This is an optimization exercise on Yosys and OpenROAD, whose aim is small area, not a production implementation. In this exercise RTL edits were held to simulation tests only and were not proved equivalent to the original. Some runs may be left out. An edit can pass the tests and still lose a function that they never use.

Run 1, M1 wires:
Supply wires on this layer in grey.
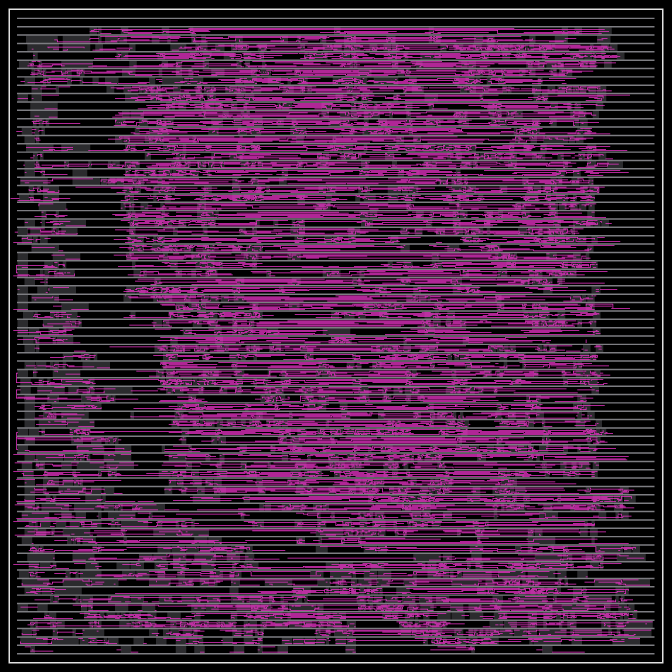
Run 1, met2 routing:
The bar under the picture is 50 um long.
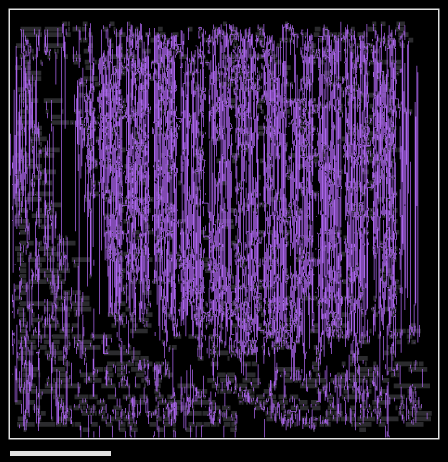
Run 1, M3 wires:
The bar under the picture is 50 um long.
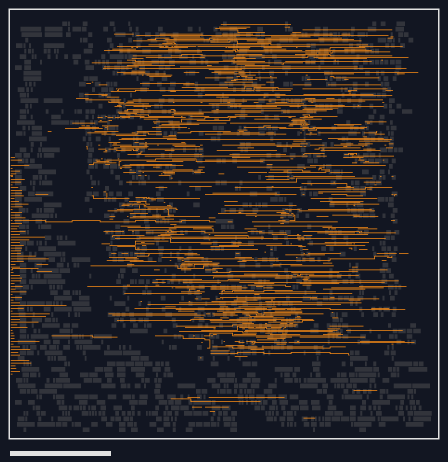
===== run.sh =====
#!/bin/bash
# synth_recipe.tcl (not shown) runs the flow's synth.tcl, then flattens the netlist and writes it again
# the make line also repeats each setting of config.mk as NAME=value (left out here)
make -C /OpenROAD-flow-scripts/flow DESIGN_CONFIG=/design/flow/config.mk WORK_HOME=/design/flow/orfs CLKGATE_MAP_FILE= SYNTH_SCRIPT=/design/flow/synth_recipe.tcl finish

===== config.mk =====
export PLATFORM = sky130hd
export DESIGN_NAME = gci_std_display_character
export DESIGN_NICKNAME = gci_std_display_character
export VERILOG_FILES = /design/flow/design.v
export SDC_FILE = /design/flow/constraint.sdc
export NUM_CORES = 4
export LEC_CHECK = 0
export CAP_MARGIN = 20
export CORE_MARGIN = 2
export CORE_UTILIZATION = 30
export PLACE_DENSITY = 0.45
export SLEW_MARGIN = 20
export SYNTH_MEMORY_MAX_BITS = 32768

===== constraint.sdc =====
create_clock -name core_clock -period 10.0 [get_ports {iCLOCK}]
set_input_delay 2.0000 -clock core_clock [delete_from_list [all_inputs] [get_ports {iCLOCK}]]
set_output_delay 2.0000 -clock core_clock [all_outputs]
set_load 0.01 [all_outputs]

===== design.v =====
`default_nettype none
module gci_std_display_font(
		input wire [6:0] iADDR,
		output wire [111:0] oDATA
	);	
	function [111:0] rom;	 
		input [6:0] funcADDR;
		begin
			case(funcADDR)
				7'd0:	rom	=	112'h0000000000000000000000000000;
				7'd1:	rom	=	112'h0000181818181010100000181800;
				7'd2:	rom	=	112'h006c6c2448000000000000000000;
				7'd3:	rom	=	112'h00002424247e2424487e48484800;
				7'd4:	rom	=	112'h0000103c525250381452523c1000;
				7'd5:	rom	=	112'h0000225254542818142a2a4A4400;
				7'd6:	rom	=	112'h0000102828102652524c442a1000;
				7'd7:	rom	=	112'h0030301020000000000000000000;
				7'd8:	rom	=	112'h0004081010202020202010100804;
				7'd9:	rom	=	112'h0020100808040404040408081020;
				7'd10:	rom	=	112'h0000001010d6543854d610100000;
				7'd11:	rom	=	112'h000000101010107e101010100000;
				7'd12:	rom	=	112'h0000000000000000000030301020;
				7'd13:	rom	=	112'h000000000000007e000000000000;
				7'd14:	rom	=	112'h0000000000000000000000303000;
				7'd15:	rom	=	112'h0202040408081010202040408080;
				7'd16:	rom	=	112'h0000182424424242411224180000;	 
				7'd17:	rom	=	112'h00001070101010101010107c0000;
				7'd18:	rom	=	112'h00001824422204081020227e0000;
				7'd19:	rom	=	112'h0000182442441804424112180000;
				7'd20:	rom	=	112'h0000040C141424247e04040e0000;
				7'd21:	rom	=	112'h00007c4040586442024112180000;
				7'd22:	rom	=	112'h00001c1122586442424112180000;
				7'd23:	rom	=	112'h00003e1122040408080808080000;
				7'd24:	rom	=	112'h0000182441121824424112180000;
				7'd25:	rom	=	112'h000018244242261a024424180000;
				7'd26:	rom	=	112'h0000000018180000001818000000;
				7'd27:	rom	=	112'h0000000018180000001818081000;
				7'd28:	rom	=	112'h0000020408102040201008040200;
				7'd29:	rom	=	112'h000000007e0000007E0000000000;
				7'd30:	rom	=	112'h0000402010080402040810204000;
				7'd31:	rom	=	112'h0000182442420408101000181800;
				7'd32:	rom	=	112'h00001824112A5656564A20221C00;
				7'd33:	rom	=	112'h00001010282828247c4444ee0000;
				7'd34:	rom	=	112'h0000782424283c22222112780000;
				7'd35:	rom	=	112'h00001a2611224040402226180000;
				7'd36:	rom	=	112'h0000782424222222211224780000;
				7'd37:	rom	=	112'h00007c2220243c242020227e0000;
				7'd38:	rom	=	112'h00007c2220243c24202020780000;
				7'd39:	rom	=	112'h00001a261122404e4222261a0000;
				7'd40:	rom	=	112'h0000ee4444447c44444444ee0000;
				7'd41:	rom	=	112'h00007c10101010101010107c0000;
				7'd42:	rom	=	112'h00001e0404040404444448300000;
				7'd43:	rom	=	112'h00006e2428283028242422760000;
				7'd44:	rom	=	112'h00007020202020202020227c0000;
				7'd45:	rom	=	112'h00004266666a5a52524242660000;
				7'd46:	rom	=	112'h000046626252524A4a4646620000;
				7'd47:	rom	=	112'h0000182442424242424112180000;
				7'd48:	rom	=	112'h0000782422211238202020700000;
				7'd49:	rom	=	112'h0000182442424242724e24180600;
				7'd50:	rom	=	112'h0000782422211238282424720000;
				7'd51:	rom	=	112'h00001a2642201804024264580000;
				7'd52:	rom	=	112'h00007e5210101010101010380000;
				7'd53:	rom	=	112'h0000762222222222222214080000;
				7'd54:	rom	=	112'h0000664112242428181010100000;
				7'd55:	rom	=	112'h0000929292525A6A6c2424240000;
				7'd56:	rom	=	112'h00006244242810182824444e0000;
				7'd57:	rom	=	112'h0000e64112281810101010380000;
				7'd58:	rom	=	112'h00003e44040808102020427c0000;
				7'd59:	rom	=	112'h003c20202020202020202020203C;
				7'd60:	rom	=	112'h8080404020201010080804040202;
				7'd61:	rom	=	112'h003c04040404040404040404043C;
				7'd62:	rom	=	112'h0010284482000000000000000000;
				7'd63:	rom	=	112'h00000000000000000000000000FE;
				7'd64:	rom	=	112'h0018181008000000000000000000;
				7'd65:	rom	=	112'h000000003844441c2444443a0000;
				7'd66:	rom	=	112'h0000602028342222222112380000;
				7'd67:	rom	=	112'h000000001a264240404226180000;
				7'd68:	rom	=	112'h00000c04142c44444444241e0000;
				7'd69:	rom	=	112'h000000001824427e4042221c0000;
				7'd70:	rom	=	112'h00000c12127c1010101010380000;
				7'd71:	rom	=	112'h000000001a24242418205c42423C;
				7'd72:	rom	=	112'h0000c04050684444444444c60000;
				7'd73:	rom	=	112'h00001818003808080808083c0000;
				7'd74:	rom	=	112'h00000c0c001c0404040404444830;
				7'd75:	rom	=	112'h0000c04046444858684444ce0000;
				7'd76:	rom	=	112'h00003808080808080808083e0000;
				7'd77:	rom	=	112'h00000000acd29292929292920000;
				7'd78:	rom	=	112'h00000000d8644444444444c60000;
				7'd79:	rom	=	112'h0000000018244242424112180000;
				7'd80:	rom	=	112'h0000000058242222222112382070;
				7'd81:	rom	=	112'h000000001a2444444444241c040E;
				7'd82:	rom	=	112'h000000005c222220202020700000;
				7'd83:	rom	=	112'h000000003c4440300c42625c0000;
				7'd84:	rom	=	112'h00001010107c10101010120c0000;
				7'd85:	rom	=	112'h00000000cc44444444444c320000;
				7'd86:	rom	=	112'h0000000066424424281810100000;
				7'd87:	rom	=	112'h00000000929292925A6c24240000;
				7'd88:	rom	=	112'h0000000066242818181424660000;
				7'd89:	rom	=	112'h0000000066222214140808485020;
				7'd90:	rom	=	112'h000000003e4408081010227e0000;
				7'd91:	rom	=	112'h0006081010101020101010100806;
				7'd92:	rom	=	112'h0010101010101010101010101010;
				7'd93:	rom	=	112'h0060100808080804080808081060;
				default:	rom	=	112'h0000000000000000000000000000;
			endcase
		end
	endfunction
	assign oDATA = rom(iADDR - 8'h20);	
endmodule
`default_nettype wire
`default_nettype none
module gci_std_display_character #(
		parameter P_AREA_H = 640,
		parameter P_AREA_V = 480,
		parameter P_AREAA_HV_N = 19,
		parameter P_MEM_ADDR_N = 23
	)(
		input wire iCLOCK,
		input wire inRESET,
		input wire iRESET_SYNC,
		input wire iIF_VALID,
		output wire oIF_BUSY,
		input wire [13:0] iIF_ADDR,	 
		input wire [31:0] iIF_DATA,
		output wire oIF_FINISH,
		output wire oIF_VALID,
		input wire iIF_BUSY,
		output wire [P_MEM_ADDR_N-1:0] oIF_ADDR,
		output wire [23:0] oIF_DATA
	);
	localparam P_L_CHARACT_STT_IDLE = 2'h0;
	localparam P_L_CHARACT_STT_OUT = 2'h1;
	localparam P_L_CHARACT_STT_END = 2'h2;
	reg [1:0] b_charact_state;
	reg [7:0] b_charact_font_color_r;
	reg [7:0] b_charact_font_color_g;
	reg [7:0] b_charact_font_color_b;
	reg [7:0] b_charact_back_color_r;
	reg [7:0] b_charact_back_color_g;
	reg [7:0] b_charact_back_color_b;
	reg [13:0] b_charact_base_addr;
	reg [6:0] b_charact_font;
	reg [P_AREAA_HV_N-1:0] b_charact_counter;
	always@(posedge iCLOCK or negedge inRESET)begin
		if(!inRESET)begin
			b_charact_state <= P_L_CHARACT_STT_IDLE;
			b_charact_font_color_r <= 8'h0;
			b_charact_font_color_g <= 8'h0;
			b_charact_font_color_b <= 8'h0;
			b_charact_back_color_r <= 8'h0;
			b_charact_back_color_g <= 8'h0;
			b_charact_back_color_b <= 8'h0;
			b_charact_base_addr <= 14'h0;
			b_charact_font <= 7'h0;
		end
		else if(iRESET_SYNC)begin
			b_charact_state <= P_L_CHARACT_STT_IDLE;
			b_charact_font_color_r <= 8'h0;
			b_charact_font_color_g <= 8'h0;
			b_charact_font_color_b <= 8'h0;
			b_charact_back_color_r <= 8'h0;
			b_charact_back_color_g <= 8'h0;
			b_charact_back_color_b <= 8'h0;
			b_charact_base_addr <= 14'h0;
			b_charact_font <= 7'h0;
		end
		else begin
			case(b_charact_state)
				P_L_CHARACT_STT_IDLE:
					begin
						if(iIF_VALID)begin
							b_charact_state <= P_L_CHARACT_STT_OUT;
							{b_charact_font_color_r,
							b_charact_font_color_g,
							b_charact_font_color_b} <= {iIF_DATA[19:16], iIF_DATA[19:16], iIF_DATA[15:12], iIF_DATA[15:12], iIF_DATA[11:8], iIF_DATA[11:8]}; 
							{b_charact_back_color_r,
							b_charact_back_color_g,
							b_charact_back_color_b} <= {iIF_DATA[31:28], iIF_DATA[31:28], iIF_DATA[27:24], iIF_DATA[27:24], iIF_DATA[23:20], iIF_DATA[23:20]}; 
							b_charact_base_addr <= iIF_ADDR;
							b_charact_font <= iIF_DATA[6:0];	
						end
					end
				P_L_CHARACT_STT_OUT:
					begin
						if(b_charact_counter == 7'd112)begin
							b_charact_state <= P_L_CHARACT_STT_END;
						end
					end
				P_L_CHARACT_STT_END:
					begin
						b_charact_state <= P_L_CHARACT_STT_IDLE;
					end
				default:
					begin
						b_charact_state <= P_L_CHARACT_STT_IDLE;
					end
			endcase
		end
	end
	always@(posedge iCLOCK or negedge inRESET)begin
		if(!inRESET)begin
			b_charact_counter <= 7'h0;
		end
		else if(iRESET_SYNC)begin
			b_charact_counter <= 7'h0;
		end
		else begin
			if(b_charact_state == P_L_CHARACT_STT_OUT)begin
				if(!iIF_BUSY)begin
					b_charact_counter <= b_charact_counter + 7'h1;
				end
			end
			else begin
				b_charact_counter <= 7'h0;
			end
		end
	end
	wire [111:0] font_rom_data;
	gci_std_display_font FONT14X8(
		.iADDR(b_charact_font),
		.oDATA(font_rom_data)
	);
	assign oIF_BUSY = b_charact_state != P_L_CHARACT_STT_IDLE;
	assign oIF_FINISH = b_charact_state == P_L_CHARACT_STT_END;
	assign oIF_VALID = !iIF_BUSY && (b_charact_state == P_L_CHARACT_STT_OUT) && (b_charact_counter != 7'd112);
	assign oIF_ADDR = b_charact_base_addr[13:8]*(640*14) + (b_charact_counter/8)*640 + b_charact_base_addr[7:0]*8 + b_charact_counter[2:0];
	assign oIF_DATA = (font_rom_data[7'd111 - b_charact_counter])? 
			{b_charact_font_color_r, b_charact_font_color_g, b_charact_font_color_b} : 
			{b_charact_back_color_r, b_charact_back_color_g, b_charact_back_color_b};
endmodule
`default_nettype wire

==> flow_summary.ini, run 1 <==
[run_status]
status = complete, no violations

[synthesis]
ys_warn_count = 2
ys_seq_area_frac = 0.1270
ys.flop_type = dfrtp_1
synth_commonest_cells = nand2_1 (194), a21oi_1 (164), o21ai_0 (109)
yosys-top-cells-area = dfrtp_1 (13%), ha_1 (8.7%), a21oi_1 (6.3%)
synth_top_family_by_area = compound AO/OA/AOI/OAI gates
synth_top_area_share = 0.1270
yosysTopAreaCell = dfrtp_1
synth_cell_types = 96

[route]
firstDrtPassIters = 6
drc_errors = 0
vias_per_cell = 6.957
drt-wirelength-per-cell_um = 38.78

[min_path]
worstHoldEndpoint = b_charact_font_color_b[4]$_DFFE_PN0P_
hp-start = b_charact_font_color_b[4]$_DFFE_PN0P_

[job]
max-cap-violations = 0

[sta]
fmaxAchievable_mhz = 115.8
setup_slack_ns = 1.361
fin_crit_ns = 8.639
relSlewSlack = 0.1572
setup_viol = 0
grt_setup_unrepaired = false

[global_routing]
grt.busiest_layer = met2
grt_max_degree = 92
antenna_found_initial = 9
grt_pass1_wl_mm = 127.6

[setup_path]
path_depth = 13
cpMostUsedCell = o211ai_1
critPathArrivalTime_ns = 6.64
end_kind = output pin

[clock_tree]
path_clk_slew_ns = 0.06
clock-root-buffer = clkbuf_16
h-tree-depth = 3
insertion_delay_ns = 0.37

[final_layout]
final_cell_mix = nand2_1 (194), a21oi_1 (164), o21ai_0 (109)
top_area_cell_class = multi-input combinational cells
antenna_cells = 2
final_layout_size_suffix_gt1_frac = 0.1062

[die]
ios = 101
Back to the opening pictures, 'M1 wires':
nets with wire on the layer: 1760
share of all routed wire: 40%
main direction: horizontal
total number of vias: 16600
GR Util met1: 0.5273
Routed WL: 92.54 mm

Back to the opening pictures, 'met2 routing':
main direction: vertical
share of all routed wire: 39%
wire length on this layer: 36.3 mm
longest straight run: 134 um
nets with wire on the layer: 1573

Back to the opening pictures, 'M3 wires':
wire length on this layer: 12100 um
main direction: horizontal
nets with wire on the layer: 401
longest straight run: 132 um

## Run 2: large edit since run 1, in outline
design.v: 231 -> 839 lines; modules unchanged: 0
  gci_std_display_font: edited, 108 -> 713 lines
  gci_std_display_character: edited, 119 -> 122 lines
==> module gci_std_display_character as of run 2 <==
module gci_std_display_character #(
		parameter P_AREA_H = 640,
		parameter P_AREA_V = 480,
		parameter P_AREAA_HV_N = 19,
		parameter P_MEM_ADDR_N = 23
	)(
		input wire iCLOCK,
		input wire inRESET,
		input wire iRESET_SYNC,
		input wire iIF_VALID,
		output wire oIF_BUSY,
		input wire [13:0] iIF_ADDR,	 
		input wire [31:0] iIF_DATA,
		output wire oIF_FINISH,
		output wire oIF_VALID,
		input wire iIF_BUSY,
		output wire [P_MEM_ADDR_N-1:0] oIF_ADDR,
		output wire [23:0] oIF_DATA
	);
	reg b_busy;
	reg [6:0] b_pixel;
	reg [11:0] b_fore;
	reg [11:0] b_back;
	reg [13:0] b_base;
	reg [6:0] b_code;
	wire finish = b_busy & b_pixel[6] & b_pixel[5] & b_pixel[4];
	wire write = b_busy & !finish & !iIF_BUSY;
	always@(posedge iCLOCK or negedge inRESET)begin
		if(!inRESET)begin
			b_busy <= 1'b0;
		end
		else if(iRESET_SYNC)begin
			b_busy <= 1'b0;
		end
		else if(!b_busy)begin
			b_busy <= iIF_VALID;
		end
		else if(finish)begin
			b_busy <= 1'b0;
		end
	end
	always@(posedge iCLOCK)begin
		if(!b_busy)begin
			b_pixel <= 7'h0;
			b_fore <= iIF_DATA[19:8];
			b_back <= iIF_DATA[31:20];
			b_base <= iIF_ADDR;
			b_code <= iIF_DATA[6:0];
		end
		else if(write)begin
			b_pixel <= b_pixel + 7'h1;
		end
	end
	wire pixel_on;
	gci_std_display_font FONT14X8(
		.iCODE(b_code),
		.iROW(b_pixel[6:3]),
		.iCOL(b_pixel[2:0]),
		.oPIXEL(pixel_on)
	);
	wire [5:0] r = b_base[13:8];
	wire [3:0] row = b_pixel[6:3];
	wire [3:0] chi = b_base[7:4];
	wire [12:0] hi;
	wire s0 = row[0] ^ chi[0];
	wire c0 = row[0] & chi[0];
	wire s1 = r[0] ^ row[1] ^ chi[1];
	wire c1 = (r[0] & row[1]) | (r[0] & chi[1]) | (row[1] & chi[1]);
	wire s2 = c0 ^ s1;
	wire c2 = c0 & s1;
	wire s3 = r[1] ^ r[0] ^ row[2];
	wire c3 = (r[1] & r[0]) | (r[1] & row[2]) | (r[0] & row[2]);
	wire s4 = row[0] ^ chi[2] ^ c1;
	wire c4 = (row[0] & chi[2]) | (row[0] & c1) | (chi[2] & c1);
	wire s5 = c2 ^ s3 ^ s4;
	wire c5 = (c2 & s3) | (c2 & s4) | (s3 & s4);
	wire s6 = r[2] ^ r[1] ^ row[3];
	wire c6 = (r[2] & r[1]) | (r[2] & row[3]) | (r[1] & row[3]);
	wire s7 = row[1] ^ chi[3] ^ c3;
	wire c7 = (row[1] & chi[3]) | (row[1] & c3) | (chi[3] & c3);
	wire s8 = c4 ^ c5 ^ s6;
	wire c8 = (c4 & c5) | (c4 & s6) | (c5 & s6);
	wire s9 = s7 ^ s8;
	wire c9 = s7 & s8;
	wire s10 = r[3] ^ r[2] ^ row[2];
	wire c10 = (r[3] & r[2]) | (r[3] & row[2]) | (r[2] & row[2]);
	wire s11 = c6 ^ c7 ^ c8;
	wire c11 = (c6 & c7) | (c6 & c8) | (c7 & c8);
	wire s12 = c9 ^ s10 ^ s11;
	wire c12 = (c9 & s10) | (c9 & s11) | (s10 & s11);
	wire s13 = r[4] ^ r[3] ^ row[3];
	wire c13 = (r[4] & r[3]) | (r[4] & row[3]) | (r[3] & row[3]);
	wire s14 = c10 ^ c11 ^ c12;
	wire c14 = (c10 & c11) | (c10 & c12) | (c11 & c12);
	wire s15 = s13 ^ s14;
	wire c15 = s13 & s14;
	wire s16 = r[5] ^ r[4] ^ r[0];
	wire c16 = (r[5] & r[4]) | (r[5] & r[0]) | (r[4] & r[0]);
	wire s17 = c13 ^ c14 ^ c15;
	wire c17 = (c13 & c14) | (c13 & c15) | (c14 & c15);
	wire s18 = s16 ^ s17;
	wire c18 = s16 & s17;
	wire s19 = r[5] ^ r[1] ^ c16;
	wire c19 = (r[5] & r[1]) | (r[5] & c16) | (r[1] & c16);
	wire s20 = c17 ^ c18 ^ s19;
	wire c20 = (c17 & c18) | (c17 & s19) | (c18 & s19);
	wire s21 = r[2] ^ c19 ^ c20;
	wire c21 = (r[2] & c19) | (r[2] & c20) | (c19 & c20);
	wire s22 = r[3] ^ c21;
	wire c22 = r[3] & c21;
	wire s23 = r[4] ^ c22;
	wire c23 = r[4] & c22;
	wire s24 = r[5] ^ c23;
	wire c24 = r[5] & c23;
	assign hi = {c24, s24, s23, s22, s21, s20, s18, s15, s12, s9, s5, s2, s0};
	assign oIF_BUSY = b_busy;
	assign oIF_FINISH = finish;
	assign oIF_VALID = write;
	assign oIF_ADDR = {3'b000, hi, b_base[3:0], b_pixel[2:0]};
	wire [11:0] color = pixel_on ? b_fore : b_back;
	assign oIF_DATA = {color[11:8], color[11:8], color[7:4], color[7:4], color[3:0], color[3:0]};
endmodule
==> flow/run.sh (new file) <==
#!/bin/bash
# Own flow: the standard flow, with the standard synthesis netlist's combinational
# logic re-mapped for area before floorplanning, and the smallest buffer on the ports.
set -euo pipefail
W=$(pwd)
R=$W/orfs/results/$FLOW_PLATFORM/gci_std_display_character/base
YOSYS=yosys
if ! command -v yosys >/dev/null 2>&1; then YOSYS=$FLOW_HOME/../tools/install/yosys/bin/yosys; fi
LIB=$FLOW_HOME/platforms/$FLOW_PLATFORM/lib/sky130_fd_sc_hd__tt_025C_1v80.lib
bash standard.sh synth > $W/std_synth.log 2>&1
cp $R/1_2_yosys.v $W/std_1_2_yosys.v
mkdir -p $W/maps
python3 $W/flow/mkmap.py $LIB $W/maps > $W/mkmap.log 2>&1
# Re-map with a few ABC scripts, keeping or re-mapping the full adders; keep the smallest.
# (A candidate far smaller than the standard netlist would mean ABC dropped logic.)
std_area=$(sed -n "s/.*Chip area for module .*: \([0-9.]*\).*/\1/p" $W/orfs/reports/$FLOW_PLATFORM/gci_std_display_character/base/synth_stat.txt | tail -1)
best=""; best_area=""
for s in nfm nf nf2 amap rs; do
  for m in combmap combmap_nofa; do
    t=remap_${s}_${m}
    if REMAP_LIB=$LIB REMAP_COMBMAP=$W/maps/$m.v REMAP_IN=$W/std_1_2_yosys.v REMAP_TOP=$FLOW_TOP \
       REMAP_SCRIPT=$W/flow/$s.abc REMAP_STAT=$W/$t.stat REMAP_OUT=$W/$t.v \
       $YOSYS -c $W/flow/remap.tcl > $W/$t.log 2>&1 \
       && python3 $W/flow/same_regs.py $W/std_1_2_yosys.v $W/$t.v > $W/$t.regs 2>&1; then
      a=$(sed -n "s/.*Chip area for module .*: \([0-9.]*\).*/\1/p" $W/$t.stat)
      echo "$t $a" >> $W/remap_areas.txt
      if python3 -c "import sys; sys.exit(0 if $a < 0.5 * $std_area else 1)"; then continue; fi
      if [[ -z "$best" ]] || python3 -c "import sys; sys.exit(0 if $a < $best_area else 1)"; then
        best=$t; best_area=$a
      fi
    fi
  done
done
echo "chosen $best $best_area" >> $W/remap_areas.txt
cp $W/$best.v $R/1_2_yosys.v
touch $R/1_2_yosys.v
# Port buffers: the smallest buffer instead of the delay cell the resizer picks.
bash standard.sh finish "BUFFER_PORTS_ARGS=-buffer_cell sky130_fd_sc_hd__buf_1" > $W/std_finish.log 2>&1
==> flow/amap.abc (new file) <==
strash
dch
amap
topo
==> flow/mkmap.py (new file) <==
# Writes Yosys techmap files that turn each combinational cell of the liberty
# file into its logic function: combmap.v (all cells) and combmap_nofa.v
# (all but the full adders, which then stay as they are).
import re, sys
lib=open(sys.argv[1]).read()
mods=[]
for c in re.split(r'\n\s*cell\s*\(', lib)[1:]:
    name=re.match(r'\s*"?(\w+)"?\s*\)',c).group(1)
    if "three_state" in c: continue
    if re.search(r'\b(ff|latch|statetable)\s*\(',c): continue
    pins=[]
    for pm in re.finditer(r'\n\s*pin\s*\(\s*"?(\w+)"?\s*\)\s*\{(.*?)\n\s{8}\}', c, re.S):
        pn,body=pm.group(1),pm.group(2)
        d=re.search(r'direction\s*:\s*"?(\w+)"?',body)
        f=re.search(r'function\s*:\s*"([^"]*)"',body)
        pins.append((pn,d.group(1) if d else None,f.group(1) if f else None))
    ins=[p for p,d,f in pins if d=='input']
    outs=[(p,f) for p,d,f in pins if d=='output']
    if not outs or any(f is None for p,f in outs): continue
    if any(re.search(r'VPWR|VGND|KAPWR',f) for p,f in outs): continue
    decl=", ".join([f"input {p}" for p in ins]+[f"output {p}" for p,_ in outs])
    body="".join(f"  assign {p} = {f.replace('!','~')};\n" for p,f in outs)
    mods.append((name,f"(* techmap_celltype = \"{name}\" *)\nmodule _map_{name}({decl});\n{body}endmodule\n"))
open(sys.argv[2]+'/combmap.v','w').write("\n".join(m for n,m in mods))
open(sys.argv[2]+'/combmap_nofa.v','w').write("\n".join(m for n,m in mods if not re.match(r'sky130_fd_sc_hd__fa_\d+$',n)))
==> flow/nf.abc (new file) <==
strash
&get -n
&dch -f
&nf -a -R 1000
&put
topo
==> flow/nf2.abc (new file) <==
strash
&get -n
&dch
&nf -R 1000
&put
topo
==> flow/nfm.abc (new file) <==
strash
&get -n
&dch -f
&nf -p -R 1000
&put
mfs3 -ae
topo
==> flow/remap.tcl (new file) <==
# Re-map the combinational logic of the standard synthesis netlist for area.
# Registers (and any cell without a model in combmap.v) are kept as they are.
yosys -import
set lib $::env(REMAP_LIB)
read_liberty -lib $lib
read_verilog -defer $::env(REMAP_COMBMAP)
read_verilog $::env(REMAP_IN)
hierarchy -top $::env(REMAP_TOP)
techmap -map $::env(REMAP_COMBMAP)
techmap
opt -fast
opt_clean
abc -script $::env(REMAP_SCRIPT) -liberty $lib -dont_use *lpflow* -dont_use *probe*
splitnets
opt_clean -purge
hilomap -singleton -hicell sky130_fd_sc_hd__conb_1 HI -locell sky130_fd_sc_hd__conb_1 LO
insbuf -buf sky130_fd_sc_hd__buf_4 A X
check -assert -mapped
tee -o $::env(REMAP_STAT) stat -liberty $lib
write_verilog -noattr -nohex -nodec $::env(REMAP_OUT)
==> flow/rs.abc (new file) <==
strash
balance -l
resub -K 6 -l
rewrite -l
resub -K 6 -N 2 -l
refactor -l
resub -K 8 -l
balance -l
resub -K 8 -N 2 -l
rewrite -l
resub -K 10 -l
rewrite -z -l
resub -K 10 -N 2 -l
balance -l
resub -K 12 -l
refactor -z -l
resub -K 12 -N 2 -l
rewrite -z -l
balance -l
balance -l
resub -K 6 -l
rewrite -l
resub -K 6 -N 2 -l
refactor -l
resub -K 8 -l
balance -l
resub -K 8 -N 2 -l
rewrite -l
resub -K 10 -l
rewrite -z -l
resub -K 10 -N 2 -l
balance -l
resub -K 12 -l
refactor -z -l
resub -K 12 -N 2 -l
rewrite -z -l
balance -l
dch
map -a
mfs2 -a
strash
dch
map -a
topo
==> flow/same_regs.py (new file) <==
import re, sys
def regs(path):
    s=open(path).read()
    out=set()
    for m in re.finditer(r'\b(sky130_fd_sc_hd__(?:df|edf|sdf|sedf|dl)\w*)\s+(\\\S+|\w+)\s*\(', s):
        out.add((m.group(1), m.group(2)))
    return out
a=regs(sys.argv[1]); b=regs(sys.argv[2])
print(len(a), "registers in the standard netlist,", len(b), "in the re-mapped one")
if a!=b:
    print("differ:", sorted(a^b)); sys.exit(1)
print("same")
==> standard.sh (new file) <==
#!/bin/bash
# synth_recipe.tcl (not shown) runs the flow's synth.tcl, then flattens the netlist and writes it again
# the make line also repeats each setting of config.mk as NAME=value (left out here)
make -C /OpenROAD-flow-scripts/flow DESIGN_CONFIG=/design/flow/config.mk WORK_HOME=/design/flow/orfs CLKGATE_MAP_FILE= SYNTH_SCRIPT=/design/flow/synth_recipe.tcl "${@:-finish}"
--- a/config.mk
+++ b/config.mk
@@ -6,4 +6,5 @@
 export NUM_CORES = 4
 export LEC_CHECK = 0
+export ABC_AREA = 1
 export CAP_MARGIN = 20
 export CORE_MARGIN = 2
removed: run.sh
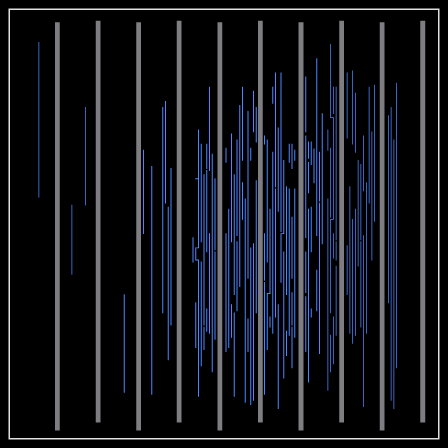
Run 2: met4 routing
Supply wires on this layer in grey.
nets with wire on the layer: 96
main direction: vertical
share of all routed wire: 9.9%

==> run 2 against run 1 <==
Hold slack gained 0.16 ns. Critical path depth rose by 9. Die area fell by 55%. Via count fell by 52%.
==> flow_summary.ini, run 2 <==
[synthesis]
ys_warn_count = 1
netlist_area_um2 = 5804

[setup_path]
path_depth = 22
worstPathMaxFanout = 12
critPathArrivalTime_ns = 7.53
end_kind = output pin
slowest_stage = o21ai_0

[final_layout]
final_cell_count_no_fill = 1189
final_cell_mix = nand2_1 (103), nor2_1 (100), buf_1 (96)
final_layout_size_suffix_gt1_frac = 0.06781
top_area_cell_class = multi-input combinational cells
antenna_cells = 0

[route]
firstDrtPassIters = 8
vias_per_cell = 6.638
drc_errors = 0
drt-wirelength-per-cell_um = 32.93
vias = 7893

[clock_tree]
path_clk_slew_ns = 0.07
clock-root-buffer = clkbuf_16
insertion_delay_ns = 0.29
h-tree-depth = 2

[run_status]
status = complete, no violations

[global_routing]
antenna_found_initial = 0
grt_pass1_wl_mm = 54.23
grt_max_degree = 50
grt.busiest_layer = met2
grtUsageMet1 = 0.4491

[sta]
grt_setup_unrepaired = false
setup_slack_ns = 0.4652
relSlewSlack = 0.1635
setup_viol = 0
fin_crit_ns = 9.535
fmaxAchievable_mhz = 104.9
fin_worst_skew_ns = 0.006412

[job]
max-cap-violations = 0

[die]
ios = 101

[min_path]
worstHoldEndpoint = b_pixel[0]$_SDFFE_PN0P_
whs_path_depth = 1
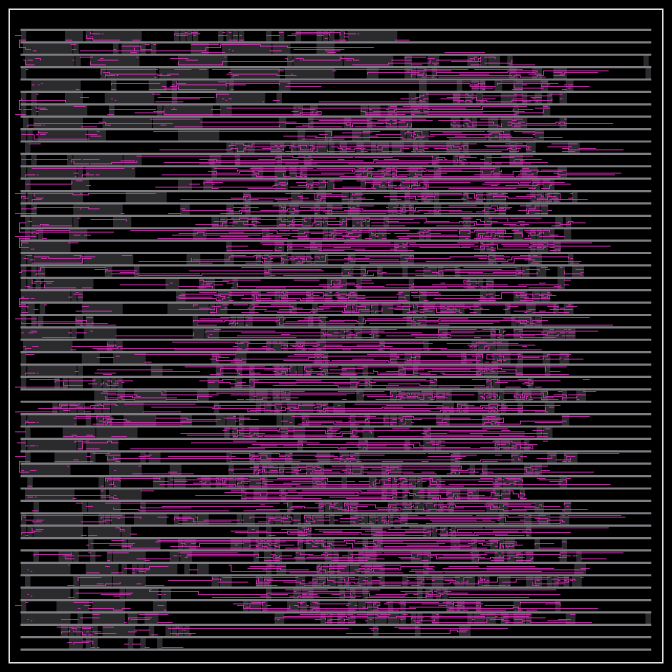
Run 2: M1 wires
Supply wires on this layer in grey.
wire length on this layer: 13500 um
longest straight run: 58.4 um
share of all routed wire: 35%
main direction: horizontal

## Run 3: what changed since run 2
--- a/flow/run.sh
+++ b/flow/run.sh
@@ -36,3 +36,6 @@
 touch $R/1_2_yosys.v
 # Port buffers: the smallest buffer instead of the delay cell the resizer picks.
-bash standard.sh finish "BUFFER_PORTS_ARGS=-buffer_cell sky130_fd_sc_hd__buf_1" > $W/std_finish.log 2>&1
+# Clock tree: clkbuf_8 buffers, larger sink clusters, no dummy loads.
+bash standard.sh finish "BUFFER_PORTS_ARGS=-buffer_cell sky130_fd_sc_hd__buf_1" \
+  "CTS_ARGS=-sink_clustering_enable -repair_clock_nets -dont_use_dummy_load -buf_list sky130_fd_sc_hd__clkbuf_8 -sink_clustering_size 30" \
+  > $W/std_finish.log 2>&1
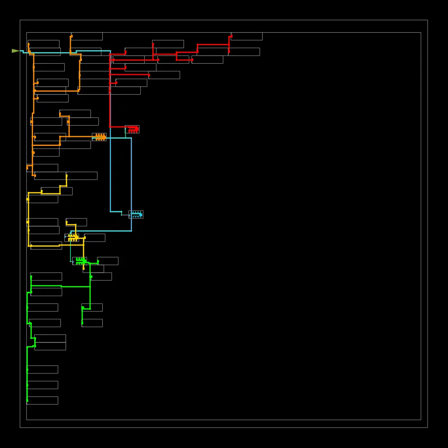
Run 3: CTS result over the die
number of flip-flops and latches: 53
CTS HTree Levels: 2

==> run 3 against run 2 <==
Non-clock buffer count is the same. Core utilization shrank 0.44 points. Critical path depth unchanged. Register-to-register slack worse by 0.02 ns. Clock skew grew 0.025 ns. Synthesized cell count is the same. Hold slack lost 0.0019 ns. Critical endpoint unchanged. Largest cell class unchanged. Highest routed layer unchanged.
==> flow_summary.ini, run 3 <==
[sta]
setup_viol = 0
final_max_slew_viol_count = 0
relSlewSlack = 0.1557
fin_worst_skew_ns = 0.03141
setup_slack_ns = 0.3980
fmaxAchievable_mhz = 104.1
fin_crit_ns = 9.602
grt_setup_unrepaired = false

[route]
firstDrtPassIters = 6
dr_wl_met2_mm = 16.07
vias = 7881
drt-wirelength-per-cell_um = 32.85
met1_length_mm = 13.42
dr_wl_met3_mm = 5.589
vias_per_cell = 6.639
drc_errors = 0

[run_status]
status = complete, no violations

[final_layout]
layout_commonest_cell = nand2_1
antenna_cells = 1
regMostFlops = b_base
nMultiInputCombCells = 655
multi_input_area_um2 = 3796
n_all_buffers = 150
final_cell_mix = nand2_1 (103), nor2_1 (100), buf_1 (96)
top_area_cell_class = multi-input combinational cells
final_cell_count_no_fill = 1187
final_layout_size_suffix_gt1_frac = 0.06479

[global_routing]
grt_pass1_vias = 7441
grt.overflow.total = 0
grtUsageMet1 = 0.4476
grt.busiest_layer = met2
grt_pass1_wl_mm = 54.21
grt_max_degree = 50
grtUsageMet3 = 0.1442
met2_usage = 0.5573
antenna_found_initial = 1

[setup_path]
cp.required_ns = 8.00
worstPathCellList = clkinv_1, nand2_1, clkinv_1, nand2_1, o22ai_1, o21ai_0, a21oi_1, a41oi_1, nor2_1, a21oi_1, or3_1, nand2_1, nand3_1, nand3_1, o21ai_0, a31oi_1, o311ai_0, nand3_1, o22ai_1, buf_4, mux2_1, buf_1
critPathArrivalTime_ns = 7.60
path_class = reg -> out
slowest_stage = o21ai_0
path_depth = 22
end_kind = output pin
r2r_cells = 7
worstPathMaxFanout = 12

[clock_tree]
cts-resized-gates = 0
clock-root-buffer = clkbuf_8
hold_buffers = 0
path_clk_slew_ns = 0.08
insertion_delay_ns = 0.31
cts_buffers = 5
cts_buffer_depth = 2

[place]
placed_cells = 1181
place.gp.congestion = 1.096
dpl_cell_area_um2 = 6640

[die]
die_w_um = 143.1
initial_core_util = 0.3082
rows = 50
die_h_um = 143.1
ios = 101
dieArea_um2 = 20480

[synthesis]
syn-instance-count = 804
avgSynthCellArea_um2 = 7.219
netlist_area_um2 = 5804
ys_warn_count = 1

[job]
max-cap-violations = 0

[min_path]
worstHoldEndpoint = b_pixel[0]$_SDFFE_PN0P_
whs_path_depth = 1
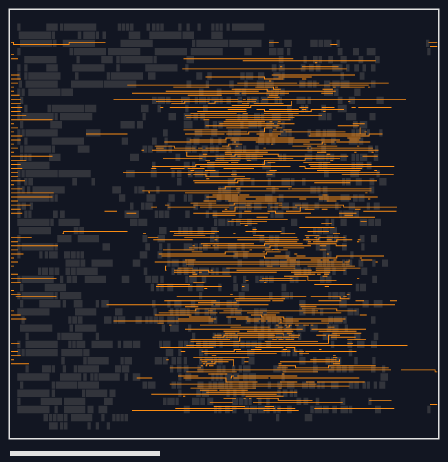
Run 3: M3 wires
The bar under the picture is 50 um long.
longest straight run: 85.6 um
nets with wire on the layer: 268
main direction: horizontal

## Run 4: what changed since run 3
--- a/design.v
+++ b/design.v
@@ -736,10 +736,21 @@
 	reg b_busy;
 	reg [6:0] b_pixel;
+	reg b_pixel_on;
 	reg [11:0] b_fore;
 	reg [11:0] b_back;
 	reg [13:0] b_base;
 	reg [6:0] b_code;
-	wire finish = b_busy & b_pixel[6] & b_pixel[5] & b_pixel[4];
-	wire write = b_busy & !finish & !iIF_BUSY;
+	wire last = b_pixel[6] & b_pixel[5] & b_pixel[4];
+	wire fetch = last & b_pixel[3];
+	wire finish = b_busy & last & !b_pixel[3];
+	wire write = b_busy & !last & !iIF_BUSY;
+	wire [6:0] next_pixel = b_pixel + 7'h1;
+	wire font_pixel;
+	gci_std_display_font FONT14X8(
+		.iCODE(b_code),
+		.iROW(next_pixel[6:3]),
+		.iCOL(next_pixel[2:0]),
+		.oPIXEL(font_pixel)
+	);
 	always@(posedge iCLOCK or negedge inRESET)begin
 		if(!inRESET)begin
@@ -758,5 +769,5 @@
 	always@(posedge iCLOCK)begin
 		if(!b_busy)begin
-			b_pixel <= 7'h0;
+			b_pixel <= 7'h7f;
 			b_fore <= iIF_DATA[19:8];
 			b_back <= iIF_DATA[31:20];
@@ -764,15 +775,9 @@
 			b_code <= iIF_DATA[6:0];
 		end
-		else if(write)begin
-			b_pixel <= b_pixel + 7'h1;
+		else if(fetch | write)begin
+			b_pixel <= next_pixel;
+			b_pixel_on <= font_pixel;
 		end
 	end
-	wire pixel_on;
-	gci_std_display_font FONT14X8(
-		.iCODE(b_code),
-		.iROW(b_pixel[6:3]),
-		.iCOL(b_pixel[2:0]),
-		.oPIXEL(pixel_on)
-	);
 	wire [5:0] r = b_base[13:8];
 	wire [3:0] row = b_pixel[6:3];
@@ -834,5 +839,5 @@
 	assign oIF_VALID = write;
 	assign oIF_ADDR = {3'b000, hi, b_base[3:0], b_pixel[2:0]};
-	wire [11:0] color = pixel_on ? b_fore : b_back;
+	wire [11:0] color = b_pixel_on ? b_fore : b_back;
 	assign oIF_DATA = {color[11:8], color[11:8], color[7:4], color[7:4], color[3:0], color[3:0]};
 endmodule
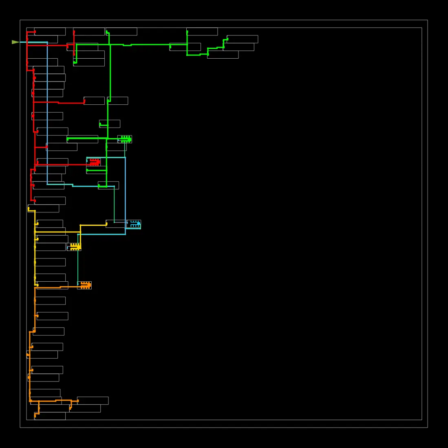
Run 4: CTS result over the die
number of flip-flops and latches: 54
Clock Sinks: 54
CTS root buffer: clkbuf_8

==> run 4 against run 3 <==
Global-route usage is 2.4 points higher. Non-clock buffer count is 10 higher. Sequential share of layout area shrank 0.16 points. Via count grew 1.8%. Setup slack improved by 1.3 ns. Clock-buffer cell count unchanged. Core utilization decreased by 0.11 points. Critical path type is now reg -> reg. Largest cell class unchanged. Highest routed layer unchanged.
==> flow_summary.ini, run 4 <==
[sta]
fin_crit_ns = 8.268
setup_viol = 0
setup_slack_ns = 1.732
fmaxAchievable_mhz = 120.9
final_max_slew_viol_count = 0
grt_setup_unrepaired = false
fin_worst_skew_ns = 0.03758
relSlewSlack = 0.1873

[final_layout]
n_all_buffers = 160
final_layout_size_suffix_gt1_frac = 0.07684
layout_commonest_cell = nand2_1
antenna_cells = 1
final_cell_mix = nand2_1 (118), nor2_1 (97), buf_1 (96)
nMultiInputCombCells = 662
multi_input_area_um2 = 3849

[route]
dr_wl_met3_mm = 6.229
met1_length_mm = 14.62
vias_per_cell = 6.599
firstDrtPassIters = 6
dr_wl_met2_mm = 16.52
drt-wirelength-per-cell_um = 34.28
drc_errors = 0

[global_routing]
grt_pass1_vias = 7791
met2_usage = 0.5797
grtUsageMet3 = 0.1712
grt_pass1_wl_mm = 57.89
grt_max_degree = 48
antenna_found_initial = 1
grt.overflow.total = 0
grtUsageMet1 = 0.4798

[setup_path]
path_depth = 28
r2r_cells = 28
end_kind = register
worstPathMaxFanout = 8
path_class = reg -> reg
critPathArrivalTime_ns = 8.29

[min_path]
whs_path_depth = 2
worstHoldEndpoint = b_pixel[1]$_SDFFE_PN1N_

[clock_tree]
cts_buffers = 5
cts-resized-gates = 0
path_clk_slew_ns = 0.10
insertion_delay_ns = 0.32
h-tree-depth = 2

[synthesis]
ys_warn_count = 1

[die]
die_w_um = 144.2
rows = 51
die_h_um = 144.2
dieArea_um2 = 20790
ios = 101

[run_status]
status = complete, no violations

[place]
placed_cells = 1208
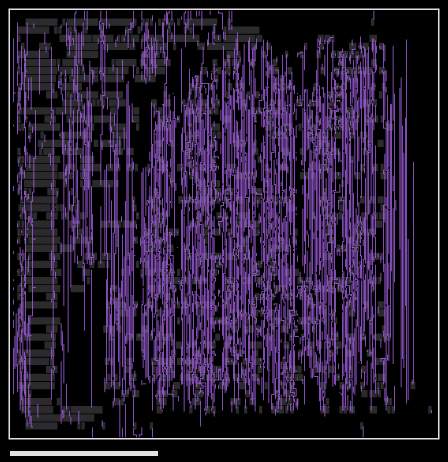
Run 4: met2 routing
The bar under the picture is 50 um long.
longest straight run: 122 um
share of all routed wire: 40%
nets with wire on the layer: 871

## Run 5: large edit since run 4, in outline
design.v: 844 -> 810 lines; modules unchanged: 1
  gci_std_display_font: edited, 713 -> 679 lines
==> flow/run.sh (replaced) <==
#!/bin/bash
# Own flow: the standard flow with two changes.
# 1. Synthesis: ORFS's synthesis script as the standard synthesis runs it, but with
#    an area-oriented ABC script (a few are tried, optionally without Yosys's
#    full-adder extraction) in place of ORFS's delay-oriented one; the smallest
#    netlist whose registers are exactly the standard synthesis's is kept.
#    No buffers are added for outputs that share a net (OpenROAD reads the
#    assign statements; the port buffers follow in placement).
# 2. Layout: the smallest buffer on the ports, and a clock tree of clkbuf_8.
set -euo pipefail
W=$(pwd)
R=$W/orfs/results/$FLOW_PLATFORM/gci_std_display_character/base
REP=$W/orfs/reports/$FLOW_PLATFORM/gci_std_display_character/base
bash standard.sh synth > $W/std_synth.log 2>&1
cp $R/1_2_yosys.v $W/std_1_2_yosys.v
cp $R/1_2_yosys.sdc $W/std_1_2_yosys.sdc
cp $REP/synth_stat.txt $W/std_synth_stat.txt
std_area=$(sed -n "s/.*Chip area for module .*: \([0-9.]*\).*/\1/p" $W/std_synth_stat.txt | tail -1)
echo "standard $std_area" > $W/synth_areas.txt
best=""; best_area=$std_area
for s in nfm nf amap; do
  for fa in 0 1 2; do
    t=synth_${s}_fa${fa}
    # fa: 0 = Yosys's adder extraction as is, 1 = none, 2 = full adders only
    xfa="extract_fa {*}[dont_use_extract_fa_args]"
    [[ $fa == 1 ]] && xfa=""
    [[ $fa == 2 ]] && xfa="extract_fa -fa {*}[dont_use_extract_fa_args]"
    sed -e "s#^\(\s*\)extract_fa {\*}\[dont_use_extract_fa_args\]#\1$xfa#" \
        -e "s#^\(\s*\)insbuf -buf #\1\# insbuf -buf #" \
        -e "s#^\(\s*\)log_cmd abc {\*}\$abc_args#\1log_cmd abc -script $W/flow/$s.abc {*}[lrange \$abc_args 2 end]#" \
        $FLOW_HOME/scripts/synth.tcl > $W/$t.tcl
    sed -e "s#^source \$::env(SCRIPTS_DIR)/synth.tcl#source $W/$t.tcl#" $W/synth_recipe.tcl > $W/my_$t.tcl
    rm -f $R/1_2_yosys.v $R/1_2_yosys.sdc $R/1_synth.odb $R/1_synth.sdc
    if bash standard.sh "SYNTH_SCRIPT=$W/my_$t.tcl" $R/1_2_yosys.v > $W/$t.log 2>&1 \
       && cp $R/1_2_yosys.v $W/$t.v && cp $REP/synth_stat.txt $W/$t.stat \
       && python3 $W/flow/same_regs.py $W/std_1_2_yosys.v $W/$t.v > $W/$t.regs 2>&1; then
      a=$(sed -n "s/.*Chip area for module .*: \([0-9.]*\).*/\1/p" $W/$t.stat | tail -1)
      echo "$t $a" >> $W/synth_areas.txt
      # (far smaller than the standard netlist would mean lost logic)
      if python3 -c "import sys; sys.exit(0 if $a < $best_area and $a > 0.5 * $std_area else 1)"; then
        best=$t; best_area=$a
      fi
    fi
  done
done
echo "chosen ${best:-standard} $best_area" >> $W/synth_areas.txt
rm -f $R/1_2_yosys.v $R/1_2_yosys.sdc $R/1_synth.odb $R/1_synth.sdc
if [[ -n "$best" ]]; then cp $W/$best.v $R/1_2_yosys.v; else cp $W/std_1_2_yosys.v $R/1_2_yosys.v; fi
cp $W/std_1_2_yosys.sdc $R/1_2_yosys.sdc
bash standard.sh finish "BUFFER_PORTS_ARGS=-buffer_cell sky130_fd_sc_hd__buf_1" \
  "CTS_ARGS=-sink_clustering_enable -repair_clock_nets -dont_use_dummy_load -buf_list sky130_fd_sc_hd__clkbuf_8 -sink_clustering_size 30" \
  > $W/std_finish.log 2>&1
--- a/config.mk
+++ b/config.mk
@@ -10,5 +10,7 @@
 export CORE_MARGIN = 2
 export CORE_UTILIZATION = 30
+export GPL_TIMING_DRIVEN = 0
 export PLACE_DENSITY = 0.45
+export SETUP_SLACK_MARGIN = 0.4
 export SLEW_MARGIN = 20
 export SYNTH_MEMORY_MAX_BITS = 32768
removed: flow/mkmap.py
removed: flow/nf2.abc
removed: flow/remap.tcl
removed: flow/rs.abc
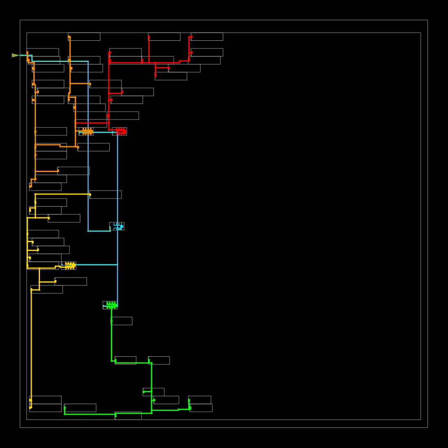
Run 5: CTS result over the die
total CTS buffers: 5

==> run 5 against run 4 <==
Wire length fell by 9.2%. Synthesized cell count is 4.5% lower. Hold slack better by 0.088 ns. Die area down 5.2%. Area after synthesis decreased by 5.3%. Sequential share of layout area grew 0.81 points. Final cell count is 7.2% lower. Largest cell class unchanged.
==> flow_summary.ini, run 5 <==
[sta]
fin_crit_ns = 9.525
hold_viol_final = 0
fmaxAchievable_mhz = 105.0
min_period_over_period = 0.9525
hold_slack_ns = 0.6225
worst_pin_slew_ns = 1.130
grt_setup_unrepaired = false
relSlewSlack = 0.2435
fin_worst_skew_ns = 0.02461
setup_viol = 0
setup_slack_ns = 0.4745
final_max_slew_viol_count = 0

[clock_tree]
path_clk_slew_ns = 0.08
clock-sinks = 54
cts_setup_buffers = 0
cts-resized-gates = 9
insertion_delay_ns = 0.31
clock-root-buffer = clkbuf_8
h-tree-depth = 2
hold_buffers = 0

[setup_path]
cp-start-kind = register
path_depth = 27
end_kind = register
path_class = reg -> reg
worstPathMaxFanout = 16
cpMostUsedCell = a21oi_1
reg2reg_to = b_pixel_on$_DFFE_PP_
endpoint = b_pixel_on$_DFFE_PP_
critPathArrivalTime_ns = 9.64
max_stage_delay_ns = 0.65
cp.required_ns = 10.12
slowest_stage = xnor2_2
r2r_cells = 27
path_buf_inv = 1

[global_routing]
grt_use_total = 0.3810
grt_pass1_wl_mm = 53.31
grt.overflow.total = 0
grt_max_degree = 45
grt_pass1_vias = 7413
met2_usage = 0.5697
grtUsageMet3 = 0.1456
antenna_found_initial = 4
grtUsageMet1 = 0.4414

[route]
vias = 7940
wirelength_mm = 37.85
dr_wl_met2_mm = 15.51
drtIter0Drc = 1527
vias_per_cell = 7.039
dr.max_layer_used = met5
dr_wl_met3_mm = 5.334
met1_length_mm = 12.98
firstDrtPassIters = 7
drc_errors = 0
drt-wirelength-per-cell_um = 33.55

[final_layout]
sh_seq_area = 0.2325
antenna_cells = 1
clockNetworkAreaShare = 0.01030
reg_top3 = b_base: 14 flops, b_back: 12 flops, b_fore: 12 flops
layout.nets = 951
final_cell_count_no_fill = 1128
final_cell_mix = nand2_1 (120), buf_1 (96), nor2_1 (82)
multi_input_area_share = 0.6000
layout_commonest_cell = nand2_1
inverters = 44
final_layout_size_suffix_gt1_frac = 0.05122
seq_cells = 54
n_all_buffers = 110
multi_input_area_um2 = 4008
area_growth_pct = 19.71
buffer_area_frac = 0.08842
nMultiInputCombCells = 685

[place]
dp_slack_ns = -0.4403
port_buffers = 96
placed_cells = 1120

[die]
die_w_um = 140.4
rows = 49
die_h_um = 140.4
ios = 101
dieArea_um2 = 19700
initial_core_util = 0.3085

[run_status]
status = complete, no violations

[min_path]
whs_path_depth = 1
worstHoldEndpoint = b_pixel[0]$_SDFFE_PN1N_

[synthesis]
netlist_area_um2 = 5579
ys_warn_count = 1
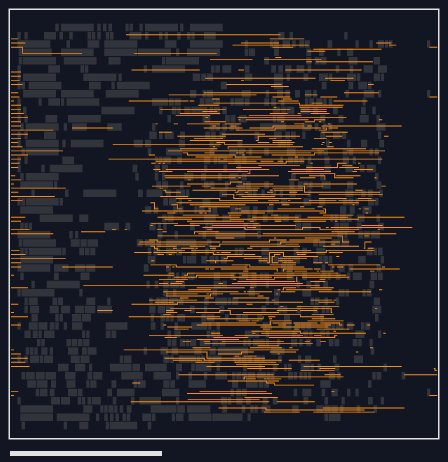
Run 5: M3 wires
The bar under the picture is 50 um long.
nets with wire on the layer: 283
main direction: horizontal

## Run 6: what changed since run 5
--- a/design.v
+++ b/design.v
@@ -702,21 +702,10 @@
 	reg b_busy;
 	reg [6:0] b_pixel;
-	reg b_pixel_on;
 	reg [11:0] b_fore;
 	reg [11:0] b_back;
 	reg [13:0] b_base;
 	reg [6:0] b_code;
-	wire last = b_pixel[6] & b_pixel[5] & b_pixel[4];
-	wire fetch = last & b_pixel[3];
-	wire finish = b_busy & last & !b_pixel[3];
-	wire write = b_busy & !last & !iIF_BUSY;
-	wire [6:0] next_pixel = b_pixel + 7'h1;
-	wire font_pixel;
-	gci_std_display_font FONT14X8(
-		.iCODE(b_code),
-		.iROW(next_pixel[6:3]),
-		.iCOL(next_pixel[2:0]),
-		.oPIXEL(font_pixel)
-	);
+	wire finish = b_busy & b_pixel[6] & b_pixel[5] & b_pixel[4];
+	wire write = b_busy & !finish & !iIF_BUSY;
 	always@(posedge iCLOCK or negedge inRESET)begin
 		if(!inRESET)begin
@@ -735,5 +724,5 @@
 	always@(posedge iCLOCK)begin
 		if(!b_busy)begin
-			b_pixel <= 7'h7f;
+			b_pixel <= 7'h0;
 			b_fore <= iIF_DATA[19:8];
 			b_back <= iIF_DATA[31:20];
@@ -741,9 +730,15 @@
 			b_code <= iIF_DATA[6:0];
 		end
-		else if(fetch | write)begin
-			b_pixel <= next_pixel;
-			b_pixel_on <= font_pixel;
+		else if(write)begin
+			b_pixel <= b_pixel + 7'h1;
 		end
 	end
+	wire pixel_on;
+	gci_std_display_font FONT14X8(
+		.iCODE(b_code),
+		.iROW(b_pixel[6:3]),
+		.iCOL(b_pixel[2:0]),
+		.oPIXEL(pixel_on)
+	);
 	wire [5:0] r = b_base[13:8];
 	wire [3:0] row = b_pixel[6:3];
@@ -805,5 +800,5 @@
 	assign oIF_VALID = write;
 	assign oIF_ADDR = {3'b000, hi, b_base[3:0], b_pixel[2:0]};
-	wire [11:0] color = b_pixel_on ? b_fore : b_back;
+	wire [11:0] color = pixel_on ? b_fore : b_back;
 	assign oIF_DATA = {color[11:8], color[11:8], color[7:4], color[7:4], color[3:0], color[3:0]};
 endmodule
==> flow/run.sh (replaced) <==
#!/bin/bash
# Own flow: the standard flow, with the standard synthesis netlist's combinational
# logic re-mapped for area before floorplanning, and the smallest buffer on the ports.
set -euo pipefail
W=$(pwd)
R=$W/orfs/results/$FLOW_PLATFORM/gci_std_display_character/base
YOSYS=yosys
if ! command -v yosys >/dev/null 2>&1; then YOSYS=$FLOW_HOME/../tools/install/yosys/bin/yosys; fi
LIB=$FLOW_HOME/platforms/$FLOW_PLATFORM/lib/sky130_fd_sc_hd__tt_025C_1v80.lib
bash standard.sh synth > $W/std_synth.log 2>&1
cp $R/1_2_yosys.v $W/std_1_2_yosys.v
mkdir -p $W/maps
python3 $W/flow/mkmap.py $LIB $W/maps > $W/mkmap.log 2>&1
# Re-map with a few ABC scripts, keeping or re-mapping the full adders; keep the smallest.
# (A candidate far smaller than the standard netlist would mean ABC dropped logic.)
std_area=$(sed -n "s/.*Chip area for module .*: \([0-9.]*\).*/\1/p" $W/orfs/reports/$FLOW_PLATFORM/gci_std_display_character/base/synth_stat.txt | tail -1)
best=""; best_area=""
for s in nfm nf nf2 amap rs; do
  for m in combmap combmap_nofa; do
    t=remap_${s}_${m}
    if REMAP_LIB=$LIB REMAP_COMBMAP=$W/maps/$m.v REMAP_IN=$W/std_1_2_yosys.v REMAP_TOP=$FLOW_TOP \
       REMAP_SCRIPT=$W/flow/$s.abc REMAP_STAT=$W/$t.stat REMAP_OUT=$W/$t.v \
       $YOSYS -c $W/flow/remap.tcl > $W/$t.log 2>&1 \
       && python3 $W/flow/same_regs.py $W/std_1_2_yosys.v $W/$t.v > $W/$t.regs 2>&1; then
      a=$(sed -n "s/.*Chip area for module .*: \([0-9.]*\).*/\1/p" $W/$t.stat)
      echo "$t $a" >> $W/remap_areas.txt
      if python3 -c "import sys; sys.exit(0 if $a < 0.5 * $std_area else 1)"; then continue; fi
      if [[ -z "$best" ]] || python3 -c "import sys; sys.exit(0 if $a < $best_area else 1)"; then
        best=$t; best_area=$a
      fi
    fi
  done
done
echo "chosen $best $best_area" >> $W/remap_areas.txt
cp $W/$best.v $R/1_2_yosys.v
touch $R/1_2_yosys.v
# Port buffers: the smallest buffer instead of the delay cell the resizer picks.
# Clock tree: clkbuf_8 buffers, larger sink clusters, no dummy loads.
bash standard.sh finish "BUFFER_PORTS_ARGS=-buffer_cell sky130_fd_sc_hd__buf_1" \
  "CTS_ARGS=-sink_clustering_enable -repair_clock_nets -dont_use_dummy_load -buf_list sky130_fd_sc_hd__clkbuf_8 -sink_clustering_size 30" \
  > $W/std_finish.log 2>&1
==> flow/mkmap.py (new file) <==
# Writes Yosys techmap files that turn each combinational cell of the liberty
# file into its logic function: combmap.v (all cells) and combmap_nofa.v
# (all but the full adders, which then stay as they are).
import re, sys
lib=open(sys.argv[1]).read()
mods=[]
for c in re.split(r'\n\s*cell\s*\(', lib)[1:]:
    name=re.match(r'\s*"?(\w+)"?\s*\)',c).group(1)
    if "three_state" in c: continue
    if re.search(r'\b(ff|latch|statetable)\s*\(',c): continue
    pins=[]
    for pm in re.finditer(r'\n\s*pin\s*\(\s*"?(\w+)"?\s*\)\s*\{(.*?)\n\s{8}\}', c, re.S):
        pn,body=pm.group(1),pm.group(2)
        d=re.search(r'direction\s*:\s*"?(\w+)"?',body)
        f=re.search(r'function\s*:\s*"([^"]*)"',body)
        pins.append((pn,d.group(1) if d else None,f.group(1) if f else None))
    ins=[p for p,d,f in pins if d=='input']
    outs=[(p,f) for p,d,f in pins if d=='output']
    if not outs or any(f is None for p,f in outs): continue
    if any(re.search(r'VPWR|VGND|KAPWR',f) for p,f in outs): continue
    decl=", ".join([f"input {p}" for p in ins]+[f"output {p}" for p,_ in outs])
    body="".join(f"  assign {p} = {f.replace('!','~')};\n" for p,f in outs)
    mods.append((name,f"(* techmap_celltype = \"{name}\" *)\nmodule _map_{name}({decl});\n{body}endmodule\n"))
open(sys.argv[2]+'/combmap.v','w').write("\n".join(m for n,m in mods))
open(sys.argv[2]+'/combmap_nofa.v','w').write("\n".join(m for n,m in mods if not re.match(r'sky130_fd_sc_hd__fa_\d+$',n)))
==> flow/nf2.abc (new file) <==
strash
&get -n
&dch
&nf -R 1000
&put
topo
==> flow/remap.tcl (new file) <==
# Re-map the combinational logic of the standard synthesis netlist for area.
# Registers (and any cell without a model in combmap.v) are kept as they are.
yosys -import
set lib $::env(REMAP_LIB)
read_liberty -lib $lib
read_verilog -defer $::env(REMAP_COMBMAP)
read_verilog $::env(REMAP_IN)
hierarchy -top $::env(REMAP_TOP)
techmap -map $::env(REMAP_COMBMAP)
techmap
opt -fast
opt_clean
abc -script $::env(REMAP_SCRIPT) -liberty $lib -dont_use *lpflow* -dont_use *probe*
splitnets
opt_clean -purge
hilomap -singleton -hicell sky130_fd_sc_hd__conb_1 HI -locell sky130_fd_sc_hd__conb_1 LO
insbuf -buf sky130_fd_sc_hd__buf_4 A X
check -assert -mapped
tee -o $::env(REMAP_STAT) stat -liberty $lib
write_verilog -noattr -nohex -nodec $::env(REMAP_OUT)
==> flow/rs.abc (new file) <==
strash
balance -l
resub -K 6 -l
rewrite -l
resub -K 6 -N 2 -l
refactor -l
resub -K 8 -l
balance -l
resub -K 8 -N 2 -l
rewrite -l
resub -K 10 -l
rewrite -z -l
resub -K 10 -N 2 -l
balance -l
resub -K 12 -l
refactor -z -l
resub -K 12 -N 2 -l
rewrite -z -l
balance -l
balance -l
resub -K 6 -l
rewrite -l
resub -K 6 -N 2 -l
refactor -l
resub -K 8 -l
balance -l
resub -K 8 -N 2 -l
rewrite -l
resub -K 10 -l
rewrite -z -l
resub -K 10 -N 2 -l
balance -l
resub -K 12 -l
refactor -z -l
resub -K 12 -N 2 -l
rewrite -z -l
balance -l
dch
map -a
mfs2 -a
strash
dch
map -a
topo
--- a/config.mk
+++ b/config.mk
@@ -10,7 +10,5 @@
 export CORE_MARGIN = 2
 export CORE_UTILIZATION = 30
-export GPL_TIMING_DRIVEN = 0
 export PLACE_DENSITY = 0.45
-export SETUP_SLACK_MARGIN = 0.4
 export SLEW_MARGIN = 20
 export SYNTH_MEMORY_MAX_BITS = 32768
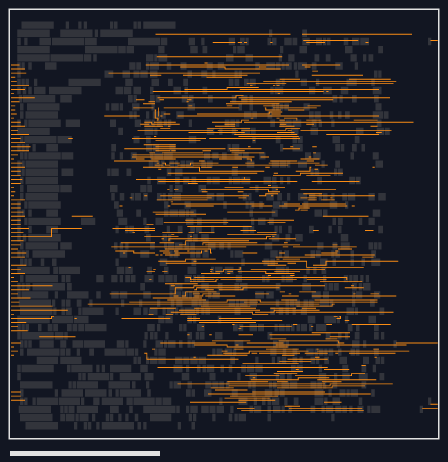
Run 6: M3 wires
The bar under the picture is 50 um long.
share of all routed wire: 13%
wire length on this layer: 5040 um
longest straight run: 76.8 um
nets with wire on the layer: 275
main direction: horizontal
Routed WL: 39.79 mm
met3 Usage GRT: 0.1211
total number of vias: 7809

==> run 6 against run 5 <==
Area after synthesis grew 3.0%. Core utilization grew 0.25 points. Die area grew 2.9%. Critical path type is now reg -> out. Fmax grew 7.0%. First-iteration DRC count shrank 16%. Sequential share of layout area shrank 1.5 points. Cell area grew 4.5%. Clock skew shrank 0.014 ns. Critical endpoint is now oIF_DATA[14]. Flip-flop and latch count shrank 1.
==> flow_summary.ini, run 6 <==
[run_status]
status = complete, no violations

[die]
initial_core_util = 0.3061
rows = 50
coreArea_um2 = 18770
ios = 101
dieArea_um2 = 20270
die_w_um = 142.4
die_h_um = 142.4

[clock_tree]
insertion_delay_ns = 0.30
hold_buffers = 0
cts_buffers = 5
cts-resized-gates = 0
clock-sinks = 53
cts_tree = built
path_clk_slew_ns = 0.08
h-tree-depth = 2
clock-root-buffer = clkbuf_8
cts_setup_buffers = 0

[final_layout]
antenna_cells = 0
n_all_buffers = 198
nMultiInputCombCells = 637
final_layout_size_suffix_gt1_frac = 0.1116
multi_input_area_share = 0.5291
clockNetworkAreaShare = 0.009862
final_cell_count_no_fill = 1202
sh_seq_area = 0.2173
multi_input_area_um2 = 3692
area_growth_pct = 21.45
inverters = 75
layout_commonest_cell = nand2_1
reg_top3 = b_base: 14 flops, b_back: 12 flops, b_fore: 12 flops
buffer_area_frac = 0.1614
seq_cells = 53

[global_routing]
grt_pass1_wl_mm = 55.83
grt_use_total = 0.3960
grt_max_degree = 50
antenna_found_initial = 1
grt.overflow.total = 0
grt_pass1_vias = 7629
met2_usage = 0.5917
grtUsageMet1 = 0.4855

[place]
dp_slack_ns = 1.783
placed_cells = 1196

[setup_path]
slowest_stage = dfxtp_1
cpMostUsedCell = a21oi_1
critPathArrivalTime_ns = 6.90
max_stage_delay_ns = 0.55
path_buf_inv = 8
worstPathMaxFanout = 12
cp.required_ns = 8.00
r2r_cells = 7
path_class = reg -> out
reg2reg_to = b_pixel[5]$_SDFFE_PN0P_
endpoint = oIF_DATA[14]
end_kind = output pin
path_depth = 30

[synthesis]
avgSynthCellArea_um2 = 7.200
netlist_area_um2 = 5746
ys_warn_count = 1

[sta]
relSlewSlack = 0.1932
hold_viol_final = 0
fin_crit_ns = 8.900
fin_worst_skew_ns = 0.01081
hold_slack_ns = 0.6677
worst_pin_slew_ns = 1.210
setup_slack_ns = 1.100
setup_viol = 0
final_max_slew_viol_count = 0
min_period_over_period = 0.8900
fmaxAchievable_mhz = 112.4
grt_setup_unrepaired = false

[route]
firstDrtPassIters = 7
dr_wl_met3_mm = 5.042
drtIter0Drc = 1284
met1_length_mm = 14.68
drc_errors = 0
drt-wirelength-per-cell_um = 33.10
dr.max_layer_used = met5
dr_wl_met2_mm = 16.38

[min_path]
whs_path_depth = 1
worstHoldEndpoint = b_pixel[3]$_SDFFE_PN0P_
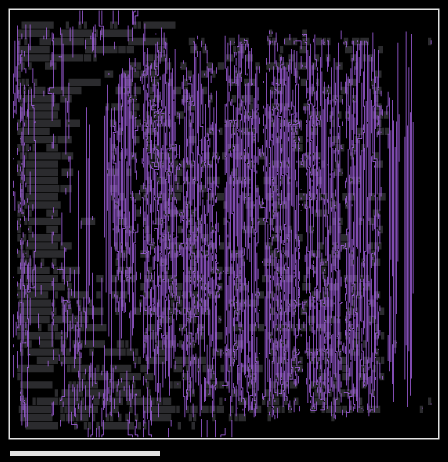
Run 6: met2 routing
The bar under the picture is 50 um long.
nets with wire on the layer: 891
share of all routed wire: 41%
main direction: vertical
wire length on this layer: 16400 um

==> run 7: too many edits to list; what changed since run 6 <==
design.v: 805 -> 869 lines; modules unchanged: 0
  gci_std_display_font: edited, 679 -> 738 lines
  gci_std_display_character: edited, 122 -> 127 lines
==> module gci_std_display_character as of run 7 <==
module gci_std_display_character #(
		parameter P_AREA_H = 640,
		parameter P_AREA_V = 480,
		parameter P_AREAA_HV_N = 19,
		parameter P_MEM_ADDR_N = 23
	)(
		input wire iCLOCK,
		input wire inRESET,
		input wire iRESET_SYNC,
		input wire iIF_VALID,
		output wire oIF_BUSY,
		input wire [13:0] iIF_ADDR,	 
		input wire [31:0] iIF_DATA,
		output wire oIF_FINISH,
		output wire oIF_VALID,
		input wire iIF_BUSY,
		output wire [P_MEM_ADDR_N-1:0] oIF_ADDR,
		output wire [23:0] oIF_DATA
	);
	reg b_busy;
	reg [6:0] b_pixel;
	reg b_pixel_on;
	reg [11:0] b_fore;
	reg [11:0] b_back;
	reg [13:0] b_base;
	reg [6:0] b_code;
	wire last = b_pixel[6] & b_pixel[5] & b_pixel[4];
	wire fetch = last & b_pixel[3];
	wire finish = b_busy & last & !b_pixel[3];
	wire write = b_busy & !last & !iIF_BUSY;
	wire [6:0] next_pixel = b_pixel + 7'h1;
	wire font_pixel;
	gci_std_display_font FONT14X8(
		.iCODE(b_code),
		.iROW(b_pixel[6:3]),
		.iCOL(b_pixel[2:0]),
		.oPIXEL(font_pixel)
	);
	always@(posedge iCLOCK or negedge inRESET)begin
		if(!inRESET)begin
			b_busy <= 1'b0;
		end
		else if(iRESET_SYNC)begin
			b_busy <= 1'b0;
		end
		else if(!b_busy)begin
			b_busy <= iIF_VALID;
		end
		else if(finish)begin
			b_busy <= 1'b0;
		end
	end
	always@(posedge iCLOCK)begin
		if(!b_busy)begin
			b_pixel <= 7'h7f;
			b_fore <= iIF_DATA[19:8];
			b_back <= iIF_DATA[31:20];
			b_base <= iIF_ADDR;
			b_code <= iIF_DATA[6:0];
		end
		else if(fetch | write)begin
			b_pixel <= next_pixel;
			b_pixel_on <= font_pixel;
		end
	end
	wire [5:0] r = b_base[13:8];
	wire [3:0] row = b_pixel[6:3];
	wire [3:0] chi = b_base[7:4];
	wire [12:0] hi;
	wire s0 = row[0] ^ chi[0];
	wire c0 = row[0] & chi[0];
	wire s1 = r[0] ^ row[1] ^ chi[1];
	wire c1 = (r[0] & row[1]) | (r[0] & chi[1]) | (row[1] & chi[1]);
	wire s2 = c0 ^ s1;
	wire c2 = c0 & s1;
	wire s3 = r[1] ^ r[0] ^ row[2];
	wire c3 = (r[1] & r[0]) | (r[1] & row[2]) | (r[0] & row[2]);
	wire s4 = row[0] ^ chi[2] ^ c1;
	wire c4 = (row[0] & chi[2]) | (row[0] & c1) | (chi[2] & c1);
	wire s5 = c2 ^ s3 ^ s4;
	wire c5 = (c2 & s3) | (c2 & s4) | (s3 & s4);
	wire s6 = r[2] ^ r[1] ^ row[3];
	wire c6 = (r[2] & r[1]) | (r[2] & row[3]) | (r[1] & row[3]);
	wire s7 = row[1] ^ chi[3] ^ c3;
	wire c7 = (row[1] & chi[3]) | (row[1] & c3) | (chi[3] & c3);
	wire s8 = c4 ^ c5 ^ s6;
	wire c8 = (c4 & c5) | (c4 & s6) | (c5 & s6);
	wire s9 = s7 ^ s8;
	wire c9 = s7 & s8;
	wire s10 = r[3] ^ r[2] ^ row[2];
	wire c10 = (r[3] & r[2]) | (r[3] & row[2]) | (r[2] & row[2]);
	wire s11 = c6 ^ c7 ^ c8;
	wire c11 = (c6 & c7) | (c6 & c8) | (c7 & c8);
	wire s12 = c9 ^ s10 ^ s11;
	wire c12 = (c9 & s10) | (c9 & s11) | (s10 & s11);
	wire s13 = r[4] ^ r[3] ^ row[3];
	wire c13 = (r[4] & r[3]) | (r[4] & row[3]) | (r[3] & row[3]);
	wire s14 = c10 ^ c11 ^ c12;
	wire c14 = (c10 & c11) | (c10 & c12) | (c11 & c12);
	wire s15 = s13 ^ s14;
	wire c15 = s13 & s14;
	wire s16 = r[5] ^ r[4] ^ r[0];
	wire c16 = (r[5] & r[4]) | (r[5] & r[0]) | (r[4] & r[0]);
	wire s17 = c13 ^ c14 ^ c15;
	wire c17 = (c13 & c14) | (c13 & c15) | (c14 & c15);
	wire s18 = s16 ^ s17;
	wire c18 = s16 & s17;
	wire s19 = r[5] ^ r[1] ^ c16;
	wire c19 = (r[5] & r[1]) | (r[5] & c16) | (r[1] & c16);
	wire s20 = c17 ^ c18 ^ s19;
	wire c20 = (c17 & c18) | (c17 & s19) | (c18 & s19);
	wire s21 = r[2] ^ c19 ^ c20;
	wire c21 = (r[2] & c19) | (r[2] & c20) | (c19 & c20);
	wire s22 = r[3] ^ c21;
	wire c22 = r[3] & c21;
	wire s23 = r[4] ^ c22;
	wire c23 = r[4] & c22;
	wire s24 = r[5] ^ c23;
	wire c24 = r[5] & c23;
	assign hi = {c24, s24, s23, s22, s21, s20, s18, s15, s12, s9, s5, s2, s0};
	assign oIF_BUSY = b_busy;
	assign oIF_FINISH = finish;
	assign oIF_VALID = write;
	assign oIF_ADDR = {3'b000, hi, b_base[3:0], b_pixel[2:0]};
	wire [11:0] color = b_pixel_on ? b_fore : b_back;
	assign oIF_DATA = {color[11:8], color[11:8], color[7:4], color[7:4], color[3:0], color[3:0]};
endmodule
==> flow/run.sh (replaced) <==
#!/bin/bash
# Own flow: the standard flow with two changes.
# 1. Synthesis: ORFS's synthesis script as the standard synthesis runs it, but with
#    an area-oriented ABC script (a few are tried, optionally without Yosys's
#    full-adder extraction) in place of ORFS's delay-oriented one; the smallest
#    netlist whose registers are exactly the standard synthesis's is kept.
#    No buffers are added for outputs that share a net (OpenROAD reads the
#    assign statements; the port buffers follow in placement).
# 2. Layout: the smallest buffer on the ports, and a clock tree of clkbuf_8.
set -euo pipefail
W=$(pwd)
R=$W/orfs/results/$FLOW_PLATFORM/gci_std_display_character/base
REP=$W/orfs/reports/$FLOW_PLATFORM/gci_std_display_character/base
bash standard.sh synth > $W/std_synth.log 2>&1
cp $R/1_2_yosys.v $W/std_1_2_yosys.v
cp $R/1_2_yosys.sdc $W/std_1_2_yosys.sdc
cp $REP/synth_stat.txt $W/std_synth_stat.txt
std_area=$(sed -n "s/.*Chip area for module .*: \([0-9.]*\).*/\1/p" $W/std_synth_stat.txt | tail -1)
echo "standard $std_area" > $W/synth_areas.txt
best=""; best_area=$std_area
for s in nfm nf amap; do
  for fa in 0 1 2; do
    t=synth_${s}_fa${fa}
    # fa: 0 = Yosys's adder extraction as is, 1 = none, 2 = full adders only
    xfa="extract_fa {*}[dont_use_extract_fa_args]"
    [[ $fa == 1 ]] && xfa=""
    [[ $fa == 2 ]] && xfa="extract_fa -fa {*}[dont_use_extract_fa_args]"
    sed -e "s#^\(\s*\)extract_fa {\*}\[dont_use_extract_fa_args\]#\1$xfa#" \
        -e "s#^\(\s*\)insbuf -buf #\1\# insbuf -buf #" \
        -e "s#^\(\s*\)log_cmd abc {\*}\$abc_args#\1log_cmd abc -script $W/flow/$s.abc {*}[lrange \$abc_args 2 end]#" \
        $FLOW_HOME/scripts/synth.tcl > $W/$t.tcl
    sed -e "s#^source \$::env(SCRIPTS_DIR)/synth.tcl#source $W/$t.tcl#" $W/synth_recipe.tcl > $W/my_$t.tcl
    rm -f $R/1_2_yosys.v $R/1_2_yosys.sdc $R/1_synth.odb $R/1_synth.sdc
    if bash standard.sh "SYNTH_SCRIPT=$W/my_$t.tcl" $R/1_2_yosys.v > $W/$t.log 2>&1 \
       && cp $R/1_2_yosys.v $W/$t.v && cp $REP/synth_stat.txt $W/$t.stat \
       && python3 $W/flow/same_regs.py $W/std_1_2_yosys.v $W/$t.v > $W/$t.regs 2>&1; then
      a=$(sed -n "s/.*Chip area for module .*: \([0-9.]*\).*/\1/p" $W/$t.stat | tail -1)
      echo "$t $a" >> $W/synth_areas.txt
      # (far smaller than the standard netlist would mean lost logic)
      if python3 -c "import sys; sys.exit(0 if $a < $best_area and $a > 0.5 * $std_area else 1)"; then
        best=$t; best_area=$a
      fi
    fi
  done
done
echo "chosen ${best:-standard} $best_area" >> $W/synth_areas.txt
rm -f $R/1_2_yosys.v $R/1_2_yosys.sdc $R/1_synth.odb $R/1_synth.sdc
if [[ -n "$best" ]]; then cp $W/$best.v $R/1_2_yosys.v; else cp $W/std_1_2_yosys.v $R/1_2_yosys.v; fi
cp $W/std_1_2_yosys.sdc $R/1_2_yosys.sdc
bash standard.sh finish "BUFFER_PORTS_ARGS=-buffer_cell sky130_fd_sc_hd__buf_1" \
  "CTS_ARGS=-sink_clustering_enable -repair_clock_nets -dont_use_dummy_load -buf_list sky130_fd_sc_hd__clkbuf_8 -sink_clustering_size 30" \
  > $W/std_finish.log 2>&1
--- a/config.mk
+++ b/config.mk
@@ -10,5 +10,7 @@
 export CORE_MARGIN = 2
 export CORE_UTILIZATION = 30
+export GPL_TIMING_DRIVEN = 0
 export PLACE_DENSITY = 0.45
+export SETUP_SLACK_MARGIN = 0.4
 export SLEW_MARGIN = 20
 export SYNTH_MEMORY_MAX_BITS = 32768
removed: flow/mkmap.py
removed: flow/nf2.abc
removed: flow/remap.tcl
removed: flow/rs.abc
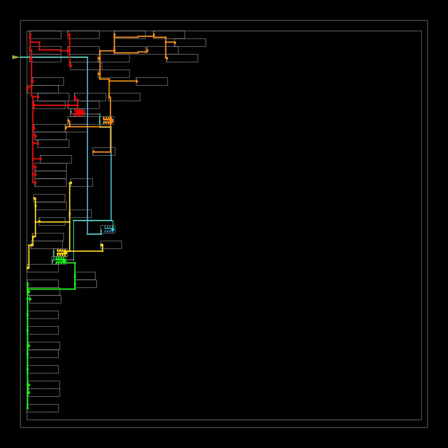
Run 7: CTS result over the die

==> run 7 against run 6 <==
Now fails the layout checks on max-capacitance violations, max-slew violations. Largest cell class unchanged. Register-to-register slack worse by 4.9 ns. Clock skew up 0.018 ns. Fmax down 0.36%.
==> flow_summary.ini, run 7 <==
[run_status]
status = finished with violations
so_faults = max-capacitance violations, max-slew violations

[sta]
setup_slack_ns = 1.067
setup_viol = 0
fin_worst_skew_ns = 0.02878
grt_setup_unrepaired = false
worst_pin_slew_ns = 1.509
hold_viol_final = 0
min_period_over_period = 0.8933
fin_crit_ns = 8.933
final_max_slew_viol_count = 2
relSlewSlack = -0.01549

[route]
drc_errors = 0
drtIter0Drc = 1367
dr.max_layer_used = met4
vias = 8057
firstDrtPassIters = 7
drt-wirelength-per-cell_um = 36.56
dr_wl_met3_mm = 6.086

[setup_path]
worstPathMaxFanout = 23
path_buf_inv = 5
critPathArrivalTime_ns = 6.93
slowest_stage = dfxtp_1
cp.required_ns = 8.00
endpoint = oIF_ADDR[18]
max_stage_delay_ns = 1.09
reg2reg_to = b_pixel_on$_DFFE_PP_
path_class = reg -> out
r2r_cells = 21
path_depth = 17

[final_layout]
area_growth_pct = 15.85
clockNetworkAreaShare = 0.01033
nMultiInputCombCells = 677
layout_commonest_cell = nand2_1
multi_input_area_share = 0.6033
multi_input_area_um2 = 4018
final_layout_size_suffix_gt1_frac = 0.02892
inverters = 58
final_cell_count_no_fill = 1135
sh_seq_area = 0.2332
buffer_area_frac = 0.07554
n_all_buffers = 105
seq_cells = 54

[die]
die_h_um = 142.4
die_w_um = 142.4
initial_core_util = 0.3063
dieArea_um2 = 20280
coreArea_um2 = 18770

[clock_tree]
hold_buffers = 0
path_clk_slew_ns = 0.09
clock-root-buffer = clkbuf_8
cts_buffers = 5
h-tree-depth = 2
cts_setup_buffers = 0
cts_tree = built
insertion_delay_ns = 0.31
cts-resized-gates = 0

[min_path]
worstHoldEndpoint = b_pixel[0]$_SDFFE_PN1N_
whs_path_depth = 1

[synthesis]
netlist_area_um2 = 5748
ys_warn_count = 1
avgSynthCellArea_um2 = 7.304

[place]
placed_cells = 1127
dp_slack_ns = 1.555

[global_routing]
grtUsageMet3 = 0.1756
met2_usage = 0.5995
grt.overflow.total = 0
antenna_found_initial = 3
grtUsageMet1 = 0.4701
grt_pass1_wl_mm = 56.83
grt_use_total = 0.4062
grt_pass1_vias = 7589

[job]
max-cap-violations = 1
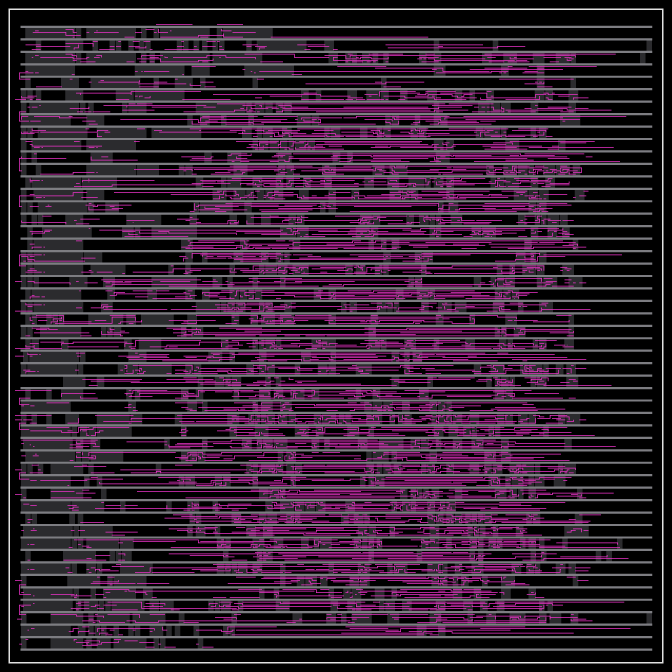
Run 7: M1 wires
Supply wires on this layer in grey.
share of all routed wire: 35%
wire length on this layer: 14600 um
nets with wire on the layer: 893

## Run 8: what changed since run 7
--- a/config.mk
+++ b/config.mk
@@ -7,5 +7,5 @@
 export LEC_CHECK = 0
 export ABC_AREA = 1
-export CAP_MARGIN = 20
+export CAP_MARGIN = 40
 export CORE_MARGIN = 2
 export CORE_UTILIZATION = 30
@@ -13,4 +13,4 @@
 export PLACE_DENSITY = 0.45
 export SETUP_SLACK_MARGIN = 0.4
-export SLEW_MARGIN = 20
+export SLEW_MARGIN = 40
 export SYNTH_MEMORY_MAX_BITS = 32768
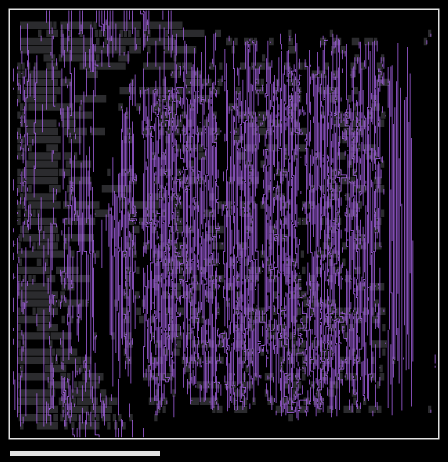
Run 8: met2 routing
The bar under the picture is 50 um long.
share of all routed wire: 41%
nets with wire on the layer: 854
wire length on this layer: 16700 um
total number of vias: 8083
met2 Resource Use GR: 0.5894

==> run 8 against run 7 <==
Now clean on timing, DRC and antenna. Cell area is 0.90% higher. Register-to-register slack better by 0.44 ns. Sequential share of layout area is 0.097 points lower. Clock-buffer cell count stayed put. Flip-flop and latch count stayed put. Final cell count is 0.18% higher. Synthesized cell count stayed put. First-iteration DRC count is 1.2% higher. Critical path depth stayed put. Clock skew hardly changed. Critical endpoint unchanged. Highest routed layer is now met5.
==> flow_summary.ini, run 8 <==
[run_status]
status = complete, no violations

[setup_path]
path_buf_inv = 5
r2r_cells = 17
critPathArrivalTime_ns = 6.30
cp.required_ns = 8.00
max_stage_delay_ns = 0.72
slowest_stage = dfxtp_2
worstPathMaxFanout = 23
endpoint = oIF_ADDR[18]
reg2reg_to = b_pixel_on$_DFFE_PP_
path_class = reg -> out

[die]
die_w_um = 142.4
die_h_um = 142.4
dieArea_um2 = 20280
coreArea_um2 = 18770
initial_core_util = 0.3063

[clock_tree]
h-tree-depth = 2
insertion_delay_ns = 0.31
cts_setup_buffers = 0
hold_buffers = 0
cts_buffers = 5
cts-resized-gates = 0
path_clk_slew_ns = 0.09
cts_tree = built

[global_routing]
grtUsageMet1 = 0.4713
grt.overflow.total = 0
antenna_found_initial = 2
grt_pass1_vias = 7603
grt_use_total = 0.4018
grtUsageMet3 = 0.1689
grt_pass1_wl_mm = 56.55

[synthesis]
avgSynthCellArea_um2 = 7.304
netlist_area_um2 = 5748
ys_warn_count = 1

[final_layout]
sh_seq_area = 0.2322
fillers = 2077
multi_input_area_um2 = 4046
inverters = 58
multi_input_area_share = 0.6022
buffer_area_frac = 0.07840
seq_cells = 54
layout_commonest_cell = nand2_1
clockNetworkAreaShare = 0.01024
final_cell_mix = nand2_1 (108), buf_1 (96), nor2_1 (81)
n_all_buffers = 107
area_growth_pct = 16.89
final_layout_size_suffix_gt1_frac = 0.04107
nMultiInputCombCells = 677
antenna_cells = 2
final_cell_count_no_fill = 1137

[sta]
grt_setup_unrepaired = false
setup_viol = 0
final_max_slew_viol_count = 0
setup_slack_ns = 1.699
min_period_over_period = 0.8301
fin_worst_skew_ns = 0.02835
hold_viol_final = 0
relSlewSlack = 0.2961
worst_pin_slew_ns = 1.047

[route]
dr_wl_met3_mm = 6.139
drt-wirelength-per-cell_um = 36.14
drc_errors = 0
dr.max_layer_used = met5
firstDrtPassIters = 7

[place]
dp_slack_ns = 2.025
port_buffers = 96
placed_cells = 1130

[min_path]
worstHoldEndpoint = b_pixel[0]$_SDFFE_PN1N_
whs_path_depth = 1

[job]
max-cap-violations = 0
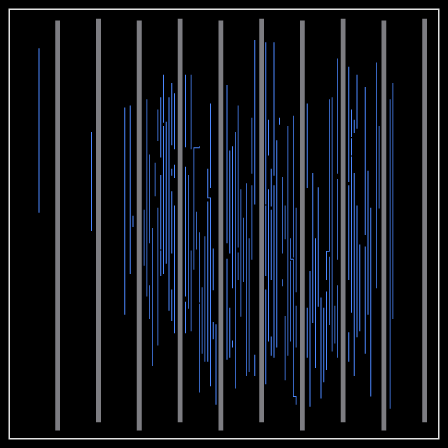
Run 8: met4 routing
Supply wires on this layer in grey.
longest straight run: 103 um
nets with wire on the layer: 100
wire length on this layer: 3990 um
share of all routed wire: 9.7%
main direction: vertical
Routed WL: 41.09 mm

separate check: timing with driven ports:
Ports are ideal in the flow. The routed layouts listed here were re-timed in OpenROAD.
Step 1: set_driving_cell puts a clkbuf_16 on iCLOCK and a buf_2 on each other input, an assumption about the parent block.
Step 2 moves the port delays by t, midway between the first and last clock arrival at a register: inputs arrive t later, outputs are due t later. That takes back most of the time a late clock gives input paths.
Three values: no drivers, after step 1, after step 2; two values: the first two.
| run | t, ns | slack for setup (ns) | clock arrival spread, ns |
|---|---|---|---|
| run 1 | 0.419 | 1.361 / 1.311 / 1.730 | 0.010 / 0.010 |
| run 2 | 0.326 | 0.465 / 0.431 / 0.757 | 0.008 / 0.008 |
| run 3 | 0.332 | 0.398 / 0.363 / 0.694 | 0.033 / 0.033 |
| run 4 | 0.331 | 1.732 / 1.732 / 1.732 | 0.038 / 0.038 |
| run 5 | 0.333 | 0.475 / 0.475 / 0.475 | 0.026 / 0.027 |
| run 6 | 0.318 | 1.100 / 1.079 / 1.397 | 0.017 / 0.017 |
| run 7 | 0.328 | 1.067 / 1.034 / 1.362 | 0.029 / 0.030 |
| run 8 | 0.324 | 1.699 / 1.669 / 1.993 | 0.029 / 0.029 |
